Context: an optimization exercise on an open-source flow, tuned for small area and a short achievable clock period. The choices shown serve that exercise and are no tape-out recipe.
Function was checked by simulation only, so behaviour that the tests miss may differ from the original.
The series may have gaps, and a smaller design here may also do less where the tests do not look.

==> flow/design.v, too long to show whole: its modules and the start of the top module <==
// module fm_mult: 9 lines
// module conv2d: 4550 lines
module conv2d#(
    parameter   CONV_WIDTH      = 'd8 ,
    parameter   CONV_HEIGHT     = 'd8 
)(
    input clk   ,
    input rst_n ,
    input                matrix_vsync ,
    input                matrix_href  ,
    input        [6:0]   matrix_h_cnt       ,
    input        [6:0]   matrix_v_cnt       ,
    input signed [15:0]   conv_bias   ,
    input        [143:0]  fm_data     ,
    input        [143:0]  conv_weight ,
    output reg        [6:0]  conv_h_cnt ,
    output reg        [6:0]  conv_v_cnt ,
    output reg               conv_href  ,
    output reg               conv_vsync ,
    output reg signed [31:0] conv_result
);
  // ...
==> flow/run.sh <==
#!/bin/bash
# synth_recipe.tcl (not shown) runs the flow's synth.tcl, then flattens the netlist and writes it again
# the make line also repeats each setting of config.mk as NAME=value (left out here)
make -C /OpenROAD-flow-scripts/flow DESIGN_CONFIG=/design/flow/config.mk WORK_HOME=/design/flow/orfs CLKGATE_MAP_FILE= SYNTH_SCRIPT=/design/flow/synth_recipe.tcl finish
==> flow/config.mk <==
export PLATFORM = sky130hd
export DESIGN_NAME = conv2d
export DESIGN_NICKNAME = conv2d
export VERILOG_FILES = /design/flow/design.v
export SDC_FILE = /design/flow/constraint.sdc
export NUM_CORES = 4
export LEC_CHECK = 0
export CAP_MARGIN = 20
export CORE_MARGIN = 2
export CORE_UTILIZATION = 40
export SLEW_MARGIN = 20
==> flow/constraint.sdc <==
create_clock -name core_clock -period 10.0 [get_ports {clk}]
set_input_delay 2.0000 -clock core_clock [delete_from_list [all_inputs] [get_ports {clk}]]
set_output_delay 2.0000 -clock core_clock [all_outputs]
set_load 0.01 [all_outputs]
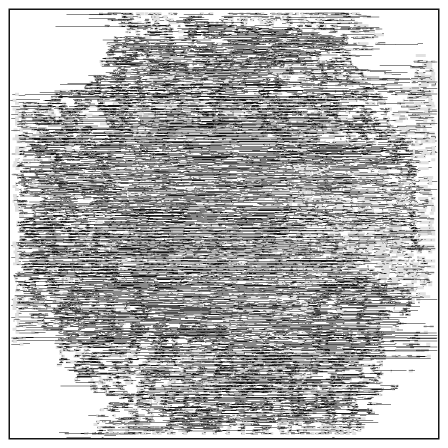
**Above:** run 1 (M1 wires).
The layer holds 40% of the routed length. The wires run mostly horizontal. The layer carries 113 mm of wire. The longest straight run is 178 µm.
via count: 48,200
Routed WL: 281,000 µm

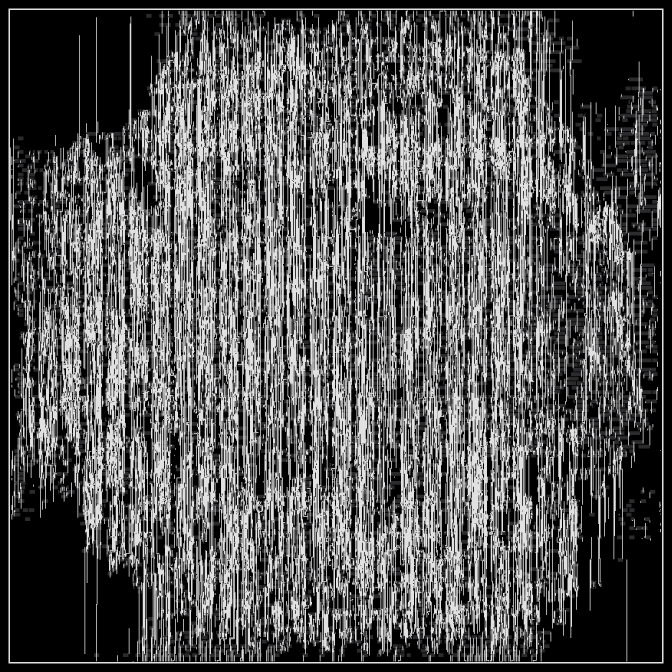
**Above:** run 1 (met2 routing).
The layer holds 44% of the routed length. 6,837 nets have wire on it. The longest straight run is 149 µm.
GRT met2 Usage: 0.557

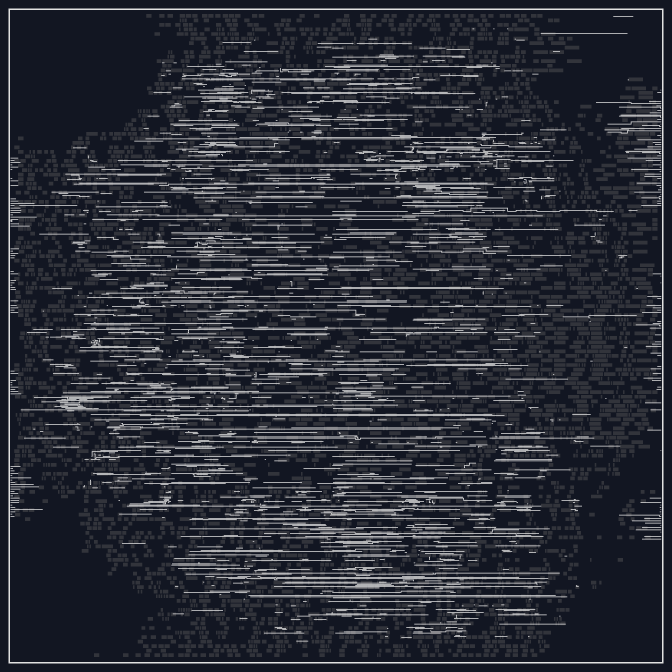
**Above:** run 1 (met3 routing).
The layer holds 9.0% of the routed length. 1,187 nets have wire on it. The longest straight run is 231 µm. The wires run mostly horizontal.
GR met3 Demand/Resource: 0.0677

==> flow_summary.toml, run 1 <==
[sta]
max_freq_ghz = 0.139
period_share = 0.720
worst_pin_slew_ns = 1.22
holdWs_ns = 0.346
skew_ns = 0.0294
final.setup.worst_slack_ns = 2.80
fin_crit_ns = 7.20
setup_viol = 0

[layout]
buffers_excl_clock = 492
layout-drive-gt1-share = 0.0409
utilization = 0.444
layout_commonest_cell = "fa_1"
fillers = 14401
nonClockInverterCount = 810
dominant_cells = "multi-input combinational cells"
seq-cell-share = 0.0821
syn_to_final_growth_pct = 10.6
buffer_area_frac = 0.0694
num-clock-buffers = 37
postLayoutCellArea_mm2 = 0.0663
num_antenna_cells = 1
multi_input_area_share = 0.749

[worst_setup_path]
cp_common_cell = "fa_1"
crit_fanout = 18
crit_buf_inv = 5
max_stage_delay_ns = 0.86
crit_slowest_cell = "nor2b_2"
worstSetupStartpointType = "primary input"
worst_r2r_path_depth = 16
endpoint_kind = "flop"
r2r_slack_ns = 4.83
path_cells = "clkdlybuf4s50_1 -> ha_1 -> nor2b_2 -> xor2_1 -> nand2_1 -> o21ai_0 -> fa_1 -> inv_1 -> fa_1 -> fa_1 -> fa_1 -> inv_1 -> fa_1 -> inv_1 -> fa_1 -> inv_1 -> fa_1"
cp_top_family = "adder cells"

[synth]
yosys.cell_types.count = 56
synth_edf_count = 0
synth_top_family_by_area = "adder cells"
ys_seq_area_frac = 0.0908
synth_compound_area_frac = 0.161
synth_area_mm2 = 0.0599
yosysMostFrequentCell = "fa_1"
synthMuxAreaShare = 0.0189
ys_warn_count = 1
yosys.area.top_type = "fa_1"
yosys-top-cells-count = "1,240 x fa_1, 882 x a22oi_1, 843 x xor2_1"

[routing]
dr_wl_met2_um = 123000
wl_met3_um = 25500
drtAntennaViolNets = 0
first_pass_iters = 6
drt-met1-wl_um = 113000
wl_per_cell_um = 34.5
detail_route.iter0.violations = 6916

[global_route]
grt_max_degree = 65
grt.met1_usage = 0.491
gr-usage-all-layers = 0.366

[min_path]
min_path_cells = 0

[clock_tree]
cts.sinks = 256
cts_buffer_depth = 3
path_clk_slew_ns = 0.07
cts_tree = "done"
insertion_delay_ns = 0.61
cts_resized = 0

[die]
core-area_mm2 = 0.149
dieHeight_um = 391
die_w_um = 391

[run_status]
status = "finished clean"

[placed_design]
io_buffer_count = 369
place.gp.congestion = 1.07
place_area_mm2 = 0.0651
dp.cells = 8099
post-place-ws_ns = 2.13
## Run 2: large edit since run 1, in outline
flow/design.v: 4561 -> 4741 lines; modules unchanged: 1
  conv2d: edited, 4550 -> 4730 lines
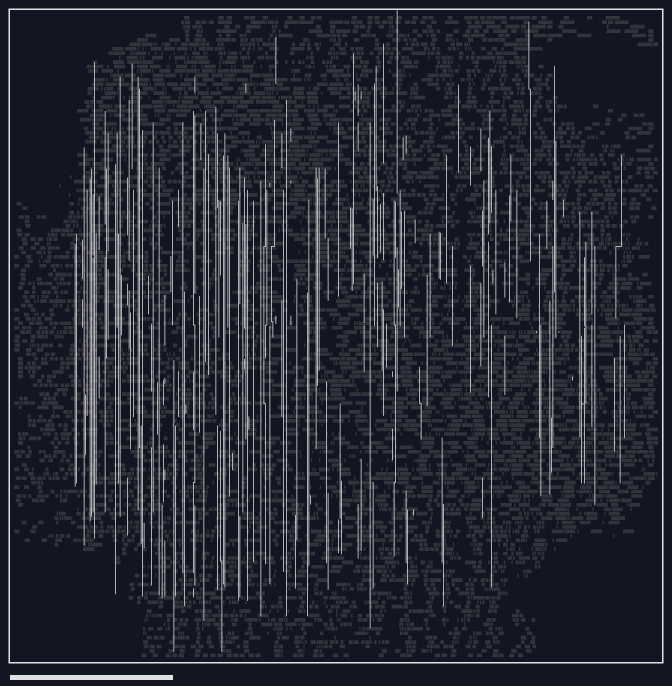
**Above:** run 2 (signal wires on met4).
Scale bar: 100 µm.
The longest straight run is 317 µm. The layer carries 19,300 µm of wire. 185 nets have wire on it. The layer holds 6.8% of the routed length. The wires run mostly vertical.
via count: 50,619
Routed WL: 287,000 µm

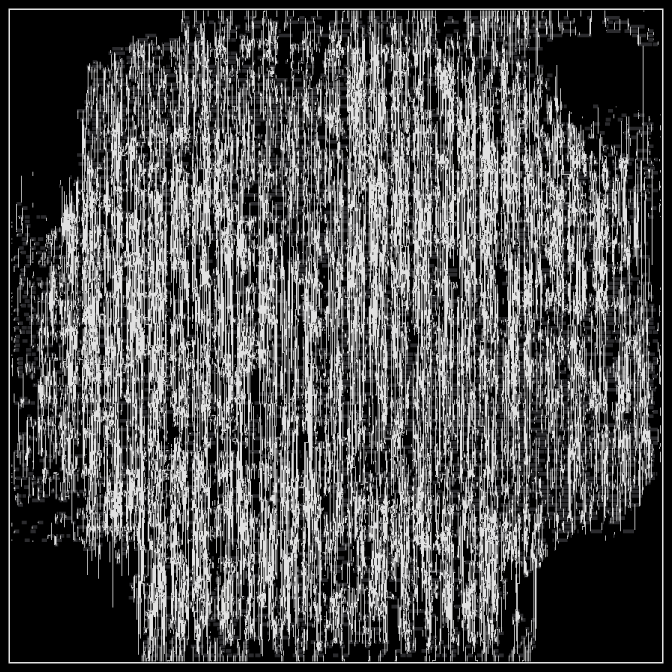
**Above:** run 2 (met2 routing).
The layer carries 119 mm of wire. The layer holds 42% of the routed length. The longest straight run is 142 µm. 7,210 nets have wire on it.
GRT met2 Usage: 0.514

==> run 2 against run 1 <==
Against the previous run: still clean on timing, DRC and antenna; wire length is 1.9% higher; sequential share of layout area is 2.1 points higher; clock skew is 0.032 ns higher; flip-flop and latch count grew 90; non-clock buffer count shrank 4; cell area is 5.5% higher; critical path type unchanged; critical endpoint is now conv_result[31].
==> flow_summary.toml, run 2 <==
[worst_setup_path]
path_cells = "clkdlybuf4s50_1 -> fa_1 -> fa_1 -> fa_1 -> inv_1 -> fa_1 -> inv_1 -> ha_1 -> nand2_1 -> o311ai_2 -> or3b_4 -> o22ai_2 -> o22ai_1 -> a221oi_1 -> o211ai_1"
crit_slowest_cell = "fa_1"
endpoint_kind = "flop"
worstSetupStartpointType = "primary input"
cp_top_family = "adder cells"
crit_buf_inv = 3

[layout]
nonClockInverterCount = 1098
num_antenna_cells = 14
postLayoutCellArea_mm2 = 0.0700
multi_input_area_share = 0.714
syn_to_final_growth_pct = 11.2
buffers_excl_clock = 488
num-clock-buffers = 56
layout-drive-gt1-share = 0.0422
layout_commonest_cell = "fa_1"
dominant_cells = "multi-input combinational cells"

[placed_design]
place.gp.congestion = 1.06
dp.cells = 8723

[clock_tree]
cts_buffer_depth = 3
path_clk_slew_ns = 0.06

[die]
die_w_um = 401

[synth]
ys_warn_count = 1
synth_area_mm2 = 0.0629
synth_top_family_by_area = "adder cells"
yosys.area.top_type = "fa_1"
ys_seq_area_frac = 0.115
synth_compound_area_frac = 0.153
yosys-top-cells-count = "1,240 x fa_1, 1,087 x inv_1, 728 x xor2_1"
yosysMostFrequentCell = "fa_1"

[sta]
period_share = 0.680
fin_crit_ns = 6.80
final.setup.worst_slack_ns = 3.20
max_freq_ghz = 0.147
setup_viol = 0

[global_route]
gr-usage-all-layers = 0.355
grt.met1_usage = 0.478

[routing]
detail_route.iter0.violations = 6497
drt-met1-wl_um = 117000
drtAntennaViolNets = 0
first_pass_iters = 8

[run_status]
status = "finished clean"

[min_path]
min_path_cells = 0
==> run 3: changes to the inputs <==
--- a/flow/config.mk
+++ b/flow/config.mk
@@ -10,2 +10,3 @@
 export CORE_UTILIZATION = 40
+export SETUP_SLACK_MARGIN = 4.0
 export SLEW_MARGIN = 20
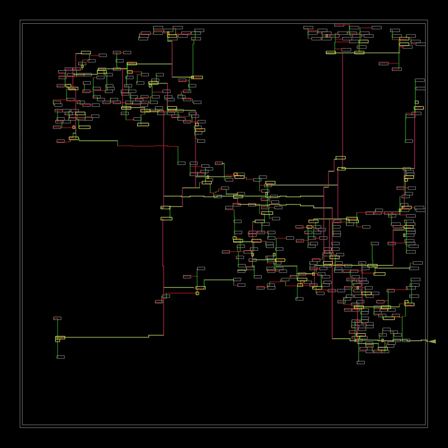
**Above:** run 3 (clock nets).
clk_buf instances: 58
CTS Buf Count: 45
Seq cells: 346

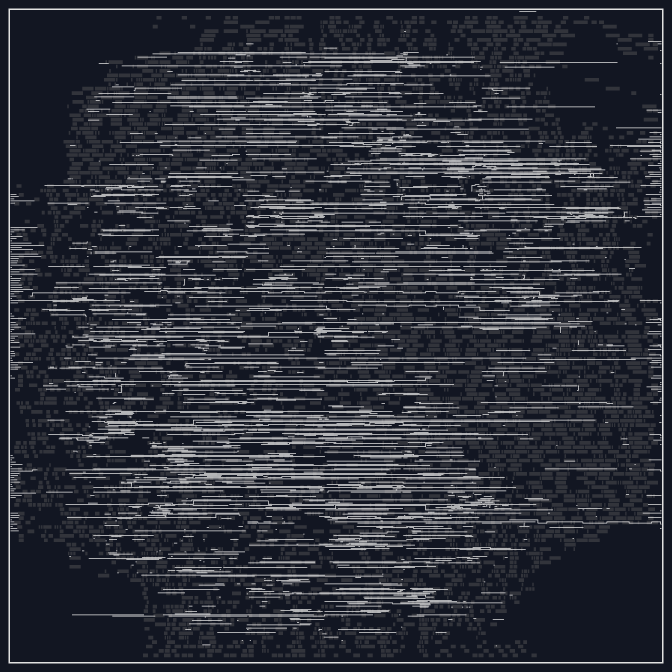
**Above:** run 3 (met3 routing).
1,218 nets have wire on it. The layer holds 11% of the routed length. The wires run mostly horizontal. The layer carries 32.3 mm of wire.
GR met3 Demand/Resource: 0.0941
via count: 51,498

==> run 3 against run 2 <==
Against the previous run: via count increased by 1.7%; first-iteration DRC count increased by 2.9%; wire length increased by 1.8%; clock-buffer cell count grew 2; die area stayed put; setup slack improved by 0.78 ns; critical endpoint is now cs_c17_7.
==> flow_summary.toml, run 3 <==
[clock_tree]
cts_tree = "done"
path_clk_slew_ns = 0.07
cts_resized = 153
cts.sinks = 346
postCtsSetupRepairBufs = 86
insertion_delay_ns = 0.68
cts_buffer_depth = 3

[worst_setup_path]
worstSetupStartpointType = "primary input"
crit_buf_inv = 3
worst_r2r_path_depth = 18
endpoint_kind = "flop"
cp_top_family = "adder cells"
crit_fanout = 9
cp.depth = 11
path_cells = "clkdlybuf4s50_1 -> xnor2_2 -> o21ai_2 -> fa_1 -> inv_1 -> fa_1 -> fa_1 -> fa_1 -> inv_1 -> fa_1 -> fa_1"
max_stage_delay_ns = 0.90
cp_common_cell = "fa_1"
crit_slowest_cell = "clkdlybuf4s50_1"
r2r_slack_ns = 4.74

[sta]
final_hold_viol_count = 0
skew_ns = 0.0497
holdWs_ns = 0.347
final.setup.worst_slack_ns = 3.97
period_share = 0.603
max_freq_ghz = 0.166
worst_pin_slew_ns = 1.33
fin_crit_ns = 6.03
setup_viol = 0

[layout]
layout-drive-gt1-share = 0.0813
nonClockInverterCount = 1100
buffer_area_frac = 0.0831
dominant_cells = "multi-input combinational cells"
multi_input_area_share = 0.701
num_antenna_cells = 14
buffers_excl_clock = 598
utilization = 0.464
fillers = 14904
layout_commonest_cell = "fa_1"
postLayoutCellArea_mm2 = 0.0725
syn_to_final_growth_pct = 15.2
seq-cell-share = 0.100

[die]
dieHeight_um = 401
core-area_mm2 = 0.156
die_w_um = 401
n_tap_cell = 2058

[placed_design]
dp.cells = 8730
io_buffer_count = 369
place_area_mm2 = 0.0684
post-place-ws_ns = 2.57
place.gp.congestion = 1.07

[routing]
dr_wl_met2_um = 123000
wl_met3_um = 32300
first_pass_iters = 6
wl_per_cell_um = 32.7
wl_um = 292000
drtAntennaViolNets = 0
detail_route.iter0.violations = 6683
drt-met1-wl_um = 116000

[global_route]
grt.met1_usage = 0.483
grt_max_degree = 65
gr-usage-all-layers = 0.360
met2_usage = 0.527

[synth]
yosys.cell_types.count = 66
ys_seq_area_frac = 0.115
synth_edf_count = 0
ys_warn_count = 1
synthMuxAreaShare = 0.0120
synth_top_family_by_area = "adder cells"
synth_xor_area_frac = 0.147
yosysMostFrequentCell = "fa_1"
yosys-top-cells-count = "1,240 x fa_1, 1,087 x inv_1, 728 x xor2_1"
synth_area_mm2 = 0.0629
synth_compound_area_frac = 0.153

[run_status]
status = "finished clean"

[min_path]
min_path_cells = 0
==> run 4: too many edits to list; what changed since run 3 <==
flow/design.v: 4741 -> 4957 lines; modules unchanged: 1
  conv2d: edited, 4730 -> 4946 lines
--- a/flow/config.mk
+++ b/flow/config.mk
@@ -9,4 +9,4 @@
 export CORE_MARGIN = 2
 export CORE_UTILIZATION = 40
-export SETUP_SLACK_MARGIN = 4.0
+export SETUP_SLACK_MARGIN = 5.0
 export SLEW_MARGIN = 20
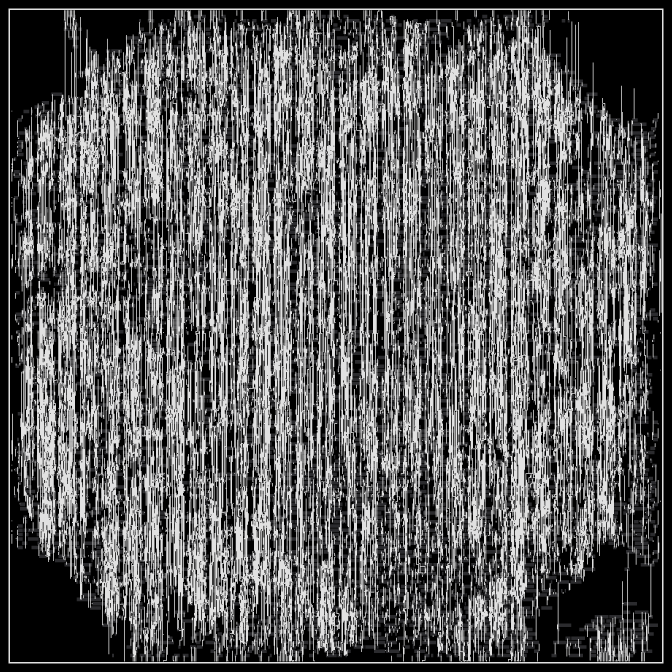
**Above:** run 4 (met2 routing).
8,098 nets have wire on it. The longest straight run is 177 µm.
via count: 55,217
Routed WL: 326,000 µm

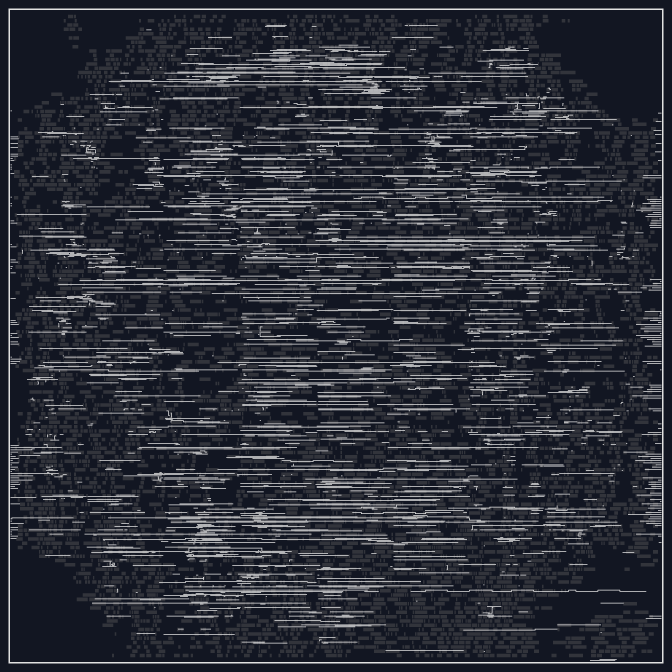
**Above:** run 4 (met3 routing).
1,309 nets have wire on it. The longest straight run is 236 µm.
GR met3 Demand/Resource: 0.0619

==> run 4 against run 3 <==
Against the previous run: first-iteration DRC count about the same; highest routed layer unchanged; maximum frequency increased by 2.2%; cell count is 10% higher; register-to-register slack got worse by 0.64 ns; largest cell class unchanged; setup slack improved by 0.13 ns; still clean; via count is 7.2% higher; cell area rose by 14%; synthesized cell count up 6.6%; clock skew grew 0.023 ns; flip-flop and latch count grew 118.
==> flow_summary.toml, run 4 <==
[worst_setup_path]
max_stage_delay_ns = 0.60
path_cells = "fa_1 -> inv_1 -> fa_1 -> inv_1 -> fa_1 -> fa_2 -> fa_1 -> inv_1 -> fa_1 -> inv_2 -> ha_4 -> a21o_1 -> a221oi_4 -> o211a_1 -> o21ai_4 -> buf_12 -> a41o_1 -> a21oi_2 -> xnor2_2"
cp_top_family = "adder cells"
endpoint_kind = "flop"
crit_fanout = 3
worst_r2r_path_depth = 19
crit_slowest_cell = "fa_1"
worstSetupStartpointType = "flop"
cp_common_cell = "fa_1"
r2r_slack_ns = 4.10
cp.depth = 19
crit_buf_inv = 5

[die]
ios = 370
dieHeight_um = 411
die_w_um = 411
dieArea_mm2 = 0.169
n_tap_cell = 2189
core-area_mm2 = 0.165

[layout]
postLayoutCellArea_mm2 = 0.0828
dominant_cells = "multi-input combinational cells"
num_antenna_cells = 13
layout-drive-gt1-share = 0.220
layout.cells.non_filler = 9850
buffer_area_frac = 0.108
seq-cell-share = 0.116
layout_commonest_cell = "inv_1"
num-clock-buffers = 79
syn_to_final_growth_pct = 25.2
fillers = 15353
buffers_excl_clock = 890
multi_input_area_share = 0.655
nonClockInverterCount = 1371
seq_cell_count = 464
utilization = 0.503

[global_route]
met2_usage = 0.582
grt.met1_usage = 0.512
grt_max_degree = 65
gr-usage-all-layers = 0.380

[synth]
synth_xor_area_frac = 0.145
synthMuxAreaShare = 0.00726
synth_top_family_by_area = "adder cells"
synth_compound_area_frac = 0.140
synth_area_mm2 = 0.0662
yosys.cell_types.count = 59
ys_seq_area_frac = 0.145
yosys-top-cells-count = "1,340 x inv_1, 1,240 x fa_1, 573 x xor2_1"
yosysMostFrequentCell = "inv_1"
yosys.area.top_type = "fa_1"
synth_edf_count = 0

[sta]
holdWs_ns = 0.347
setup_viol = 0
final.setup.worst_slack_ns = 4.10
max_freq_ghz = 0.169
worst_pin_slew_ns = 1.14
period_share = 0.590
skew_ns = 0.0723
final_hold_viol_count = 0
fin_crit_ns = 5.90

[routing]
drt-met1-wl_um = 130000
dr_wl_met2_um = 143000
drc = 0
wl_met3_um = 28400
first_pass_iters = 6
drtAntennaViolNets = 0

[placed_design]
place_area_mm2 = 0.0732
dp.cells = 9332
io_buffer_count = 369
place.gp.congestion = 1.06

[clock_tree]
cts_inserted_buffers = 60
cts-root-buf = "clkbuf_16"
postCtsSetupRepairBufs = 289
path_clk_slew_ns = 0.07
cts_buffer_depth = 3
cts_resized = 1041
insertion_delay_ns = 0.74
cts_tree = "done"
cts.sinks = 464

[min_path]
min_path_cells = 0

[run_status]
status = "finished clean"
## Run 5: large edit since run 4, in outline
flow/design.v: 4957 -> 4721 lines; modules unchanged: 1
  conv2d: edited, 4946 -> 4710 lines
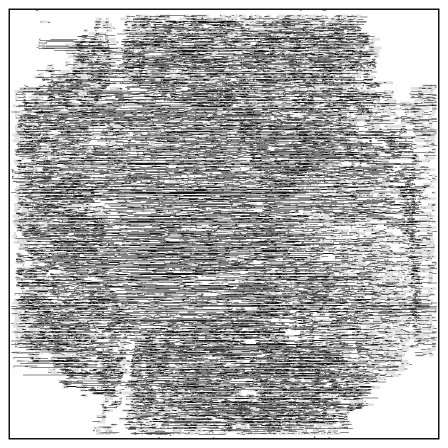
**Above:** run 5 (M1 wires).
The layer holds 37% of the routed length. 8,405 nets have wire on it. The longest straight run is 231 µm. The wires run mostly horizontal.
Routed WL: 321,000 µm
GR Util met1: 0.485
via count: 54,892

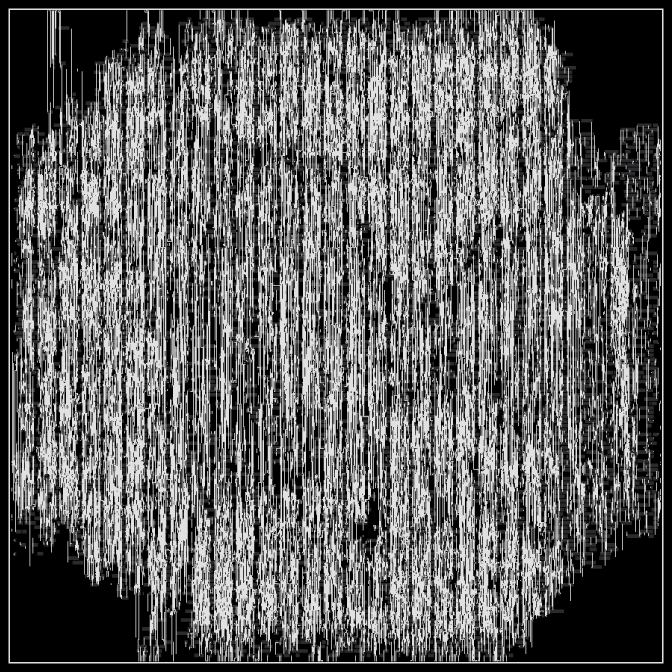
**Above:** run 5 (met2 routing).
The layer carries 140 mm of wire. The longest straight run is 197 µm. 8,067 nets have wire on it. The wires run mostly vertical. The layer holds 44% of the routed length.
GRT met2 Usage: 0.605

==> run 5 against run 4 <==
Against the previous run: flip-flop and latch count shrank 118; utilization rose by 6.4 points; critical endpoint is now cs_c18_8; still clean; critical path type is now in -> reg; wire length is 1.6% lower.
==> flow_summary.toml, run 5 <==
[worst_setup_path]
max_stage_delay_ns = 0.55
cp.depth = 14
worstSetupStartpointType = "primary input"
path_cells = "buf_8 -> buf_12 -> buf_4 -> nand2_1 -> o21ai_4 -> buf_4 -> a22oi_2 -> fa_2 -> fa_2 -> fa_2 -> fa_1 -> inv_2 -> fa_2 -> fa_2"
endpoint_kind = "flop"
cp_top_family = "adder cells"
crit_slowest_cell = "fa_1"
worst_r2r_path_depth = 14
crit_fanout = 10
crit_buf_inv = 5
r2r_slack_ns = 5.10
arrival_ns = 6.00
cp_common_cell = "fa_2"

[layout]
buffer_area_frac = 0.136
fillers = 13215
largest_reg_flops = 32
syn_to_final_growth_pct = 40.5
multiInputCombCellCount = 4817
utilization = 0.567
postLayoutCellArea_mm2 = 0.0887
layout-drive-gt1-share = 0.412
dominant_cells = "multi-input combinational cells"
nonClockInverterCount = 1115
seq_cell_count = 346
seq-cell-share = 0.0817
num-clock-buffers = 56
multi_input_area_mm2 = 0.0609
layout.cells.non_filler = 9457
num_antenna_cells = 15
multi_input_area_share = 0.687
fin_nets = 9043
seqCellArea_mm2 = 0.00725
buffers_excl_clock = 1030
layout_commonest_cell = "inv_1"

[sta]
final_hold_viol_count = 0
final.setup.worst_slack_ns = 4.54
holdWs_ns = 0.346
max-slew-margin-rel = 0.251
tns_ns = 0
setup_viol = 0
period_share = 0.546
worst_pin_slew_ns = 1.12
max_freq_ghz = 0.183
skew_ns = 0.0233
fin_crit_ns = 5.46

[clock_tree]
cts_tree = "done"
path_clk_slew_ns = 0.06
cts_buffer_depth = 3
cts_inserted_buffers = 43
cts_resized = 2768
cts-root-buf = "clkbuf_16"
postCtsSetupRepairBufs = 392
cts_hold_buf = 0
insertion_delay_ns = 0.60
cts.sinks = 346

[run_status]
status = "finished clean"

[synth]
synthMuxAreaShare = 0.00966
synth_edf_count = 0
synth_top_family_by_area = "adder cells"
synth_area_mm2 = 0.0632
yosys.area.top_type = "fa_1"
synth_compound_area_frac = 0.151
ys_top_cells_by_area = "fa_1 39%, xor2_1 9.2%, dfxtp_1 8.9%"
yosys.cell_types.count = 65
avgSynthCellArea_um2 = 9.37
ys_seq_area_frac = 0.115
yosys-top-cells-count = "1,240 x fa_1, 1,100 x inv_1, 665 x xor2_1"
ys_warn_count = 1
yosysMostFrequentCell = "fa_1"
synth_xor_area_frac = 0.146
syn_inst = 6739

[routing]
wl_per_cell_um = 33.9
wl_met3_um = 31800
drc = 0
drtAntennaViolNets = 0
detail_route.iter0.violations = 5945
dr_wl_met2_um = 140000
drt-met1-wl_um = 117000
first_pass_iters = 8

[die]
core-area_mm2 = 0.157
n_tap_cell = 2058
dieHeight_um = 401
die_w_um = 401
ios = 370
dieArea_mm2 = 0.161

[placed_design]
dp.cells = 8817
place.gp.congestion = 1.08
place_area_mm2 = 0.0706
io_buffer_count = 369
post-place-ws_ns = 2.69
hpwlAfterDp_um = 262000

[global_route]
grt-busiest-layer = "met2"
met3_usage = 0.0959
gr-usage-all-layers = 0.392
grt_max_degree = 58

[min_path]
min_path_cells = 0
==> run 6: changes to the inputs <==
--- a/flow/config.mk
+++ b/flow/config.mk
@@ -10,3 +10,3 @@
 export CORE_UTILIZATION = 40
-export SETUP_SLACK_MARGIN = 5.0
+export SETUP_SLACK_MARGIN = 4.0
 export SLEW_MARGIN = 20
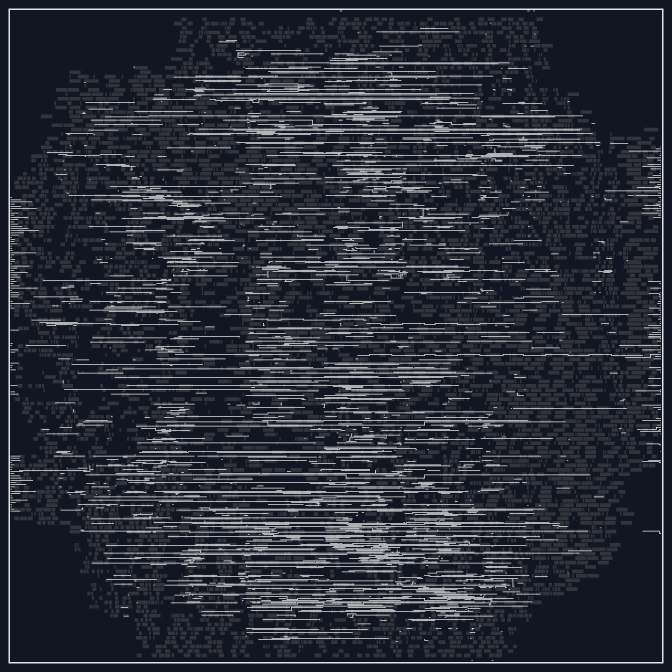
**Above:** run 6 (met3 routing).
1,174 nets have wire on it. The longest straight run is 267 µm.
Routed WL: 302,000 µm
GR met3 Demand/Resource: 0.0906

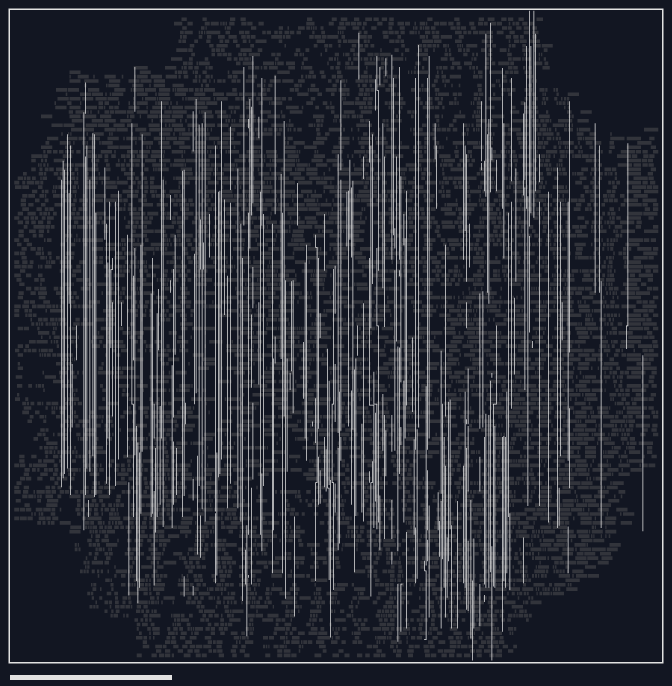
**Above:** run 6 (signal wires on met4).
Scale bar: 100 µm.
The longest straight run is 257 µm. 268 nets have wire on it. The layer holds 9.0% of the routed length. The layer carries 27.1 mm of wire.
via count: 51,621

==> run 6 against run 5 <==
Against the previous run: still clean on timing, DRC and antenna; via count fell by 6.0%; cell count fell by 4.7%; global-route usage fell by 2.0 points; clock-buffer cell count fell by 2; critical endpoint is now cs_c12_7.
==> flow_summary.toml, run 6 <==
[run_status]
status = "finished clean"

[routing]
detail_route.iter0.violations = 6174
drc = 0
wl_per_cell_um = 33.5
drtAntennaViolNets = 0
dr_wl_met2_um = 129000
first_pass_iters = 6
drt-met1-wl_um = 117000

[die]
ios = 370
n_tap_cell = 2058
dieArea_mm2 = 0.161
core-area_mm2 = 0.157
die_w_um = 401

[clock_tree]
cts.sinks = 346
cts_buffer_depth = 3
cts_hold_buf = 0
insertion_delay_ns = 0.63
postCtsSetupRepairBufs = 51
cts_resized = 171
cts-root-buf = "clkbuf_16"
cts_tree = "done"
cts_inserted_buffers = 43

[sta]
setup_viol = 0
fin_crit_ns = 6.05
skew_ns = 0.0432
holdWs_ns = 0.347
final.setup.worst_slack_ns = 3.95
final_hold_viol_count = 0
max_freq_ghz = 0.165
worst_pin_slew_ns = 1.28
max-slew-margin-rel = 0.139
period_share = 0.605

[worst_setup_path]
max_stage_delay_ns = 0.90
cp_top_family = "adder cells"
arrival_ns = 6.53
path_cells = "clkdlybuf4s50_1 -> xor2_1 -> nand2_1 -> o21ai_0 -> fa_1 -> fa_1 -> fa_1 -> inv_1 -> fa_1 -> inv_1 -> fa_1"
crit_slowest_cell = "clkdlybuf4s50_1"
crit_fanout = 9
r2r_slack_ns = 4.58
cp.depth = 11
crit_buf_inv = 3
worst_r2r_path_depth = 16
cp_common_cell = "fa_1"

[synth]
yosys.cell_types.count = 65
ys_seq_area_frac = 0.115
yosys.area.top_type = "fa_1"
yosysMostFrequentCell = "fa_1"
synth_xor_area_frac = 0.146
synth_area_mm2 = 0.0632
synth_top_family_by_area = "adder cells"
synth_edf_count = 0
synthMuxAreaShare = 0.00966
yosys-top-cells-count = "1,240 x fa_1, 1,100 x inv_1, 665 x xor2_1"

[global_route]
gr-usage-all-layers = 0.372
grt_max_degree = 65
grt-busiest-layer = "met2"

[min_path]
min_path_cells = 0

[layout]
syn_to_final_growth_pct = 14.5
nonClockInverterCount = 1113
multiInputCombCellCount = 4816
multi_input_area_mm2 = 0.0509
buffer_area_frac = 0.0821
layout-drive-gt1-share = 0.0820
utilization = 0.462
layout_commonest_cell = "fa_1"
postLayoutCellArea_mm2 = 0.0724
seq-cell-share = 0.100
seq_cell_count = 346
seqCellArea_mm2 = 0.00725

[placed_design]
io_buffer_count = 369
post-place-ws_ns = 2.26
hpwlAfterDp_um = 264000
==> run 7: changes to the inputs <==
--- a/flow/config.mk
+++ b/flow/config.mk
@@ -7,5 +7,6 @@
 export LEC_CHECK = 0
+export ABC_CLOCK_PERIOD_IN_PS = 5000
 export CAP_MARGIN = 20
 export CORE_MARGIN = 2
-export CORE_UTILIZATION = 40
+export CORE_UTILIZATION = 55
 export SETUP_SLACK_MARGIN = 4.0
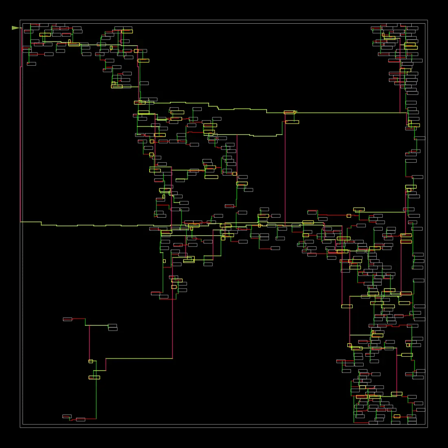
**Above:** run 7 (clock nets).
Worst-Skew Late Latency: 0.66 ns
CTS Buf Count: 43

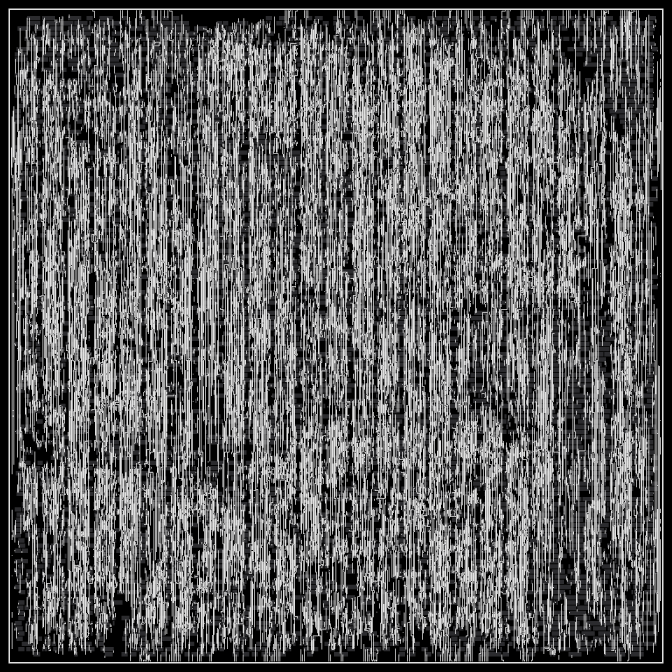
**Above:** run 7 (met2 routing).
7,441 nets have wire on it. The wires run mostly vertical.
Routed WL: 278,000 µm
via count: 51,928

==> run 7 against run 6 <==
Against the previous run: still clean; sequential share of layout area is 0.15 points higher; non-clock buffer count fell by 35; cell area fell by 1.5%; synthesized cell count stayed put.
==> flow_summary.toml, run 7 <==
[synth]
yosysMostFrequentCell = "fa_1"
ys_warn_count = 1
synthAdderAreaFrac = 0.418
ys_seq_area_frac = 0.115
synth_area_mm2 = 0.0632
synth_xor_area_frac = 0.146
avgSynthCellArea_um2 = 9.37
yosys.area.top_type = "fa_1"
yosys-top-cells-count = "1,240 x fa_1, 1,100 x inv_1, 665 x xor2_1"
syn_inst = 6739
synth_compound_area_frac = 0.151
ys_top_cells_by_area = "fa_1 39%, xor2_1 9.2%, dfxtp_1 8.9%"
synth_top_family_by_area = "adder cells"
synthMuxAreaShare = 0.00966
synth_edf_count = 0
yosys.cell_types.count = 65

[worst_setup_path]
cp.depth = 14
path_cells = "clkdlybuf4s50_1 -> buf_12 -> ha_1 -> nor2b_4 -> buf_4 -> xor2_1 -> a22oi_1 -> fa_1 -> fa_1 -> fa_2 -> fa_1 -> inv_1 -> fa_1 -> fa_1"
arrival_ns = 6.52
crit_slowest_cell = "fa_1"
max_stage_delay_ns = 0.51
cp_common_cell = "fa_1"
crit_buf_inv = 4
worst_r2r_path_depth = 16
cp_top_family = "adder cells"
endpoint_kind = "flop"
worstSetupStartpointType = "primary input"

[layout]
layout_commonest_cell = "fa_1"
layout.cells.non_filler = 8433
dominant_cells = "multi-input combinational cells"
multiInputCombCellCount = 4816
nonClockInverterCount = 1113
buffer_area_frac = 0.0782
seqCellArea_mm2 = 0.00725
largest_reg_flops = 32
num-clock-buffers = 52
buffers_excl_clock = 558
seq-cell-share = 0.102
layout-drive-gt1-share = 0.0719
multi_input_area_share = 0.712
syn_to_final_growth_pct = 12.8
multi_input_area_mm2 = 0.0507
utilization = 0.624
fillers = 9843
postLayoutCellArea_mm2 = 0.0713

[die]
die_w_um = 343
dieArea_mm2 = 0.118
core-area_mm2 = 0.114
dieHeight_um = 343
n_tap_cell = 1512

[sta]
tns_ns = 0
holdWs_ns = 0.346
max_freq_ghz = 0.167
final_hold_viol_count = 0
worst_pin_slew_ns = 1.19
skew_ns = 0.0412
fin_crit_ns = 6.00
setup_viol = 0

[routing]
first_pass_iters = 6
drc = 0
wl_met3_um = 36100
detail_route.iter0.violations = 6543
drt-met1-wl_um = 98800
dr_wl_met2_um = 116000
wl_per_cell_um = 33.0
drtAntennaViolNets = 0

[clock_tree]
cts_tree = "done"
cts-root-buf = "clkbuf_16"
cts.sinks = 346
postCtsSetupRepairBufs = 48
path_clk_slew_ns = 0.06
cts_resized = 140

[global_route]
grt_max_degree = 65
gr-usage-all-layers = 0.473
grt.met1_usage = 0.588
grt-busiest-layer = "met2"
met2_usage = 0.684

[placed_design]
place.gp.congestion = 1.12
io_buffer_count = 369
hpwlAfterDp_um = 240000

[run_status]
status = "finished clean"
--- run 8: outline of the changes from run 7 ---
flow/design.v: 4721 -> 4725 lines; modules unchanged: 1
  conv2d: edited, 4710 -> 4710 lines
  fa3: new, 4 lines
==> module fa3 as of run 8 <==
module fa3 (input a, input b, input c, output s, output co);
assign s  = ~(~a ^ b ^ c);
assign co = ~((~a & ~b) | (~a & ~c) | (~b & ~c));
endmodule
--- a/flow/config.mk
+++ b/flow/config.mk
@@ -12,2 +12,3 @@
 export SETUP_SLACK_MARGIN = 4.0
 export SLEW_MARGIN = 20
+export SYNTH_HIERARCHICAL = 1
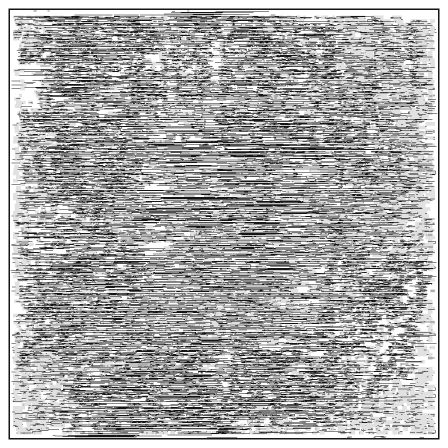
**Above:** run 8 (M1 wires).
The layer carries 94.6 mm of wire. The layer holds 35% of the routed length. 6,792 nets have wire on it. The longest straight run is 90.6 µm.
via count: 48,124
GR Util met1: 0.631

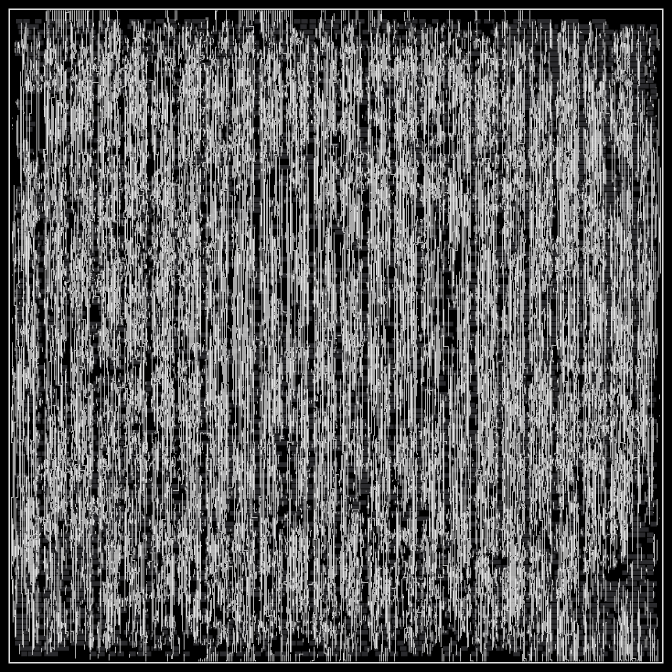
**Above:** run 8 (met2 routing).
The longest straight run is 151 µm. The layer holds 41% of the routed length. 6,642 nets have wire on it. The layer carries 112 mm of wire. The wires run mostly vertical.
Routed WL: 273,000 µm
GRT met2 Usage: 0.714

==> run 8 against run 7 <==
Against the previous run: still clean on timing, DRC and antenna; register-to-register slack is essentially flat; cell count decreased by 16%; cell area decreased by 7.7%; non-clock buffer count rose by 30; via count fell by 7.3%; critical path depth is 5 lower; sequential share of layout area is 0.85 points higher; area after synthesis decreased by 8.6%; global-route usage increased by 3.3 points; setup slack worse by 0.048 ns; critical endpoint is now cs_c17_8; largest cell class unchanged.
==> flow_summary.toml, run 8 <==
[die]
die_w_um = 328
dieArea_mm2 = 0.108
core-area_mm2 = 0.104

[layout]
layout_commonest_cell = "fa_1"
num-clock-buffers = 53
largest_reg_flops = 32
seqCellArea_mm2 = 0.00725
multi_input_area_mm2 = 0.0487
dominant_cells = "multi-input combinational cells"
syn_to_final_growth_pct = 14.0
multiInputCombCellCount = 4532
multi_input_area_share = 0.741
layout-drive-gt1-share = 0.0880
utilization = 0.634
buffers_excl_clock = 588

[routing]
wl_met3_um = 39400
drtAntennaViolNets = 0
drt-met1-wl_um = 94600
wl_per_cell_um = 38.6

[clock_tree]
cts-root-buf = "clkbuf_16"
cts_resized = 122
cts.sinks = 346

[synth]
yosysMostFrequentCell = "fa_1"
ys_seq_area_frac = 0.126
yosys.area.top_type = "fa_1"
synth_edf_count = 0
yosys-top-cells-count = "1,242 x fa_1, 997 x xnor2_1, 882 x o22ai_1"
ys_top_cells_by_area = "fa_1 43%, xnor2_1 15%, dfxtp_1 9.8%"

[sta]
holdWs_ns = 0.346
setup_viol = 0
final_hold_viol_count = 0
final.setup.worst_slack_ns = 3.96
period_share = 0.604

[worst_setup_path]
path_cells = "clkdlybuf4s50_1 -> nand2_1 -> o21ai_0 -> fa_1 -> fa_1 -> fa_1 -> fa_1 -> fa_1 -> ha_1"
endpoint_kind = "flop"
max_stage_delay_ns = 1.00
crit_buf_inv = 1

[global_route]
gr-usage-all-layers = 0.506
grt-busiest-layer = "met2"

[placed_design]
post-place-ws_ns = 2.26
io_buffer_count = 369
dp.cells = 6902

[run_status]
status = "finished clean"

[min_path]
min_path_cells = 0
==> run 9: changes to the inputs <==
==> flow/flow/run.sh (new file) <==
#!/bin/bash
# The standard layout (standard.sh: standard synthesis, floorplan, place, CTS, route,
# finish), except that the port buffers that buffer_ports inserts are
# sky130_fd_sc_hd__buf_2 instead of the delay buffer it picks by default.
# The full make output goes to standard.log here; ORFS's per-step logs stay in orfs/logs/.
set -uo pipefail
export BUFFER_PORTS_ARGS="-buffer_cell sky130_fd_sc_hd__buf_2"
bash standard.sh > standard.log 2>&1
==> flow/standard.sh (new file) <==
#!/bin/bash
# synth_recipe.tcl (not shown) runs the flow's synth.tcl, then flattens the netlist and writes it again
# the make line also repeats each setting of config.mk as NAME=value (left out here)
make -C /OpenROAD-flow-scripts/flow DESIGN_CONFIG=/design/flow/config.mk WORK_HOME=/design/flow/orfs CLKGATE_MAP_FILE= SYNTH_SCRIPT=/design/flow/synth_recipe.tcl "${@:-finish}"
--- a/flow/config.mk
+++ b/flow/config.mk
@@ -11,3 +11,3 @@
 export CORE_UTILIZATION = 55
-export SETUP_SLACK_MARGIN = 4.0
+export SETUP_SLACK_MARGIN = 4
 export SLEW_MARGIN = 20
removed: flow/run.sh
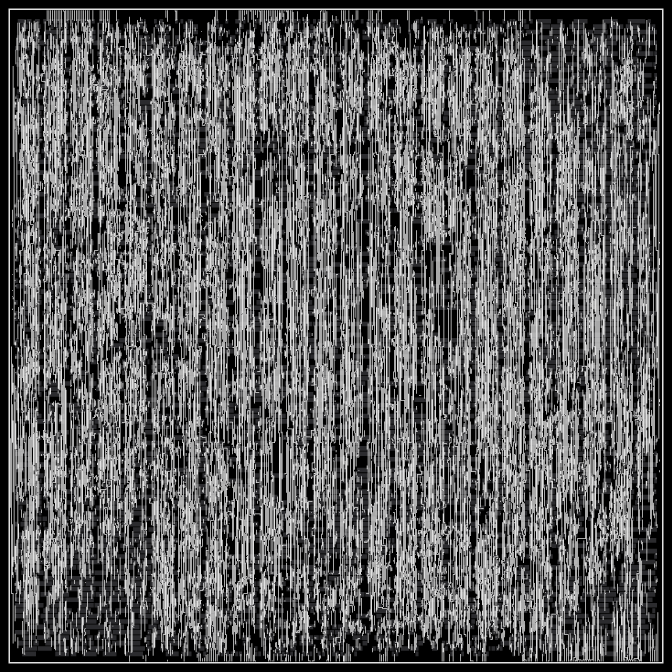
**Above:** run 9 (met2 routing).
The wires run mostly vertical. The layer carries 111 mm of wire. The longest straight run is 178 µm. The layer holds 41% of the routed length.
GRT met2 Usage: 0.711
via count: 47,248
Routed WL: 269,000 µm

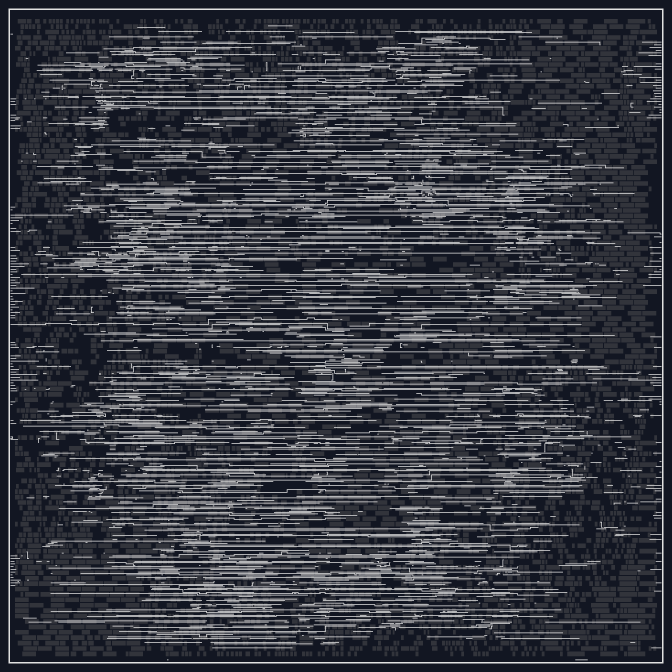
**Above:** run 9 (met3 routing).
The wires run mostly horizontal. The layer carries 37.0 mm of wire. The layer holds 14% of the routed length.
GR met3 Demand/Resource: 0.165

==> run 9 against run 8 <==
Against the previous run: clock skew decreased by 0.032 ns; critical endpoint is now cs_c18_8; register-to-register slack improved by 0.17 ns; wire length is 1.6% lower; highest routed layer unchanged; synthesized cell count did not move; cell count down 0.58%; worst hold slack got worse by 0.0018 ns; sequential share of layout area increased by 0.55 points.
==> flow_summary.toml, run 9 <==
[layout]
layout.cells.non_filler = 7039
seq_cell_count = 346
multi_input_area_mm2 = 0.0483
buffers_excl_clock = 547
seqCellArea_mm2 = 0.00725
dominant_cells = "multi-input combinational cells"
multiInputCombCellCount = 4531
utilization = 0.604
fin_nets = 7314
fillers = 8939
num_antenna_cells = 3
num-clock-buffers = 53

[synth]
avgSynthCellArea_um2 = 10.5
yosysMostFrequentCell = "fa_1"
yosys.cell_types.count = 48
synthAdderAreaFrac = 0.458
ys_warn_count = 7
synthMuxAreaShare = 0.00156
syn_inst = 5498
ys_seq_area_frac = 0.126
synth_edf_count = 0

[worst_setup_path]
cp_common_cell = "fa_1"
max_stage_delay_ns = 0.70
crit_fanout = 36
crit_buf_inv = 3
worst_r2r_path_depth = 13
cp.depth = 12
crit_slowest_cell = "fa_1"
path_cells = "buf_2 -> buf_4 -> ha_1 -> nor2b_4 -> buf_6 -> xnor2_1 -> o21ai_0 -> fa_1 -> fa_1 -> fa_1 -> fa_1 -> fa_1"
cp_top_family = "adder cells"

[die]
die_w_um = 328
n_tap_cell = 1380
core-area_mm2 = 0.104
ios = 370
dieArea_mm2 = 0.108

[clock_tree]
cts_resized = 27
path_clk_slew_ns = 0.06
cts_tree = "done"
cts_buffer_depth = 3
cts_inserted_buffers = 42
insertion_delay_ns = 0.65
cts_hold_buf = 0
cts.sinks = 346
postCtsSetupRepairBufs = 3
cts-root-buf = "clkbuf_16"

[global_route]
grt_max_degree = 37
gr-usage-all-layers = 0.499
grt.met1_usage = 0.647

[sta]
skew_ns = 0.0388
tns_ns = 0
max_freq_ghz = 0.167
fin_crit_ns = 6.00

[routing]
dr_wl_met2_um = 111000
drtAntennaViolNets = 0
wl_per_cell_um = 38.2
drc = 0
wl_met3_um = 37000

[placed_design]
hpwlAfterDp_um = 234000
post-place-ws_ns = 3.00
place_area_mm2 = 0.0603

[run_status]
status = "finished clean"

[min_path]
min_path_cells = 0
==> run 10: changes to the inputs <==
--- a/flow/config.mk
+++ b/flow/config.mk
@@ -11,3 +11,3 @@
 export CORE_UTILIZATION = 55
-export SETUP_SLACK_MARGIN = 4
+export SETUP_SLACK_MARGIN = 4.5
 export SLEW_MARGIN = 20
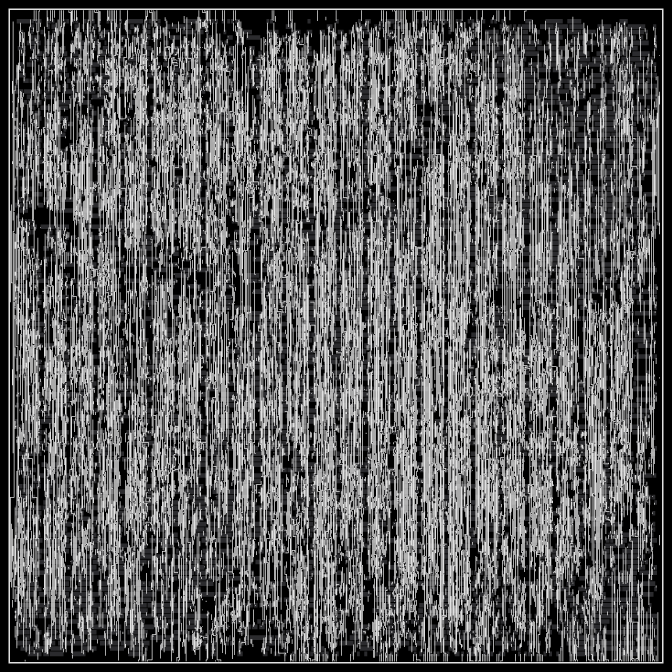
**Above:** run 10 (met2 routing).
The layer carries 108 mm of wire. 6,527 nets have wire on it.
via count: 46,952
Routed WL: 259,000 µm

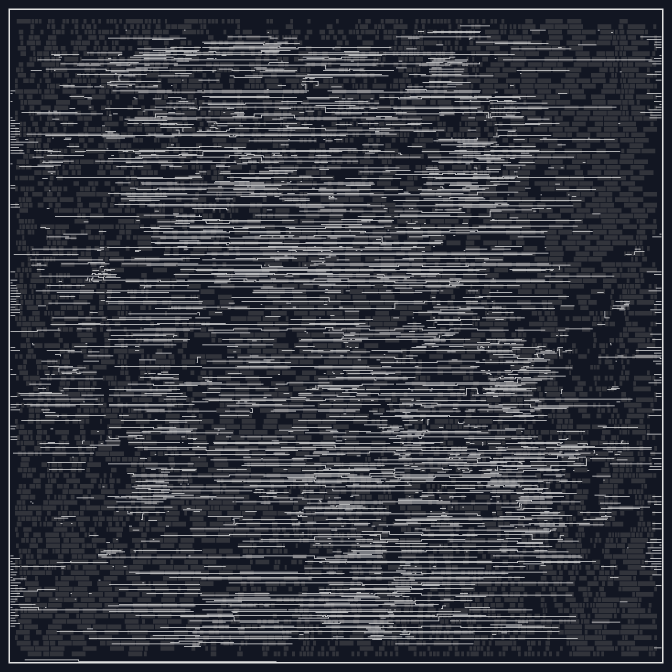
**Above:** run 10 (met3 routing).
The longest straight run is 253 µm. 1,348 nets have wire on it. The layer holds 13% of the routed length. The layer carries 33.4 mm of wire.
GR met3 Demand/Resource: 0.138

==> run 10 against run 9 <==
Against the previous run: still clean; setup slack improved by 0.49 ns; critical path depth is 3 lower; flip-flop and latch count did not move; synthesized cell count unchanged; cell area increased by 1.5%; via count decreased by 0.63%; highest routed layer unchanged.
==> flow_summary.toml, run 10 <==
[run_status]
status = "finished clean"

[layout]
buffers_excl_clock = 546
multi_input_area_mm2 = 0.0489
buffer_area_frac = 0.0568
largest_reg_flops = 32
multi_input_area_share = 0.769
num_antenna_cells = 15
seq-cell-share = 0.114
layout.cells.non_filler = 7051
layout-drive-gt1-share = 0.156
fillers = 8767
nonClockInverterCount = 154
fin_nets = 7314
multiInputCombCellCount = 4531
layout_commonest_cell = "fa_1"
utilization = 0.613
syn_to_final_growth_pct = 10.2
seq_cell_count = 346

[synth]
synth_edf_count = 0
synth_area_mm2 = 0.0577
yosys.area.top_type = "fa_1"
yosys.cell_types.count = 48
synth_xor_area_frac = 0.162
synth_top_family_by_area = "adder cells"
avgSynthCellArea_um2 = 10.5
synthAdderAreaFrac = 0.458
ys_top_cells_by_area = "fa_1 43%, xnor2_1 15%, dfxtp_1 9.8%"

[placed_design]
place_area_mm2 = 0.0607
dp.cells = 6889
io_buffer_count = 369

[routing]
wl_per_cell_um = 36.7
first_pass_iters = 8
drt-met1-wl_um = 92200
dr_wl_met2_um = 108000
detail_route.iter0.violations = 6167
drc = 0

[worst_setup_path]
endpoint_kind = "flop"
crit_fanout = 31
cp.depth = 9
worstSetupStartpointType = "primary input"
worst_r2r_path_depth = 13
r2r_slack_ns = 4.65
cp_top_family = "adder cells"
max_stage_delay_ns = 0.81

[clock_tree]
path_clk_slew_ns = 0.06
cts_buffer_depth = 3
cts_hold_buf = 0
cts-root-buf = "clkbuf_16"
insertion_delay_ns = 0.65
postCtsSetupRepairBufs = 27
cts.sinks = 346
cts_resized = 57

[sta]
fin_crit_ns = 5.51
tns_ns = 0
setup_viol = 0
final_hold_viol_count = 0
period_share = 0.551
worst_pin_slew_ns = 1.05
max-slew-margin-rel = 0.291
max_freq_ghz = 0.182
holdWs_ns = 0.347

[die]
dieHeight_um = 328
ios = 370
core-area_mm2 = 0.104
n_tap_cell = 1380
dieArea_mm2 = 0.108

[global_route]
grt_max_degree = 65
grt.met1_usage = 0.617
==> run 11: changes to the inputs <==
--- a/flow/config.mk
+++ b/flow/config.mk
@@ -7,3 +7,2 @@
 export LEC_CHECK = 0
-export ABC_CLOCK_PERIOD_IN_PS = 5000
 export CAP_MARGIN = 20
@@ -11,3 +10,3 @@
 export CORE_UTILIZATION = 55
-export SETUP_SLACK_MARGIN = 4.5
+export SETUP_SLACK_MARGIN = 5.0
 export SLEW_MARGIN = 20
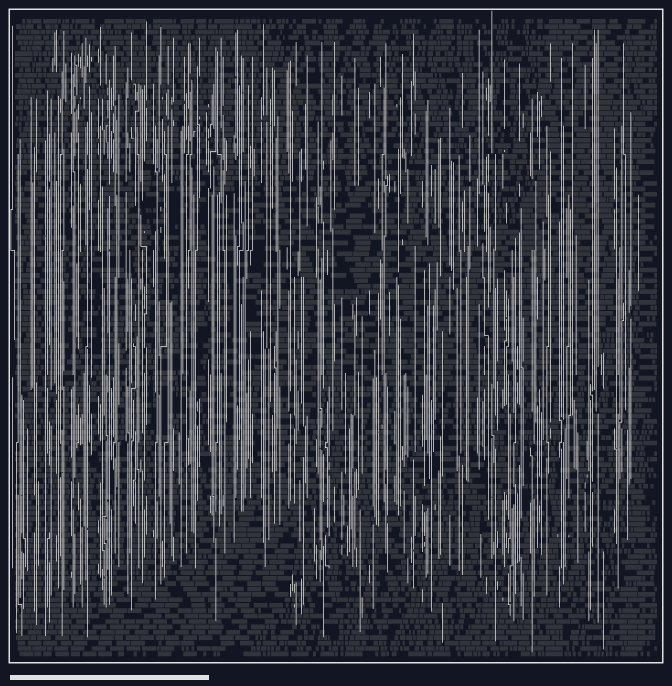
**Above:** run 11 (signal wires on met4).
Scale bar: 100 µm.
The layer carries 32.6 mm of wire. The layer holds 11% of the routed length. 559 nets have wire on it. The longest straight run is 231 µm. The wires run mostly vertical.
Routed WL: 291,000 µm
via count: 52,227

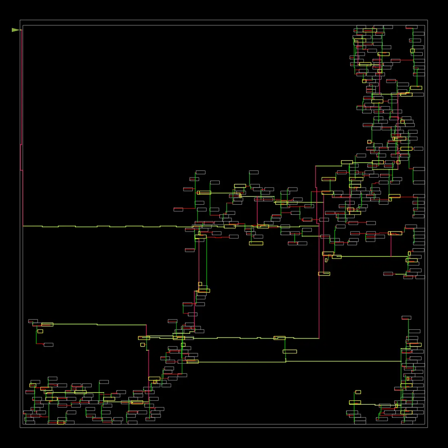
**Above:** run 11 (clock nets).
CTS Buf Count: 40
Clock Sink Count: 346

==> run 11 against run 10 <==
Against the previous run: die area is the same; still clean on timing, DRC and antenna; flip-flop and latch count is the same; critical path depth did not move; cell count is 7.1% higher; worst hold slack worse by 0.00063 ns; maximum frequency grew 1.8%; sequential share of layout area down 2.0 points; area after synthesis is the same; utilization is 13 points higher.
==> flow_summary.toml, run 11 <==
[run_status]
status = "finished clean"

[synth]
yosys.cell_types.count = 48
synth_compound_area_frac = 0.146
yosys.area.top_type = "fa_1"
ys_seq_area_frac = 0.126
ys_warn_count = 7
synth_area_mm2 = 0.0577
synth_edf_count = 0
yosys-top-cells-count = "1,242 x fa_1, 997 x xnor2_1, 882 x o22ai_1"
synthAdderAreaFrac = 0.458
yosysMostFrequentCell = "fa_1"
syn_inst = 5498
synth_top_family_by_area = "adder cells"

[layout]
syn_to_final_growth_pct = 33.8
multi_input_area_share = 0.727
seqCellArea_mm2 = 0.00725
layout_commonest_cell = "xnor2_1"
layout-drive-gt1-share = 0.426
fillers = 6807
num-clock-buffers = 49
buffer_area_frac = 0.128
multiInputCombCellCount = 4532
dominant_cells = "multi-input combinational cells"
multi_input_area_mm2 = 0.0562
postLayoutCellArea_mm2 = 0.0772
largest_reg_flops = 32
utilization = 0.744
nonClockInverterCount = 156

[worst_setup_path]
path_cells = "buf_2 -> nand2_1 -> o21ai_1 -> fa_2 -> fa_2 -> fa_2 -> fa_2 -> fa_2 -> fa_2"
endpoint_kind = "flop"
worst_r2r_path_depth = 13
crit_buf_inv = 1
crit_fanout = 31
arrival_ns = 5.97
cp_top_family = "adder cells"
cp_common_cell = "fa_2"

[global_route]
grt-busiest-layer = "met2"
grt.met1_usage = 0.635
met2_usage = 0.721
gr-usage-all-layers = 0.515
met3_usage = 0.206
grt_max_degree = 65

[routing]
detail_route.iter0.violations = 7475
dr_wl_met2_um = 117000
first_pass_iters = 10
drt-met1-wl_um = 96700
wl_per_cell_um = 38.5
drtAntennaViolNets = 0
drc = 0

[die]
die_w_um = 328
core-area_mm2 = 0.104
dieArea_mm2 = 0.108
ios = 370

[sta]
final.setup.worst_slack_ns = 4.59
max_freq_ghz = 0.185
skew_ns = 0.0305
final_hold_viol_count = 0
setup_viol = 0
worst_pin_slew_ns = 1.05
tns_ns = 0
period_share = 0.541

[clock_tree]
insertion_delay_ns = 0.63
cts_hold_buf = 0
cts_buffer_depth = 3
cts_resized = 791
path_clk_slew_ns = 0.06
postCtsSetupRepairBufs = 357

[placed_design]
dp.cells = 6862
post-place-ws_ns = 3.10
hpwlAfterDp_um = 230000
place_area_mm2 = 0.0630

[min_path]
min_path_cells = 0
==> run 12: changes to the inputs <==
--- a/flow/config.mk
+++ b/flow/config.mk
@@ -10,3 +10,3 @@
 export CORE_UTILIZATION = 55
-export SETUP_SLACK_MARGIN = 5.0
+export SETUP_SLACK_MARGIN = 4.6
 export SLEW_MARGIN = 20
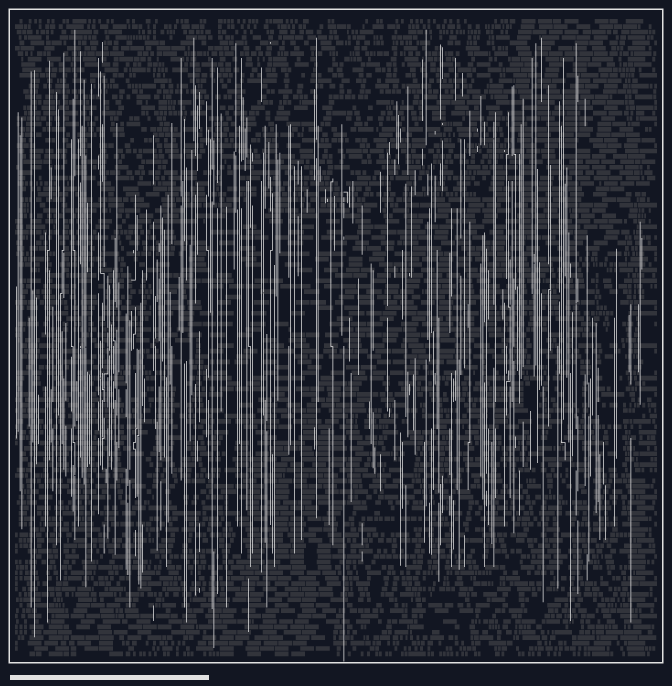
**Above:** run 12 (signal wires on met4).
Scale bar: 100 µm.
The longest straight run is 285 µm. The layer holds 9.2% of the routed length. The layer carries 24.0 mm of wire. The wires run mostly vertical.
Routed WL: 262,000 µm
via count: 47,485

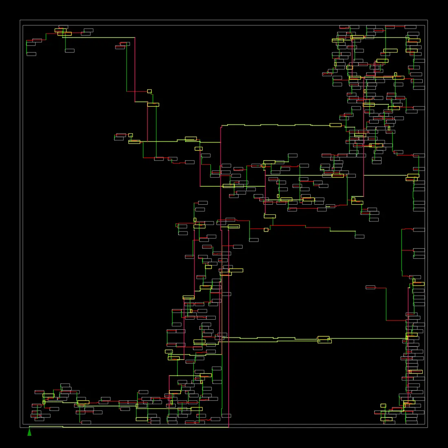
**Above:** run 12 (clock nets).
clk_buf instances: 59
Clock Skew: 0.0414 ns
CTS Buf Count: 42

==> run 12 against run 11 <==
Against the previous run: flip-flop and latch count unchanged; worst hold slack got worse by 0.0012 ns; register-to-register slack worse by 0.31 ns; sequential share of layout area grew 1.8 points; still clean; largest cell class unchanged; maximum frequency shrank 1.1%; first-iteration DRC count is 15% lower; synthesized cell count unchanged; utilization fell by 12 points; setup slack worse by 0.063 ns.
==> flow_summary.toml, run 12 <==
[run_status]
status = "finished clean"

[worst_setup_path]
path_cells = "buf_4 -> ha_1 -> nor2b_4 -> buf_4 -> xnor2_1 -> o22ai_1 -> fa_1 -> fa_2 -> fa_1 -> fa_2 -> fa_2 -> fa_1"
max_stage_delay_ns = 0.57
worst_r2r_path_depth = 13
cp.depth = 12
endpoint_kind = "flop"
crit_fanout = 36
crit_slowest_cell = "fa_1"
worstSetupStartpointType = "primary input"

[layout]
multi_input_area_mm2 = 0.0493
fillers = 8593
seqCellArea_mm2 = 0.00725
multi_input_area_share = 0.763
seq-cell-share = 0.112
largest_reg_flops = 32
buffer_area_frac = 0.0645
layout.cells.non_filler = 7111
buffers_excl_clock = 609
dominant_cells = "multi-input combinational cells"
syn_to_final_growth_pct = 11.8
layout-drive-gt1-share = 0.180
multiInputCombCellCount = 4533
nonClockInverterCount = 155
seq_cell_count = 346
utilization = 0.622
postLayoutCellArea_mm2 = 0.0645

[synth]
synthAdderAreaFrac = 0.458
ys_warn_count = 7
synth_edf_count = 0
ys_top_cells_by_area = "fa_1 43%, xnor2_1 15%, dfxtp_1 9.8%"
synth_area_mm2 = 0.0577
synth_xor_area_frac = 0.162
avgSynthCellArea_um2 = 10.5
syn_inst = 5498
ys_seq_area_frac = 0.126
synthMuxAreaShare = 0.00156
yosys.cell_types.count = 48
yosys.area.top_type = "fa_1"

[die]
ios = 370
dieArea_mm2 = 0.108
n_tap_cell = 1380
dieHeight_um = 328

[global_route]
grt.met1_usage = 0.609
grt_max_degree = 55
gr-usage-all-layers = 0.487
met3_usage = 0.161
grt-busiest-layer = "met2"

[sta]
max_freq_ghz = 0.183
fin_crit_ns = 5.47
final_hold_viol_count = 0
final.setup.worst_slack_ns = 4.53
period_share = 0.547

[clock_tree]
cts_resized = 124
cts-root-buf = "clkbuf_16"
cts_buffer_depth = 3
cts_hold_buf = 0
cts.sinks = 346
path_clk_slew_ns = 0.06
postCtsSetupRepairBufs = 68

[placed_design]
io_buffer_count = 369
place_area_mm2 = 0.0609
dp.cells = 6882
post-place-ws_ns = 3.10
hpwlAfterDp_um = 226000
place.gp.congestion = 1.10

[routing]
drt-met1-wl_um = 93500
drc = 0
first_pass_iters = 8
dr_wl_met2_um = 111000
wl_per_cell_um = 36.9
drtAntennaViolNets = 0

[min_path]
min_path_cells = 0
## Run 13: large edit since run 12, in outline
flow/design.v: 4725 -> 4961 lines; modules unchanged: 2
  conv2d: edited, 4710 -> 4946 lines
==> flow/run.sh (new file) <==
#!/bin/bash
# synth_recipe.tcl (not shown) runs the flow's synth.tcl, then flattens the netlist and writes it again
# the make line also repeats each setting of config.mk as NAME=value (left out here)
make -C /OpenROAD-flow-scripts/flow DESIGN_CONFIG=/design/flow/config.mk WORK_HOME=/design/flow/orfs CLKGATE_MAP_FILE= SYNTH_SCRIPT=/design/flow/synth_recipe.tcl finish
--- a/flow/config.mk
+++ b/flow/config.mk
@@ -6,8 +6,9 @@
 export NUM_CORES = 4
 export LEC_CHECK = 0
+export ABC_CLOCK_PERIOD_IN_PS = 5000
 export CAP_MARGIN = 20
 export CORE_MARGIN = 2
 export CORE_UTILIZATION = 55
-export SETUP_SLACK_MARGIN = 4.6
+export SETUP_SLACK_MARGIN = 4.0
 export SLEW_MARGIN = 20
 export SYNTH_HIERARCHICAL = 1
removed: flow/flow/run.sh
removed: flow/standard.sh
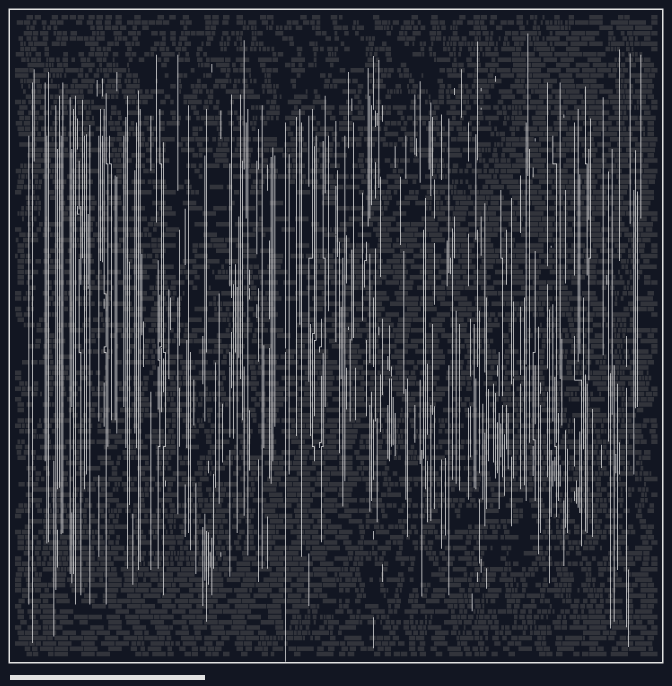
**Above:** run 13 (signal wires on met4).
Scale bar: 100 µm.
The wires run mostly vertical. 285 nets have wire on it. The layer carries 24.2 mm of wire. The layer holds 9.1% of the routed length.
via count: 47,755
Routed WL: 265,000 µm

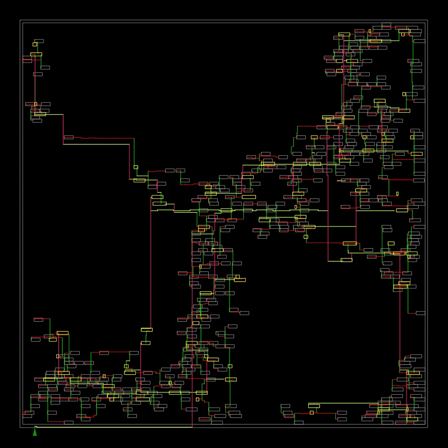
**Above:** run 13 (clock nets).
Clock Skew: 0.0556 ns
Seq cells: 464
CTS Buf Count: 55
Worst-Skew Late Latency: 0.69 ns
Clock Sink Count: 464

==> run 13 against run 12 <==
Against the previous run: still clean on timing, DRC and antenna; sequential share of layout area up 3.1 points; cell area up 3.6%; wire length up 1.2%; cell count up 1.3%; worst hold slack better by 0.0016 ns; global-route usage down 1.2 points; clock-buffer cell count up 12.
==> flow_summary.toml, run 13 <==
[run_status]
status = "finished clean"

[sta]
worst_pin_slew_ns = 1.05
final_hold_viol_count = 0
holdWs_ns = 0.347
max_freq_ghz = 0.169
setup_viol = 0
max-slew-margin-rel = 0.300
final.setup.worst_slack_ns = 4.07
tns_ns = 0

[routing]
wl_met3_um = 35400
drt-met1-wl_um = 95500
drtAntennaViolNets = 0
dr_wl_met2_um = 110000
wl_per_cell_um = 36.8
detail_route.iter0.violations = 6159
first_pass_iters = 6

[layout]
fin_nets = 7403
layout.cells.non_filler = 7204
utilization = 0.616
syn_to_final_growth_pct = 11.6
layout_commonest_cell = "fa_1"
layout-drive-gt1-share = 0.0587
num_antenna_cells = 32
postLayoutCellArea_mm2 = 0.0669
fillers = 8837
num-clock-buffers = 71
multiInputCombCellCount = 4539
seq-cell-share = 0.144
multi_input_area_mm2 = 0.0482
seqCellArea_mm2 = 0.00961
largest_reg_flops = 32
dominant_cells = "multi-input combinational cells"

[synth]
yosys.cell_types.count = 47
yosysMostFrequentCell = "fa_1"
synth_edf_count = 0
synthAdderAreaFrac = 0.441
avgSynthCellArea_um2 = 10.7
ys_top_cells_by_area = "fa_1 41%, xnor2_1 14%, dfxtp_1 13%"
synth_compound_area_frac = 0.139
synth_top_family_by_area = "adder cells"
ys_seq_area_frac = 0.160
synth_xor_area_frac = 0.154
yosys-top-cells-count = "1,242 x fa_1, 976 x xnor2_1, 882 x o22ai_1"
synthMuxAreaShare = 0.00188

[die]
ios = 370
dieHeight_um = 334
dieArea_mm2 = 0.112
core-area_mm2 = 0.109
n_tap_cell = 1414

[worst_setup_path]
crit_slowest_cell = "fa_1"
endpoint_kind = "flop"
worst_r2r_path_depth = 14
path_cells = "fa_1 -> fa_1 -> fa_1 -> fa_1 -> fa_1 -> fa_1 -> ha_1 -> a21oi_1 -> o21ai_0 -> or2_2 -> o21ai_2 -> a211o_2 -> nand2_1 -> a211oi_2"
r2r_slack_ns = 4.07
cp_top_family = "adder cells"
crit_buf_inv = 0
arrival_ns = 6.52
worstSetupStartpointType = "flop"

[placed_design]
io_buffer_count = 369
post-place-ws_ns = 3.08
hpwlAfterDp_um = 229000
place.gp.congestion = 1.11
place_area_mm2 = 0.0647

[global_route]
grt.met1_usage = 0.598
met2_usage = 0.681
met3_usage = 0.167
grt_max_degree = 65
grt-busiest-layer = "met2"

[clock_tree]
path_clk_slew_ns = 0.07
cts-root-buf = "clkbuf_16"
cts_hold_buf = 0
postCtsSetupRepairBufs = 0
cts_tree = "done"

[min_path]
min_path_cells = 0
--- run 14: outline of the changes from run 13 ---
flow/design.v: 4961 -> 4845 lines; modules unchanged: 2
  conv2d: edited, 4946 -> 4830 lines
==> flow/flow/run.sh (new file) <==
#!/bin/bash
# The standard layout (standard.sh: standard synthesis, floorplan, place, CTS, route,
# finish), except that the port buffers that buffer_ports inserts are
# sky130_fd_sc_hd__buf_2 instead of the delay buffer it picks by default.
# The full make output goes to standard.log here; ORFS's per-step logs stay in orfs/logs/.
set -uo pipefail
export BUFFER_PORTS_ARGS="-buffer_cell sky130_fd_sc_hd__buf_2"
bash standard.sh > standard.log 2>&1
==> flow/standard.sh (new file) <==
#!/bin/bash
# synth_recipe.tcl (not shown) runs the flow's synth.tcl, then flattens the netlist and writes it again
# the make line also repeats each setting of config.mk as NAME=value (left out here)
make -C /OpenROAD-flow-scripts/flow DESIGN_CONFIG=/design/flow/config.mk WORK_HOME=/design/flow/orfs CLKGATE_MAP_FILE= SYNTH_SCRIPT=/design/flow/synth_recipe.tcl "${@:-finish}"
--- a/flow/config.mk
+++ b/flow/config.mk
@@ -6,9 +6,8 @@
 export NUM_CORES = 4
 export LEC_CHECK = 0
-export ABC_CLOCK_PERIOD_IN_PS = 5000
 export CAP_MARGIN = 20
 export CORE_MARGIN = 2
 export CORE_UTILIZATION = 55
-export SETUP_SLACK_MARGIN = 4.0
+export SETUP_SLACK_MARGIN = 5.0
 export SLEW_MARGIN = 20
 export SYNTH_HIERARCHICAL = 1
removed: flow/run.sh
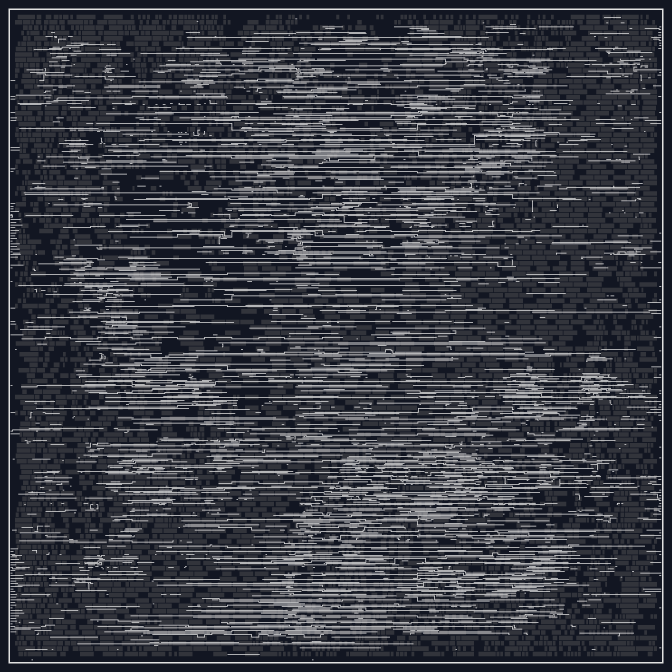
**Above:** run 14 (met3 routing).
1,595 nets have wire on it. The wires run mostly horizontal. The layer carries 38.0 mm of wire.
GR met3 Demand/Resource: 0.163
via count: 50,921
Routed WL: 291,000 µm

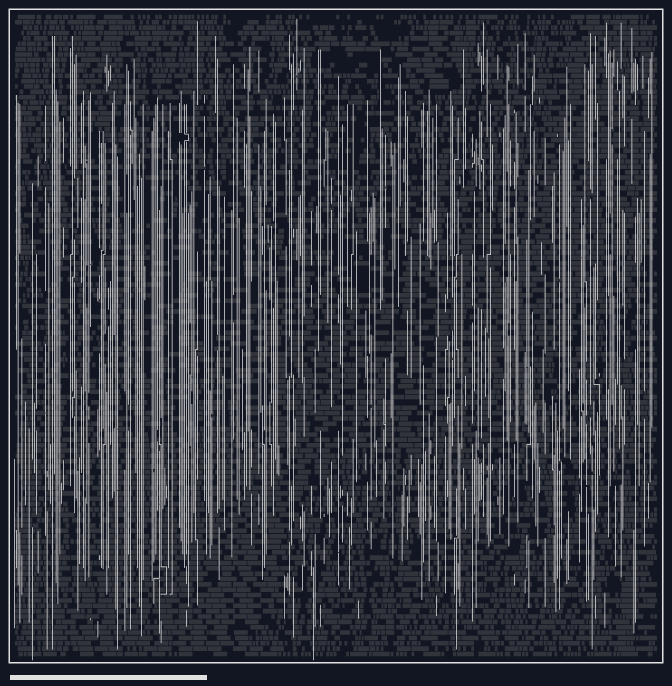
**Above:** run 14 (signal wires on met4).
Scale bar: 100 µm.
The layer carries 34.2 mm of wire. The layer holds 12% of the routed length.

==> run 14 against run 13 <==
Against the previous run: cell area up 11%; non-clock buffer count up 394; critical path depth up 1; worst hold slack better by 0.0017 ns; flip-flop and latch count down 58; synthesized cell count down 0.93%; sequential share of layout area down 3.0 points; largest cell class unchanged.
==> flow_summary.toml, run 14 <==
[clock_tree]
cts_inserted_buffers = 47
cts_resized = 464
insertion_delay_ns = 0.65
cts-root-buf = "clkbuf_16"
postCtsSetupRepairBufs = 199
cts_buffer_depth = 3

[worst_setup_path]
worst_r2r_path_depth = 15
cp.depth = 15
r2r_slack_ns = 4.55
crit_slowest_cell = "fa_1"
arrival_ns = 5.96
cp_top_family = "adder cells"
worstSetupStartpointType = "flop"
max_stage_delay_ns = 0.64
endpoint_kind = "flop"
crit_buf_inv = 1

[synth]
ys_warn_count = 7
ys_seq_area_frac = 0.143
synth_xor_area_frac = 0.157
ys_top_cells_by_area = "fa_1 42%, xnor2_1 15%, dfxtp_1 12%"
synth_top_family_by_area = "adder cells"
synthAdderAreaFrac = 0.449
syn_inst = 5550
synthMuxAreaShare = 0.00172
yosysMostFrequentCell = "fa_1"
yosys.cell_types.count = 56

[layout]
multi_input_area_mm2 = 0.0537
num-clock-buffers = 63
layout-drive-gt1-share = 0.338
fillers = 7761
fin_nets = 7735
num_antenna_cells = 19
multiInputCombCellCount = 4542
layout.cells.non_filler = 7503
layout_commonest_cell = "fa_1"
postLayoutCellArea_mm2 = 0.0742

[placed_design]
hpwlAfterDp_um = 239000
place.gp.congestion = 1.10
place_area_mm2 = 0.0642
dp.cells = 6955

[sta]
worst_pin_slew_ns = 1.24
setup_viol = 0
final.setup.worst_slack_ns = 4.55
max-slew-margin-rel = 0.175
final_hold_viol_count = 0
period_share = 0.545
tns_ns = 0
fin_crit_ns = 5.45

[die]
dieHeight_um = 331
dieArea_mm2 = 0.110
n_tap_cell = 1403
die_w_um = 331

[global_route]
gr-usage-all-layers = 0.515
grt_max_degree = 65
grt-busiest-layer = "met2"
met2_usage = 0.743
grt.met1_usage = 0.629

[routing]
dr_wl_met2_um = 120000
wl_per_cell_um = 38.8
wl_met3_um = 38000
drtAntennaViolNets = 0
drc = 0

[run_status]
status = "finished clean"
==> run 15: changes to the inputs <==
--- a/flow/config.mk
+++ b/flow/config.mk
@@ -10,3 +10,3 @@
 export CORE_UTILIZATION = 55
-export SETUP_SLACK_MARGIN = 5.0
+export SETUP_SLACK_MARGIN = 4.5
 export SLEW_MARGIN = 20
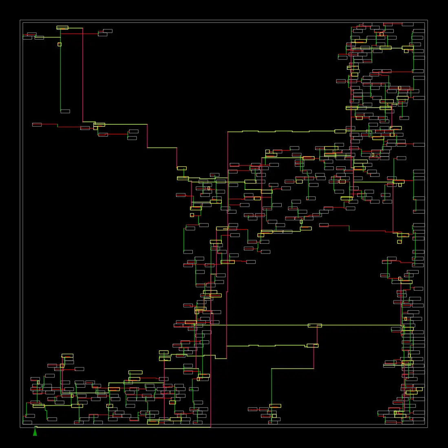
**Above:** run 15 (clock nets).
Seq cells: 406
Worst-Skew Late Latency: 0.68 ns
Clock Sink Count: 406

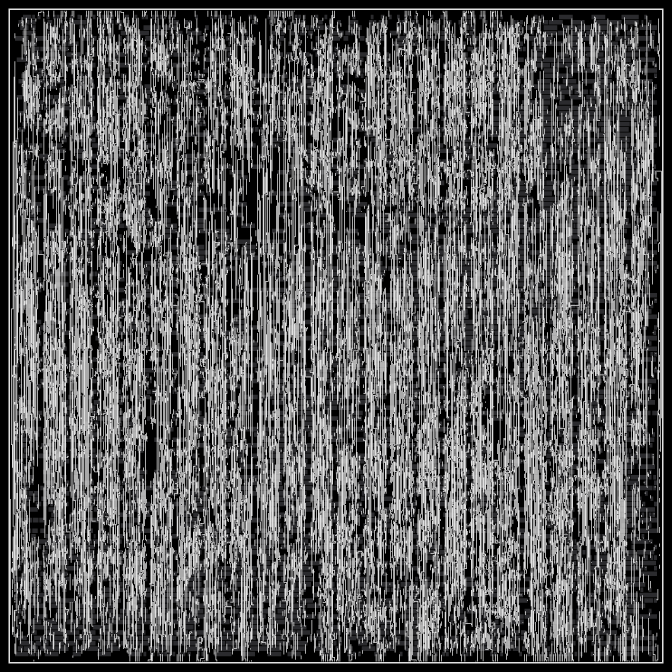
**Above:** run 15 (met2 routing).
The layer holds 41% of the routed length. 6,587 nets have wire on it. The layer carries 111 mm of wire. The longest straight run is 222 µm. The wires run mostly vertical.
via count: 47,659
GRT met2 Usage: 0.697
Routed WL: 269,000 µm

==> run 15 against run 14 <==
Against the previous run: maximum frequency decreased by 1.7%; clock skew increased by 0.019 ns; first-iteration DRC count decreased by 12%; flip-flop and latch count unchanged; die area unchanged; register-to-register slack got worse by 0.096 ns; wire length decreased by 7.5%; non-clock buffer count decreased by 391; utilization decreased by 9.4 points; critical path type unchanged; still clean on timing, DRC and antenna.
==> flow_summary.toml, run 15 <==
[sta]
final_hold_viol_count = 0
period_share = 0.554
skew_ns = 0.0378
setup_viol = 0
max-slew-margin-rel = 0.187
tns_ns = 0

[synth]
synth_compound_area_frac = 0.142
synth_area_mm2 = 0.0589
syn_inst = 5550
synth_xor_area_frac = 0.157
yosys.area.top_type = "fa_1"
ys_seq_area_frac = 0.143
synthAdderAreaFrac = 0.449
yosys-top-cells-count = "1,242 x fa_1, 983 x xnor2_1, 882 x o22ai_1"
ys_top_cells_by_area = "fa_1 42%, xnor2_1 15%, dfxtp_1 12%"
yosysMostFrequentCell = "fa_1"

[global_route]
grt.met1_usage = 0.621
met3_usage = 0.169
gr-usage-all-layers = 0.490

[clock_tree]
cts-root-buf = "clkbuf_16"
path_clk_slew_ns = 0.06
cts_resized = 35
postCtsSetupRepairBufs = 20
cts_inserted_buffers = 47

[layout]
layout_commonest_cell = "fa_1"
layout.cells.non_filler = 7123
utilization = 0.601
syn_to_final_growth_pct = 8.78
multiInputCombCellCount = 4542
postLayoutCellArea_mm2 = 0.0641
seqCellArea_mm2 = 0.00845
layout-drive-gt1-share = 0.129
dominant_cells = "multi-input combinational cells"
multi_input_area_share = 0.757
largest_reg_flops = 32

[worst_setup_path]
cp_common_cell = "fa_1"
endpoint_kind = "flop"
crit_slowest_cell = "fa_1"
worst_r2r_path_depth = 13
path_cells = "fa_1 -> fa_1 -> fa_1 -> fa_1 -> fa_1 -> ha_1 -> ha_1 -> a21o_1 -> o21bai_1 -> a221oi_2 -> nand3_2 -> a21oi_1 -> xnor2_1"
max_stage_delay_ns = 0.70
crit_buf_inv = 0
arrival_ns = 6.13
cp.depth = 13
crit_fanout = 6
r2r_slack_ns = 4.46

[die]
core-area_mm2 = 0.107
dieHeight_um = 331
die_w_um = 331
n_tap_cell = 1403

[placed_design]
place.gp.congestion = 1.12
post-place-ws_ns = 3.26
place_area_mm2 = 0.0616

[run_status]
status = "finished clean"

[routing]
first_pass_iters = 8
detail_route.iter0.violations = 6335
wl_met3_um = 36200
dr_wl_met2_um = 111000
drc = 0

[min_path]
min_path_cells = 0
==> run 16: changes to the inputs <==
--- a/flow/config.mk
+++ b/flow/config.mk
@@ -10,4 +10,5 @@
 export CORE_UTILIZATION = 55
-export SETUP_SLACK_MARGIN = 4.5
+export SETUP_SLACK_MARGIN = 4.7
 export SLEW_MARGIN = 20
 export SYNTH_HIERARCHICAL = 1
+export TNS_END_PERCENT = 10
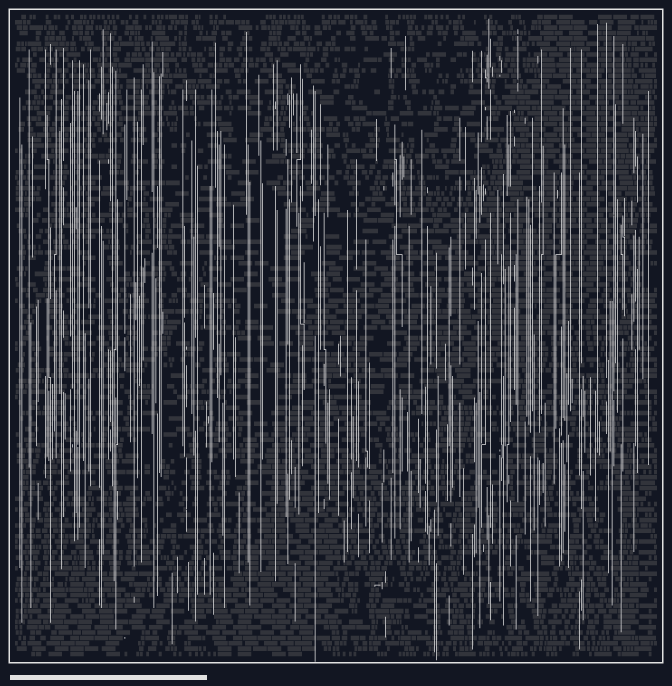
**Above:** run 16 (signal wires on met4).
Scale bar: 100 µm.
The wires run mostly vertical. The layer carries 25.2 mm of wire. The longest straight run is 272 µm. 309 nets have wire on it. The layer holds 9.3% of the routed length.
Routed WL: 272,000 µm
via count: 47,941

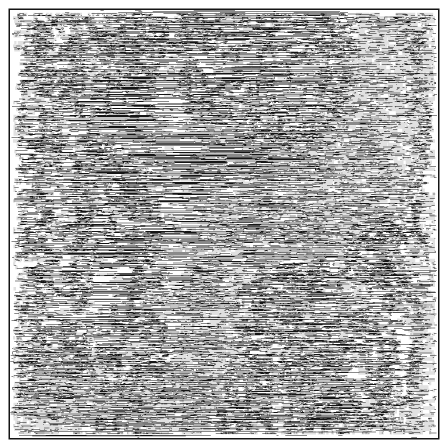
**Above:** run 16 (M1 wires).
The layer carries 97.7 mm of wire. 6,804 nets have wire on it.
GR Util met1: 0.631

==> run 16 against run 15 <==
Against the previous run: die area stayed put; clock-buffer cell count rose by 11; setup slack improved by 0.14 ns.
==> flow_summary.toml, run 16 <==
[run_status]
status = "finished clean"

[routing]
wl_met3_um = 34800
drtAntennaViolNets = 0
drt-met1-wl_um = 97700
wl_per_cell_um = 38.1
first_pass_iters = 6
detail_route.iter0.violations = 6733

[layout]
layout.cells.non_filler = 7134
num_antenna_cells = 15
fin_nets = 7367
seqCellArea_mm2 = 0.00845
fillers = 8781
postLayoutCellArea_mm2 = 0.0649
layout-drive-gt1-share = 0.150
buffer_area_frac = 0.0524
multi_input_area_share = 0.754
utilization = 0.608
seq_cell_count = 406
dominant_cells = "multi-input combinational cells"
seq-cell-share = 0.130
nonClockInverterCount = 134

[synth]
synth_top_family_by_area = "adder cells"
synth_edf_count = 0
ys_top_cells_by_area = "fa_1 42%, xnor2_1 15%, dfxtp_1 12%"
yosysMostFrequentCell = "fa_1"
avgSynthCellArea_um2 = 10.6
ys_seq_area_frac = 0.143
synth_xor_area_frac = 0.157
syn_inst = 5550
yosys-top-cells-count = "1,242 x fa_1, 983 x xnor2_1, 882 x o22ai_1"
synth_area_mm2 = 0.0589
synth_compound_area_frac = 0.142
yosys.area.top_type = "fa_1"

[clock_tree]
insertion_delay_ns = 0.68
cts-root-buf = "clkbuf_16"
cts_tree = "done"
cts_hold_buf = 0
cts_resized = 109
cts_inserted_buffers = 50
cts_buffer_depth = 3

[sta]
holdWs_ns = 0.348
tns_ns = 0
skew_ns = 0.0486
final_hold_viol_count = 0
fin_crit_ns = 5.41
max-slew-margin-rel = 0.237
period_share = 0.541
final.setup.worst_slack_ns = 4.59
max_freq_ghz = 0.185
setup_viol = 0

[die]
n_tap_cell = 1403
ios = 370
dieArea_mm2 = 0.110

[placed_design]
place_area_mm2 = 0.0616
dp.cells = 6960
io_buffer_count = 369
place.gp.congestion = 1.09
post-place-ws_ns = 3.31

[worst_setup_path]
endpoint_kind = "flop"
path_cells = "buf_2 -> ha_4 -> nor2b_2 -> buf_4 -> xnor2_1 -> o22ai_1 -> fa_1 -> fa_1 -> fa_1 -> fa_1 -> fa_1"
max_stage_delay_ns = 0.56
crit_fanout = 18
crit_buf_inv = 2
crit_slowest_cell = "fa_1"
worstSetupStartpointType = "primary input"
r2r_slack_ns = 4.62
cp.depth = 11

[global_route]
gr-usage-all-layers = 0.493
grt_max_degree = 65
grt-busiest-layer = "met2"
met3_usage = 0.149
met2_usage = 0.715

[min_path]
min_path_cells = 0
==> run 17: changes to the inputs <==
--- a/flow/config.mk
+++ b/flow/config.mk
@@ -10,5 +10,5 @@
 export CORE_UTILIZATION = 55
-export SETUP_SLACK_MARGIN = 4.7
+export PLACE_DENSITY = 0.8
+export SETUP_SLACK_MARGIN = 4.6
 export SLEW_MARGIN = 20
 export SYNTH_HIERARCHICAL = 1
-export TNS_END_PERCENT = 10
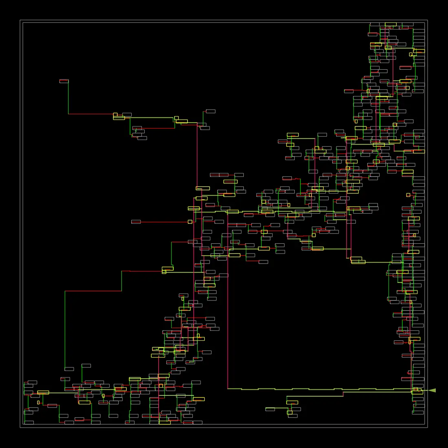
**Above:** run 17 (clock nets).
Clock Skew: 0.0585 ns
clk_buf instances: 60

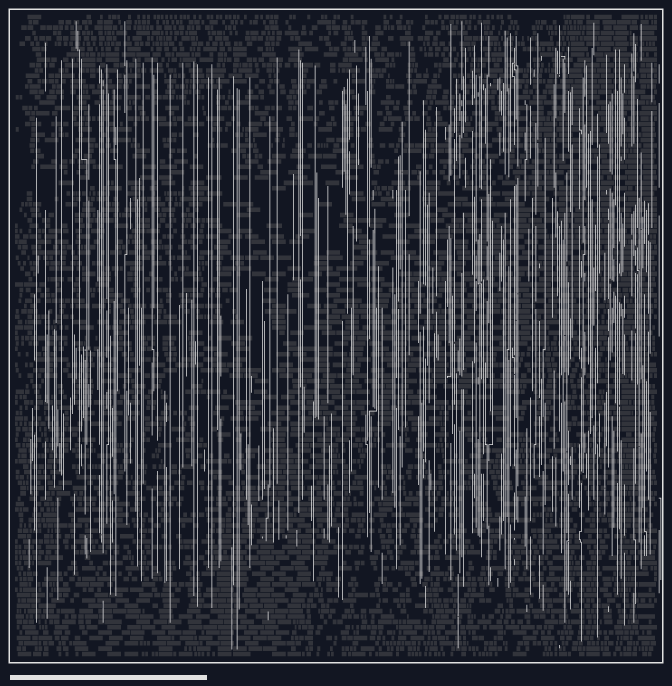
**Above:** run 17 (signal wires on met4).
Scale bar: 100 µm.
410 nets have wire on it. The layer holds 10% of the routed length. The wires run mostly vertical. The longest straight run is 285 µm. The layer carries 29.3 mm of wire.
via count: 49,284
Routed WL: 290,000 µm

==> run 17 against run 16 <==
Against the previous run: clock skew increased by 0.0098 ns; cell area is 0.16% lower; non-clock buffer count rose by 7; setup slack worse by 0.11 ns; cell count up 0.20%; wire length is 6.9% higher; via count up 2.8%; critical endpoint is now conv_result[29]; maximum frequency shrank 2.0%; flip-flop and latch count is the same; sequential share of layout area hardly changed; clock-buffer cell count down 12.
==> flow_summary.toml, run 17 <==
[global_route]
grt_max_degree = 65
met3_usage = 0.192
gr-usage-all-layers = 0.524

[die]
dieHeight_um = 331
ios = 370
die_w_um = 331

[run_status]
status = "finished clean"

[placed_design]
post-place-ws_ns = 3.35
dp.cells = 6962
io_buffer_count = 369
place_area_mm2 = 0.0616

[sta]
setup_viol = 0
final.setup.worst_slack_ns = 4.48
fin_crit_ns = 5.52
max_freq_ghz = 0.181
worst_pin_slew_ns = 1.32

[worst_setup_path]
endpoint_kind = "flop"
cp.depth = 14
crit_buf_inv = 0
cp_common_cell = "fa_1"
path_cells = "fa_1 -> fa_1 -> fa_1 -> fa_1 -> fa_1 -> ha_1 -> ha_1 -> a21o_1 -> a21oi_2 -> o21bai_1 -> a221oi_4 -> nand3_2 -> a21oi_1 -> xnor2_1"
max_stage_delay_ns = 0.63

[clock_tree]
cts_resized = 79
cts-root-buf = "clkbuf_16"
insertion_delay_ns = 0.68
cts_buffer_depth = 3
cts_hold_buf = 0

[synth]
synthAdderAreaFrac = 0.449
ys_seq_area_frac = 0.143
avgSynthCellArea_um2 = 10.6
synth_xor_area_frac = 0.157
ys_top_cells_by_area = "fa_1 42%, xnor2_1 15%, dfxtp_1 12%"
yosys.area.top_type = "fa_1"
yosys.cell_types.count = 56
synth_compound_area_frac = 0.142
synth_area_mm2 = 0.0589

[layout]
postLayoutCellArea_mm2 = 0.0647
layout.cells.non_filler = 7148
utilization = 0.607
layout-drive-gt1-share = 0.144
seqCellArea_mm2 = 0.00845
multiInputCombCellCount = 4542
largest_reg_flops = 32

[routing]
dr_wl_met2_um = 117000
wl_per_cell_um = 40.6
drt-met1-wl_um = 102000
drtAntennaViolNets = 0
==> run 18: too many edits to list; what changed since run 17 <==
flow/design.v: 4845 -> 5439 lines; modules unchanged: 2
  conv2d: edited, 4830 -> 5424 lines
--- a/flow/config.mk
+++ b/flow/config.mk
@@ -9,6 +9,5 @@
 export CORE_MARGIN = 2
 export CORE_UTILIZATION = 55
-export PLACE_DENSITY = 0.8
-export SETUP_SLACK_MARGIN = 4.6
+export SETUP_SLACK_MARGIN = 4.8
 export SLEW_MARGIN = 20
 export SYNTH_HIERARCHICAL = 1
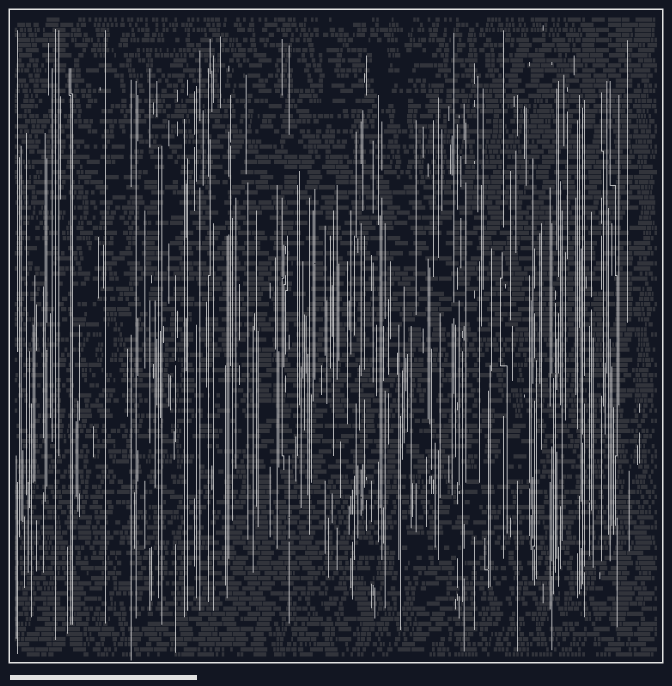
**Above:** run 18 (signal wires on met4).
Scale bar: 100 µm.
314 nets have wire on it. The layer carries 23.6 mm of wire. The wires run mostly vertical.
Routed WL: 289,000 µm
via count: 49,840

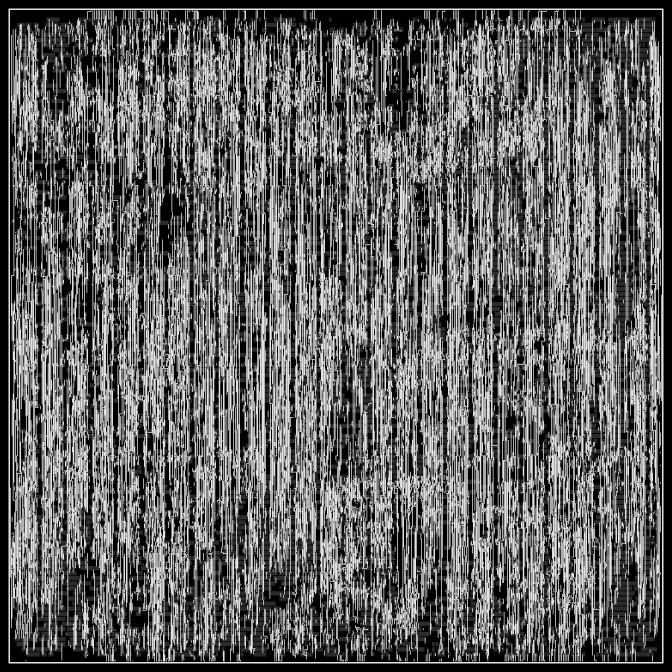
**Above:** run 18 (met2 routing).
The layer holds 43% of the routed length. The wires run mostly vertical. The layer carries 123 mm of wire. 6,908 nets have wire on it.
GRT met2 Usage: 0.703

==> run 18 against run 17 <==
Against the previous run: register-to-register slack improved by 0.76 ns; non-clock buffer count decreased by 65; critical path type is now reg -> out; highest routed layer unchanged; worst hold slack got worse by 0.0023 ns; utilization about the same.
==> flow_summary.toml, run 18 <==
[sta]
worst_pin_slew_ns = 1.13
holdWs_ns = 0.347
skew_ns = 0.0288
final_hold_viol_count = 0
setup_viol = 0
max_freq_ghz = 0.184
tns_ns = 0
max-slew-margin-rel = 0.247
final.setup.worst_slack_ns = 4.57
period_share = 0.543
fin_crit_ns = 5.43

[layout]
seq-cell-share = 0.211
utilization = 0.607
buffer_area_frac = 0.0377
fin_nets = 7672
buffers_excl_clock = 483
fillers = 9820
multi_input_area_share = 0.676
num_antenna_cells = 15
seqCellArea_mm2 = 0.0151
syn_to_final_growth_pct = 9.35
nonClockInverterCount = 137
layout-drive-gt1-share = 0.123
multiInputCombCellCount = 4543
multi_input_area_mm2 = 0.0485
dominant_cells = "multi-input combinational cells"
num-clock-buffers = 117

[routing]
drtAntennaViolNets = 0
wl_per_cell_um = 38.0
first_pass_iters = 10
wl_met3_um = 36500
detail_route.iter0.violations = 6938
dr_wl_met2_um = 123000
drc = 0
drt-met1-wl_um = 105000

[die]
ios = 370
die_w_um = 349
dieHeight_um = 349
core-area_mm2 = 0.118

[synth]
ys_top_cells_by_area = "fa_1 38%, dfxtp_1 19%, xnor2_1 13%"
avgSynthCellArea_um2 = 11.2
synth_xor_area_frac = 0.141
yosys.cell_types.count = 51
syn_inst = 5875
synth_top_family_by_area = "adder cells"
synth_edf_count = 0
synth_area_mm2 = 0.0656
yosys.area.top_type = "fa_1"
ys_warn_count = 7
ys_seq_area_frac = 0.231

[min_path]
min_path_cells = 0

[clock_tree]
postCtsSetupRepairBufs = 6
cts_hold_buf = 0
cts_resized = 37
cts.sinks = 732
cts_buffer_depth = 3
path_clk_slew_ns = 0.06
cts_inserted_buffers = 85

[global_route]
grt_max_degree = 63
grt-busiest-layer = "met2"
gr-usage-all-layers = 0.477
met3_usage = 0.163
grt.met1_usage = 0.598

[worst_setup_path]
endpoint_kind = "output pin"
cp_top_family = "compound AO/OA/AOI/OAI gates"
crit_fanout = 5
worstSetupStartpointType = "flop"
path_cells = "ha_4 -> buf_4 -> a21oi_1 -> o2111ai_1 -> a21boi_2 -> a2111oi_4 -> o21bai_2 -> a21oi_4 -> xnor2_1 -> buf_2"
arrival_ns = 3.43
max_stage_delay_ns = 0.50
worst_r2r_path_depth = 8
r2r_slack_ns = 5.24
crit_slowest_cell = "a2111oi_4"

[placed_design]
dp.cells = 7421
hpwlAfterDp_um = 248000
place_area_mm2 = 0.0684
place.gp.congestion = 1.06
post-place-ws_ns = 4.12
io_buffer_count = 369

[run_status]
status = "finished clean"
==> run 19: changes to the inputs <==
--- a/flow/config.mk
+++ b/flow/config.mk
@@ -10,3 +10,3 @@
 export CORE_UTILIZATION = 55
-export SETUP_SLACK_MARGIN = 4.8
+export SETUP_SLACK_MARGIN = 5.0
 export SLEW_MARGIN = 20
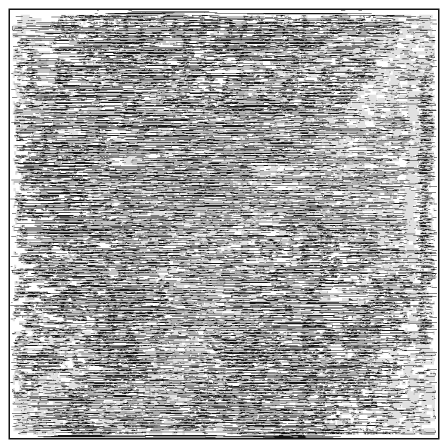
**Above:** run 19 (M1 wires).
The layer holds 37% of the routed length. The layer carries 105 mm of wire. 7,132 nets have wire on it. The longest straight run is 134 µm.
Routed WL: 285,000 µm
via count: 49,899
GR Util met1: 0.597

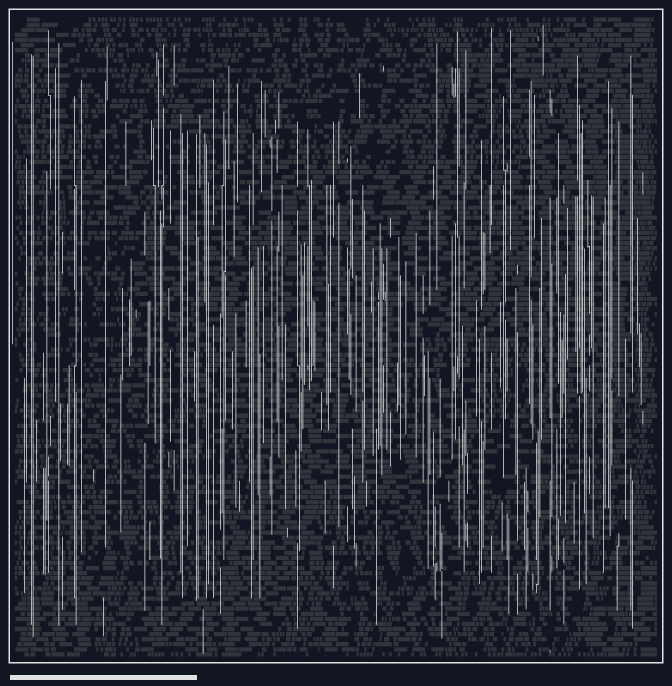
**Above:** run 19 (signal wires on met4).
Scale bar: 100 µm.
The layer holds 7.6% of the routed length. The layer carries 21.6 mm of wire.

==> run 19 against run 18 <==
Against the previous run: wire length is 1.4% lower; worst hold slack worse by 0.0011 ns; register-to-register slack worse by 0.22 ns; flip-flop and latch count stayed put.
==> flow_summary.toml, run 19 <==
[clock_tree]
cts.sinks = 732
cts_hold_buf = 0
postCtsSetupRepairBufs = 15
insertion_delay_ns = 0.72
cts_resized = 66

[worst_setup_path]
crit_buf_inv = 1
crit_slowest_cell = "a2111oi_4"
path_cells = "ha_4 -> nand2_4 -> a2111oi_4 -> o21ai_4 -> a2111oi_4 -> o21bai_4 -> a21oi_4 -> xnor2_2 -> buf_2"
endpoint_kind = "output pin"
cp.depth = 9
max_stage_delay_ns = 0.48
worstSetupStartpointType = "flop"
r2r_slack_ns = 5.02
crit_fanout = 2

[layout]
layout.cells.non_filler = 7611
nonClockInverterCount = 137
seq_cell_count = 732
multi_input_area_share = 0.674
buffer_area_frac = 0.0400
multi_input_area_mm2 = 0.0487
num_antenna_cells = 7
multiInputCombCellCount = 4543
syn_to_final_growth_pct = 10.0
postLayoutCellArea_mm2 = 0.0721
fillers = 9744
fin_nets = 7691
utilization = 0.611
num-clock-buffers = 104

[die]
die_w_um = 349
dieArea_mm2 = 0.122
core-area_mm2 = 0.118

[placed_design]
place.gp.congestion = 1.10
post-place-ws_ns = 4.19
dp.cells = 7427
hpwlAfterDp_um = 244000
io_buffer_count = 369

[routing]
wl_per_cell_um = 37.4
drtAntennaViolNets = 0
drt-met1-wl_um = 105000
dr_wl_met2_um = 122000

[synth]
yosys.cell_types.count = 51
synthMuxAreaShare = 0.00155
synth_top_family_by_area = "adder cells"
syn_inst = 5875
synth_xor_area_frac = 0.141
yosys-top-cells-count = "1,242 x fa_1, 984 x xnor2_1, 883 x o22ai_1"
ys_top_cells_by_area = "fa_1 38%, dfxtp_1 19%, xnor2_1 13%"

[sta]
final_hold_viol_count = 0
final.setup.worst_slack_ns = 4.61
worst_pin_slew_ns = 1.27
fin_crit_ns = 5.39

[global_route]
grt-busiest-layer = "met2"
gr-usage-all-layers = 0.470
met2_usage = 0.693

[run_status]
status = "finished clean"
## Run 20: large edit since run 19, in outline
flow/design.v: 5439 -> 4665 lines; modules unchanged: 2
  conv2d: edited, 5424 -> 4650 lines
--- a/flow/config.mk
+++ b/flow/config.mk
@@ -9,5 +9,5 @@
 export CORE_MARGIN = 2
 export CORE_UTILIZATION = 55
-export SETUP_SLACK_MARGIN = 5.0
+export SETUP_SLACK_MARGIN = 4.5
 export SLEW_MARGIN = 20
 export SYNTH_HIERARCHICAL = 1
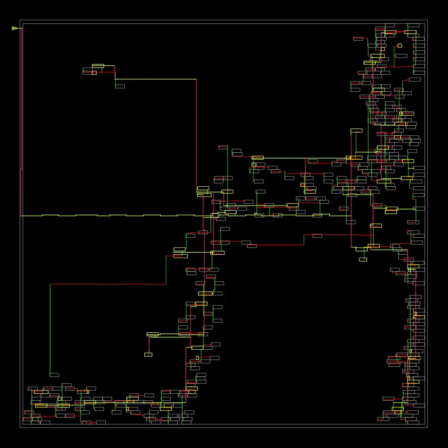
**Above:** run 20 (clock nets).
Clock Skew: 0.0395 ns

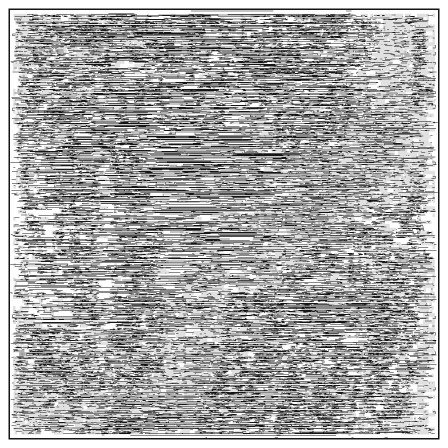
**Above:** run 20 (M1 wires).
The longest straight run is 157 µm. 6,776 nets have wire on it. The layer holds 35% of the routed length.
Routed WL: 276,000 µm
GR Util met1: 0.650
via count: 48,413

==> run 20 against run 19 <==
Against the previous run: still clean; die area is 13% lower; utilization is 2.3 points higher; cell area is 9.1% lower; synthesized cell count is 6.6% lower; critical path depth is 1 higher; clock-buffer cell count is 55 lower; clock skew is 0.013 ns higher; critical endpoint is now cs_c23_3; largest cell class unchanged.
==> flow_summary.toml, run 20 <==
[run_status]
status = "finished clean"

[clock_tree]
cts-root-buf = "clkbuf_16"
cts_tree = "done"
cts_resized = 195
cts_buffer_depth = 3
postCtsSetupRepairBufs = 71
insertion_delay_ns = 0.63
cts.sinks = 316
path_clk_slew_ns = 0.06
cts_inserted_buffers = 37

[sta]
setup_viol = 0
worst_pin_slew_ns = 0.921
period_share = 0.561
max-slew-margin-rel = 0.380
fin_crit_ns = 5.61
tns_ns = 0
holdWs_ns = 0.346
final_hold_viol_count = 0
max_freq_ghz = 0.178
final.setup.worst_slack_ns = 4.39

[synth]
ys_seq_area_frac = 0.116
ys_top_cells_by_area = "fa_1 43%, xnor2_1 15%, o22ai_1 9.7%"
synth_area_mm2 = 0.0572
synthMuxAreaShare = 0.00195
synth_xor_area_frac = 0.161
yosys.area.top_type = "fa_1"
yosysMostFrequentCell = "fa_1"
yosys.cell_types.count = 61
synth_top_family_by_area = "adder cells"
syn_inst = 5489
avgSynthCellArea_um2 = 10.4
synthAdderAreaFrac = 0.462
ys_warn_count = 7
yosys-top-cells-count = "1,242 x fa_1, 978 x xnor2_1, 883 x o22ai_1"
synth_edf_count = 0

[worst_setup_path]
crit_buf_inv = 2
crit_slowest_cell = "fa_1"
arrival_ns = 6.07
path_cells = "buf_2 -> ha_1 -> nor2b_4 -> buf_12 -> xnor2_1 -> o21ai_0 -> fa_1 -> fa_1 -> fa_1 -> fa_1"
worst_r2r_path_depth = 13
r2r_slack_ns = 4.57
cp_top_family = "adder cells"
crit_fanout = 14
max_stage_delay_ns = 0.91
cp_common_cell = "fa_1"
endpoint_kind = "flop"

[placed_design]
hpwlAfterDp_um = 236000
io_buffer_count = 369
place_area_mm2 = 0.0608
post-place-ws_ns = 2.93
place.gp.congestion = 1.12
dp.cells = 6859

[layout]
nonClockInverterCount = 138
multi_input_area_mm2 = 0.0506
dominant_cells = "multi-input combinational cells"
num-clock-buffers = 49
fillers = 8224
postLayoutCellArea_mm2 = 0.0655
layout_commonest_cell = "fa_1"
utilization = 0.634
num_antenna_cells = 12
multi_input_area_share = 0.771
buffers_excl_clock = 627
seq_cell_count = 316
layout.cells.non_filler = 7107
seqCellArea_mm2 = 0.00665
syn_to_final_growth_pct = 14.5
largest_reg_flops = 32

[die]
dieArea_mm2 = 0.107
core-area_mm2 = 0.103
dieHeight_um = 327
ios = 370
die_w_um = 327
n_tap_cell = 1380

[routing]
wl_per_cell_um = 38.8
detail_route.iter0.violations = 7186
drt-met1-wl_um = 96700
drc = 0
first_pass_iters = 7
drtAntennaViolNets = 0
dr_wl_met2_um = 113000

[global_route]
gr-usage-all-layers = 0.516
grt_max_degree = 65
grt-busiest-layer = "met2"
met3_usage = 0.183
met2_usage = 0.730
==> run 21: too many edits to list; what changed since run 20 <==
flow/design.v: 4665 -> 5154 lines; modules unchanged: 2
  conv2d: edited, 4650 -> 5139 lines
--- a/flow/config.mk
+++ b/flow/config.mk
@@ -9,5 +9,5 @@
 export CORE_MARGIN = 2
 export CORE_UTILIZATION = 55
-export SETUP_SLACK_MARGIN = 4.5
+export SETUP_SLACK_MARGIN = 4.7
 export SLEW_MARGIN = 20
 export SYNTH_HIERARCHICAL = 1
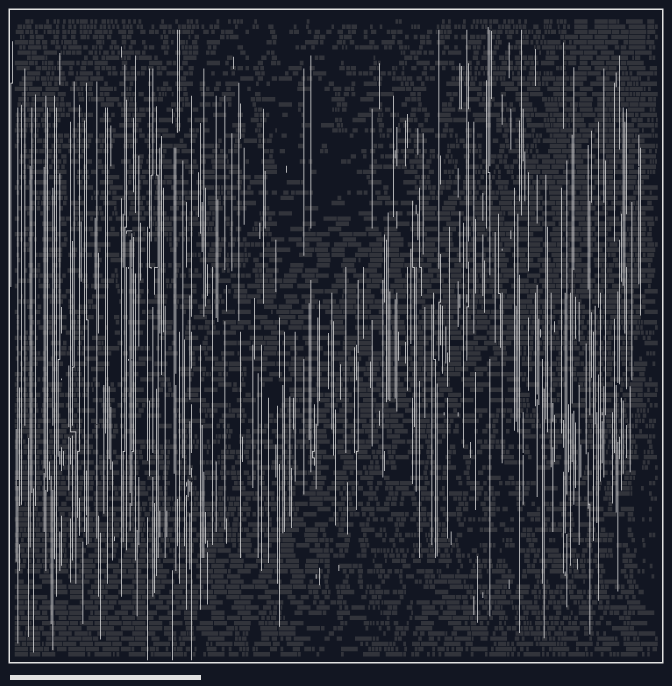
**Above:** run 21 (signal wires on met4).
Scale bar: 100 µm.
The longest straight run is 256 µm. The layer holds 8.4% of the routed length. The wires run mostly vertical.
via count: 49,126
Routed WL: 283,000 µm

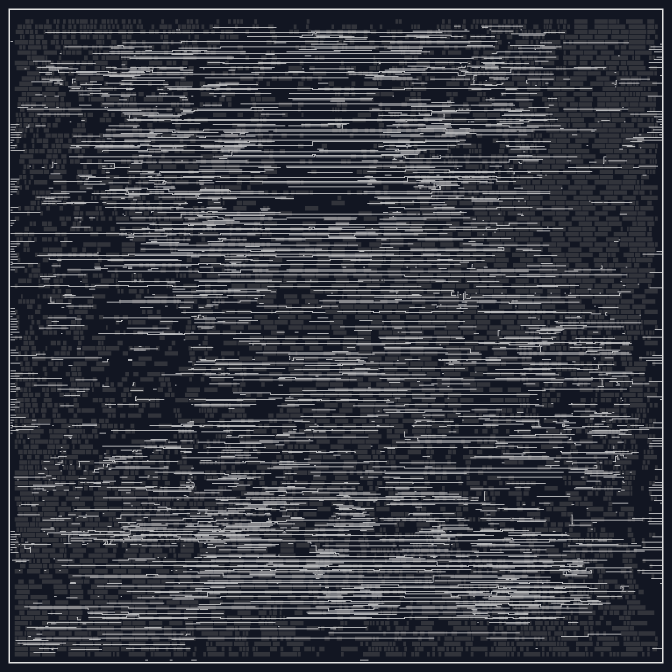
**Above:** run 21 (met3 routing).
The layer holds 13% of the routed length. The wires run mostly horizontal. The layer carries 36.8 mm of wire. The longest straight run is 209 µm. 1,377 nets have wire on it.
GR met3 Demand/Resource: 0.159

==> run 21 against run 20 <==
Against the previous run: worst hold slack better by 0.0034 ns; highest routed layer unchanged; still clean on timing, DRC and antenna; first-iteration DRC count is 7.4% lower; cell area is 4.0% higher; utilization is 3.1 points lower; synthesized cell count is 3.8% higher; die area is 9.6% higher; global-route usage is 3.3 points lower; clock skew is 0.0019 ns higher; critical path depth is 2 higher.
==> flow_summary.toml, run 21 <==
[sta]
setup_viol = 0
max-slew-margin-rel = 0.228
max_freq_ghz = 0.188
skew_ns = 0.0414

[die]
ios = 370
core-area_mm2 = 0.113

[synth]
ys_seq_area_frac = 0.195
yosysMostFrequentCell = "fa_1"
syn_inst = 5696
synthMuxAreaShare = 0.00621
ys_warn_count = 7
avgSynthCellArea_um2 = 11.0
ys_top_cells_by_area = "fa_1 40%, dfxtp_1 15%, xnor2_1 14%"
synth_compound_area_frac = 0.128
synth_edf_count = 0

[clock_tree]
cts_hold_buf = 0
cts.sinks = 586
cts_tree = "done"
insertion_delay_ns = 0.67
cts_resized = 2

[routing]
drt-met1-wl_um = 103000
wl_per_cell_um = 38.3
drc = 0
detail_route.iter0.violations = 6652
first_pass_iters = 6
drtAntennaViolNets = 0

[placed_design]
dp.cells = 7218
io_buffer_count = 369

[layout]
num_antenna_cells = 37
buffer_area_frac = 0.0399
layout-drive-gt1-share = 0.121
postLayoutCellArea_mm2 = 0.0682
buffers_excl_clock = 484

[global_route]
met2_usage = 0.695

[worst_setup_path]
worstSetupStartpointType = "flop"
cp_top_family = "adder cells"
cp_common_cell = "fa_1"
path_cells = "fa_1 -> fa_1 -> fa_1 -> fa_1 -> fa_1 -> ha_1 -> ha_1 -> inv_1 -> fa_1 -> inv_1 -> ha_1 -> xor2_1"

[run_status]
status = "finished clean"

==> notes/layouts.md <==
Pictures saved along the way, in no particular order.

Clock nets.
Plate I
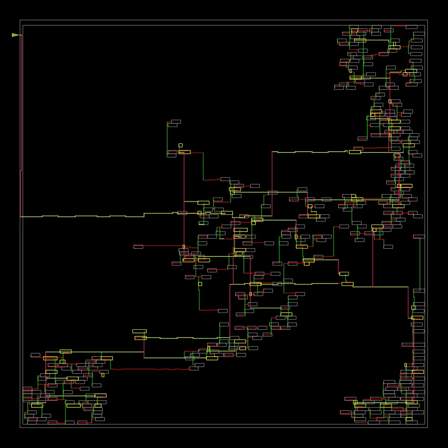
Plate II
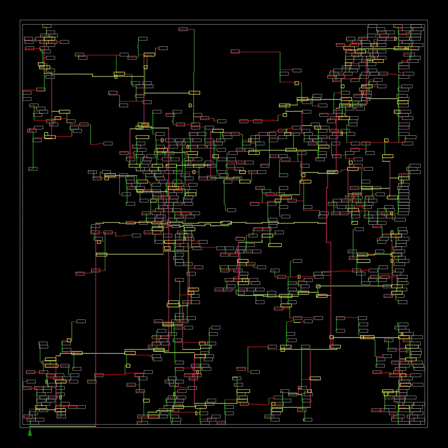
Plate III
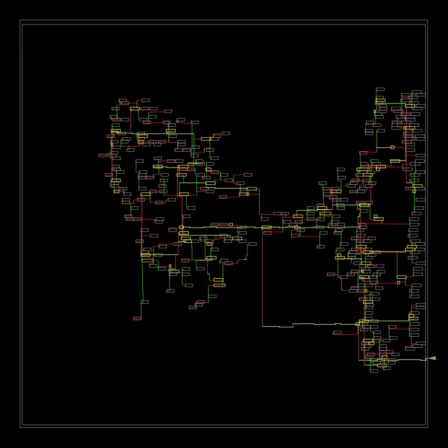
Plate IV
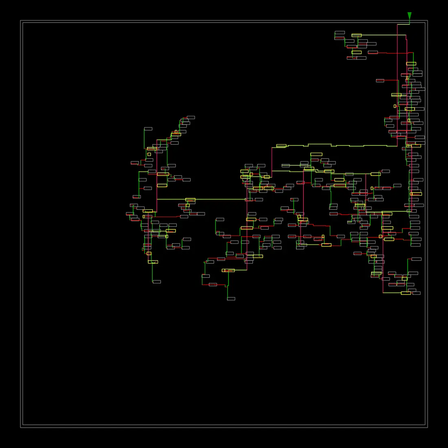
Plate V
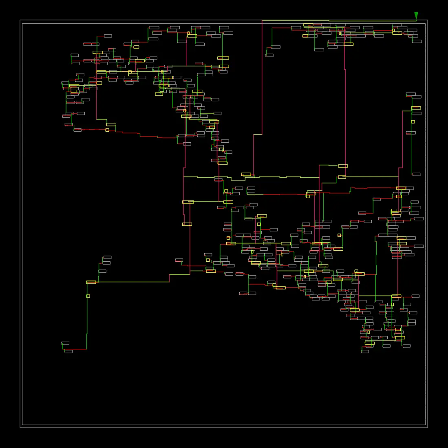
Plate VI
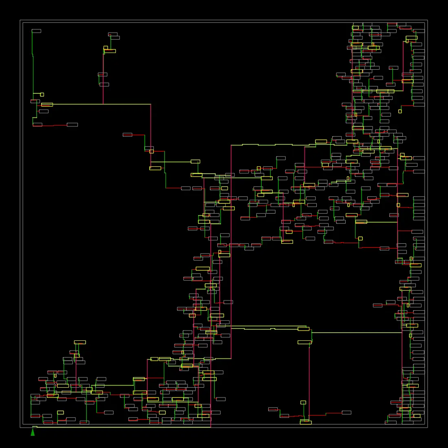
Of these, fewest sequential cells: Plate IV
Run 5 is Plate III.
Run 1 is Plate IV.
Run 18 is Plate II.
Run 9 is Plate I.
Run 16 is Plate VI.
Run 2 is Plate V.


==> gallery <==
Met2 routing.
image #1
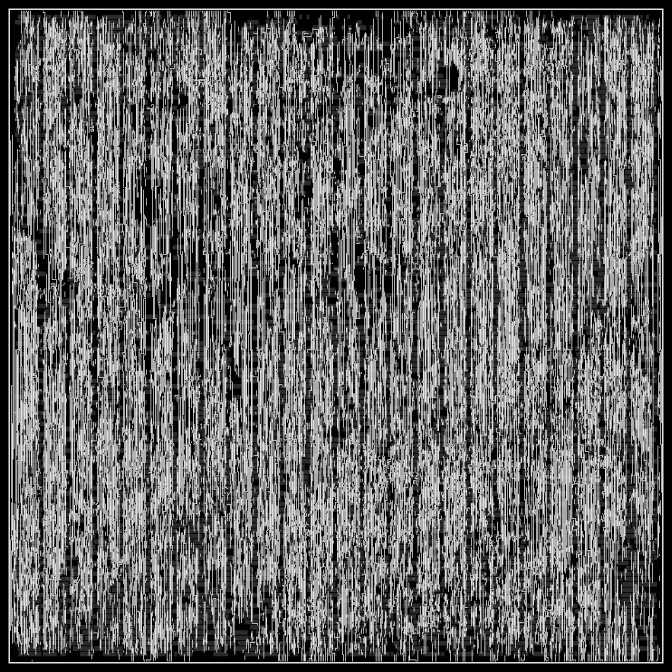
image #2
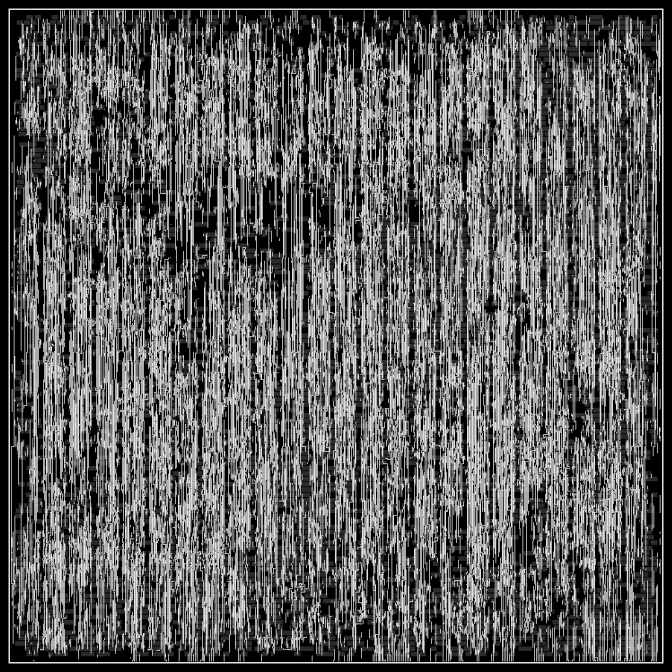
image #3
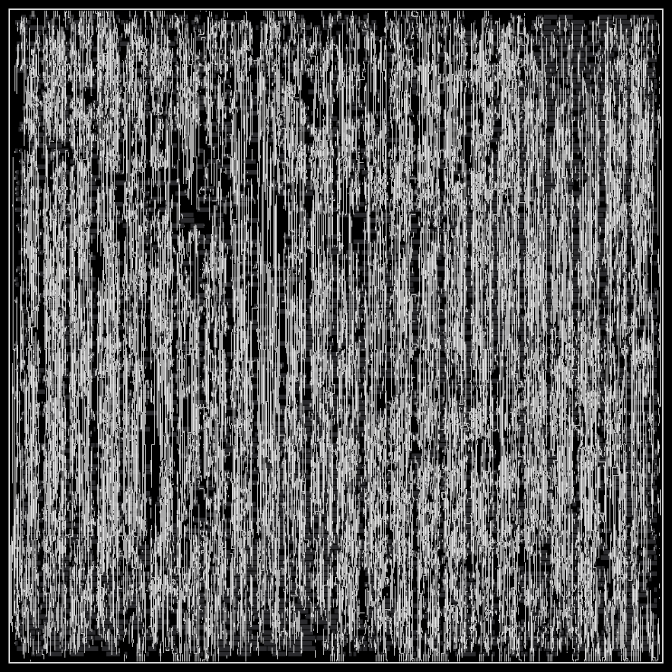
image #4
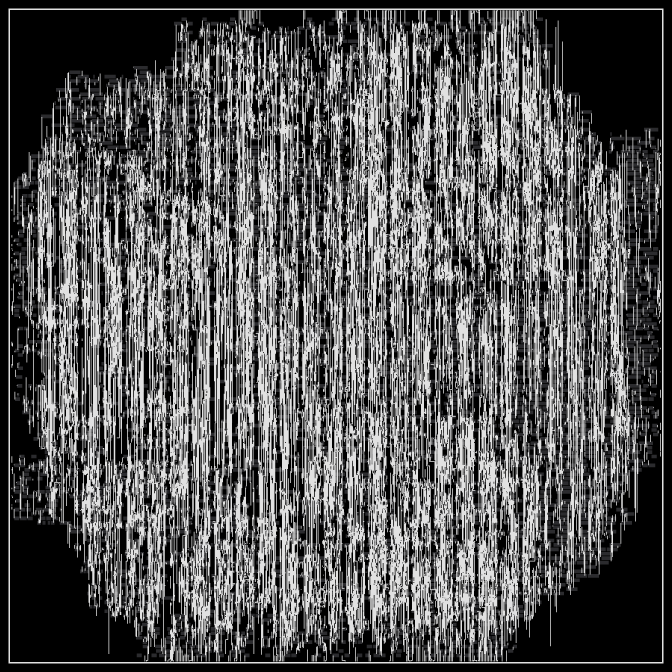
image #5
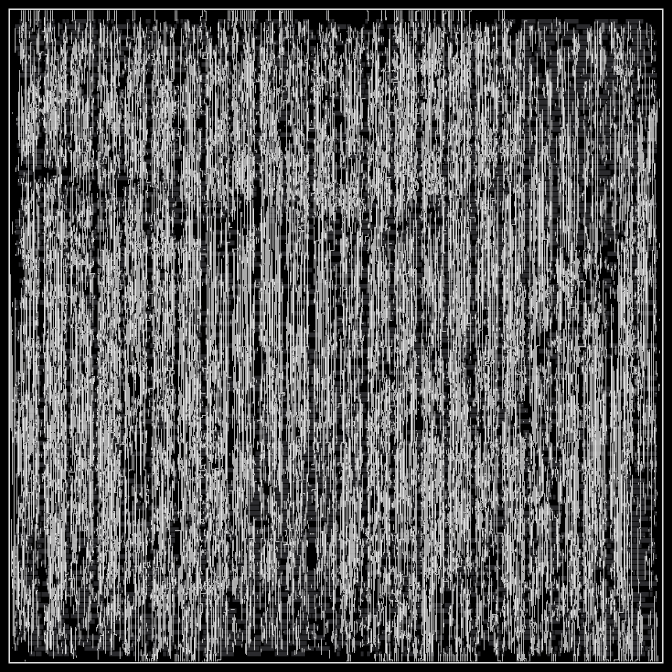
image #6
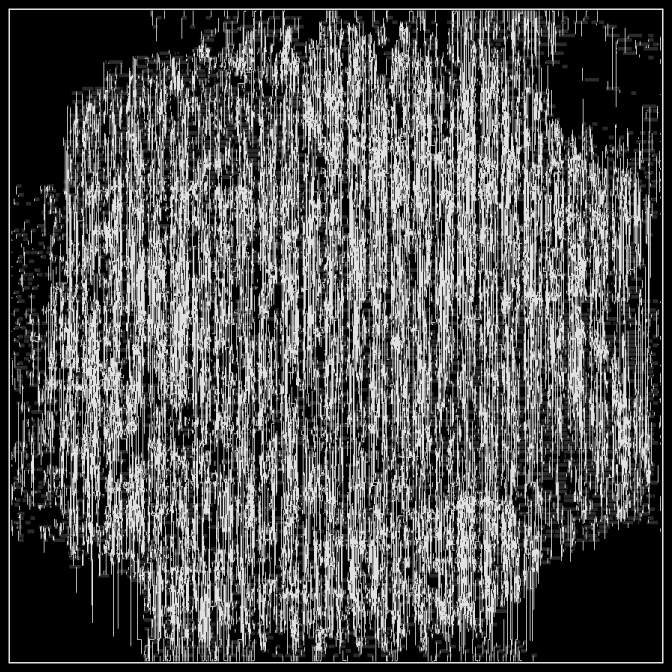
For run 3, see image #6.
For run 14, see image #1.
For run 13, see image #2.
For run 12, see image #5.
For run 16, see image #3.
For run 6, see image #4.

Key to image #4:
The longest straight run is 203 µm. The layer carries 129 mm of wire. 7,428 nets have wire on it. The layer holds 43% of the routed length. The wires run mostly vertical.

==> separate check: timing with driven ports <==
Ports are ideal in the flow. The routed layouts listed here were re-timed in OpenROAD.
Step 1 (the two cells are an assumption about what drives the block):
set clk [get_ports {clk}]
set_driving_cell -lib_cell sky130_fd_sc_hd__clkbuf_16 $clk
set_driving_cell -lib_cell sky130_fd_sc_hd__buf_2 [delete_from_list [all_inputs] $clk]
Step 2 adds t to the input delays and takes it off the output delays; t is the mean of the earliest and latest rising clock arrival at the registers after step 1. Input paths then give back, and output paths get back, about the clock's delay inside the block.
Slacks: ideal / step 1 / step 2; pairs: ideal / step 1.
run	t, ns	setup WS [ns]	hold slack, ns	worst setup path at the end	cell pins on the clock port's net
run 1	0.665	2.800 / 2.838 / 2.173	0.346 / 0.346 / 0.346	input to register	1
run 2	0.722	3.195 / 3.249 / 2.527	0.347 / 0.347 / 0.347	input to register	1
run 3	0.736	3.973 / 4.033 / 3.297	0.347 / 0.347 / 0.347	input to register	1
run 4	0.792	4.100 / 4.100 / 4.100	0.347 / 0.347 / 0.347	register to register	1
run 5	0.663	4.535 / 4.539 / 3.876	0.346 / 0.346 / 0.346	input to register	1
run 6	0.686	3.950 / 3.998 / 3.312	0.347 / 0.347 / 0.347	input to register	1
run 7	0.726	4.004 / 4.054 / 3.328	0.346 / 0.346 / 0.346	input to register	1
run 8	0.712	3.956 / 3.969 / 3.258	0.346 / 0.346 / 0.346	input to register	1
run 9	0.711	4.003 / 4.060 / 3.349	0.344 / 0.344 / 0.344	input to register	1
run 10	0.706	4.491 / 4.547 / 3.841	0.347 / 0.347 / 0.347	input to register	1
run 11	0.691	4.588 / 4.637 / 3.946	0.347 / 0.347 / 0.347	input to register	1
run 12	0.714	4.525 / 4.562 / 3.848	0.345 / 0.345 / 0.345	input to register	1
run 13	0.736	4.069 / 4.069 / 3.392	0.347 / 0.347 / 0.347	input to register	1
run 14	0.727	4.552 / 4.552 / 4.246	0.349 / 0.349 / 0.349	input to register	1
run 15	0.737	4.456 / 4.456 / 3.854	0.347 / 0.347 / 0.347	input to register	1
run 16	0.734	4.594 / 4.620 / 3.918	0.348 / 0.348 / 0.348	input to register	1
run 17	0.736	4.482 / 4.482 / 3.857	0.349 / 0.349 / 0.349	input to register	1
run 18	0.754	4.573 / 4.487 / 4.339	0.347 / 0.347 / 0.347	input to register	1
run 19	0.791	4.611 / 4.525 / 4.400	0.346 / 0.346 / 0.346	input to register	1
run 20	0.688	4.387 / 4.426 / 3.738	0.346 / 0.346 / 0.346	input to register	1
run 21	0.731	4.692 / 4.692 / 4.052	0.349 / 0.349 / 0.349	input to register	1
After both steps every run listed still meets setup and hold. The setup slack of run 8, which loses most, moves by +0.013 ns with the drivers and by -0.698 ns with both steps.
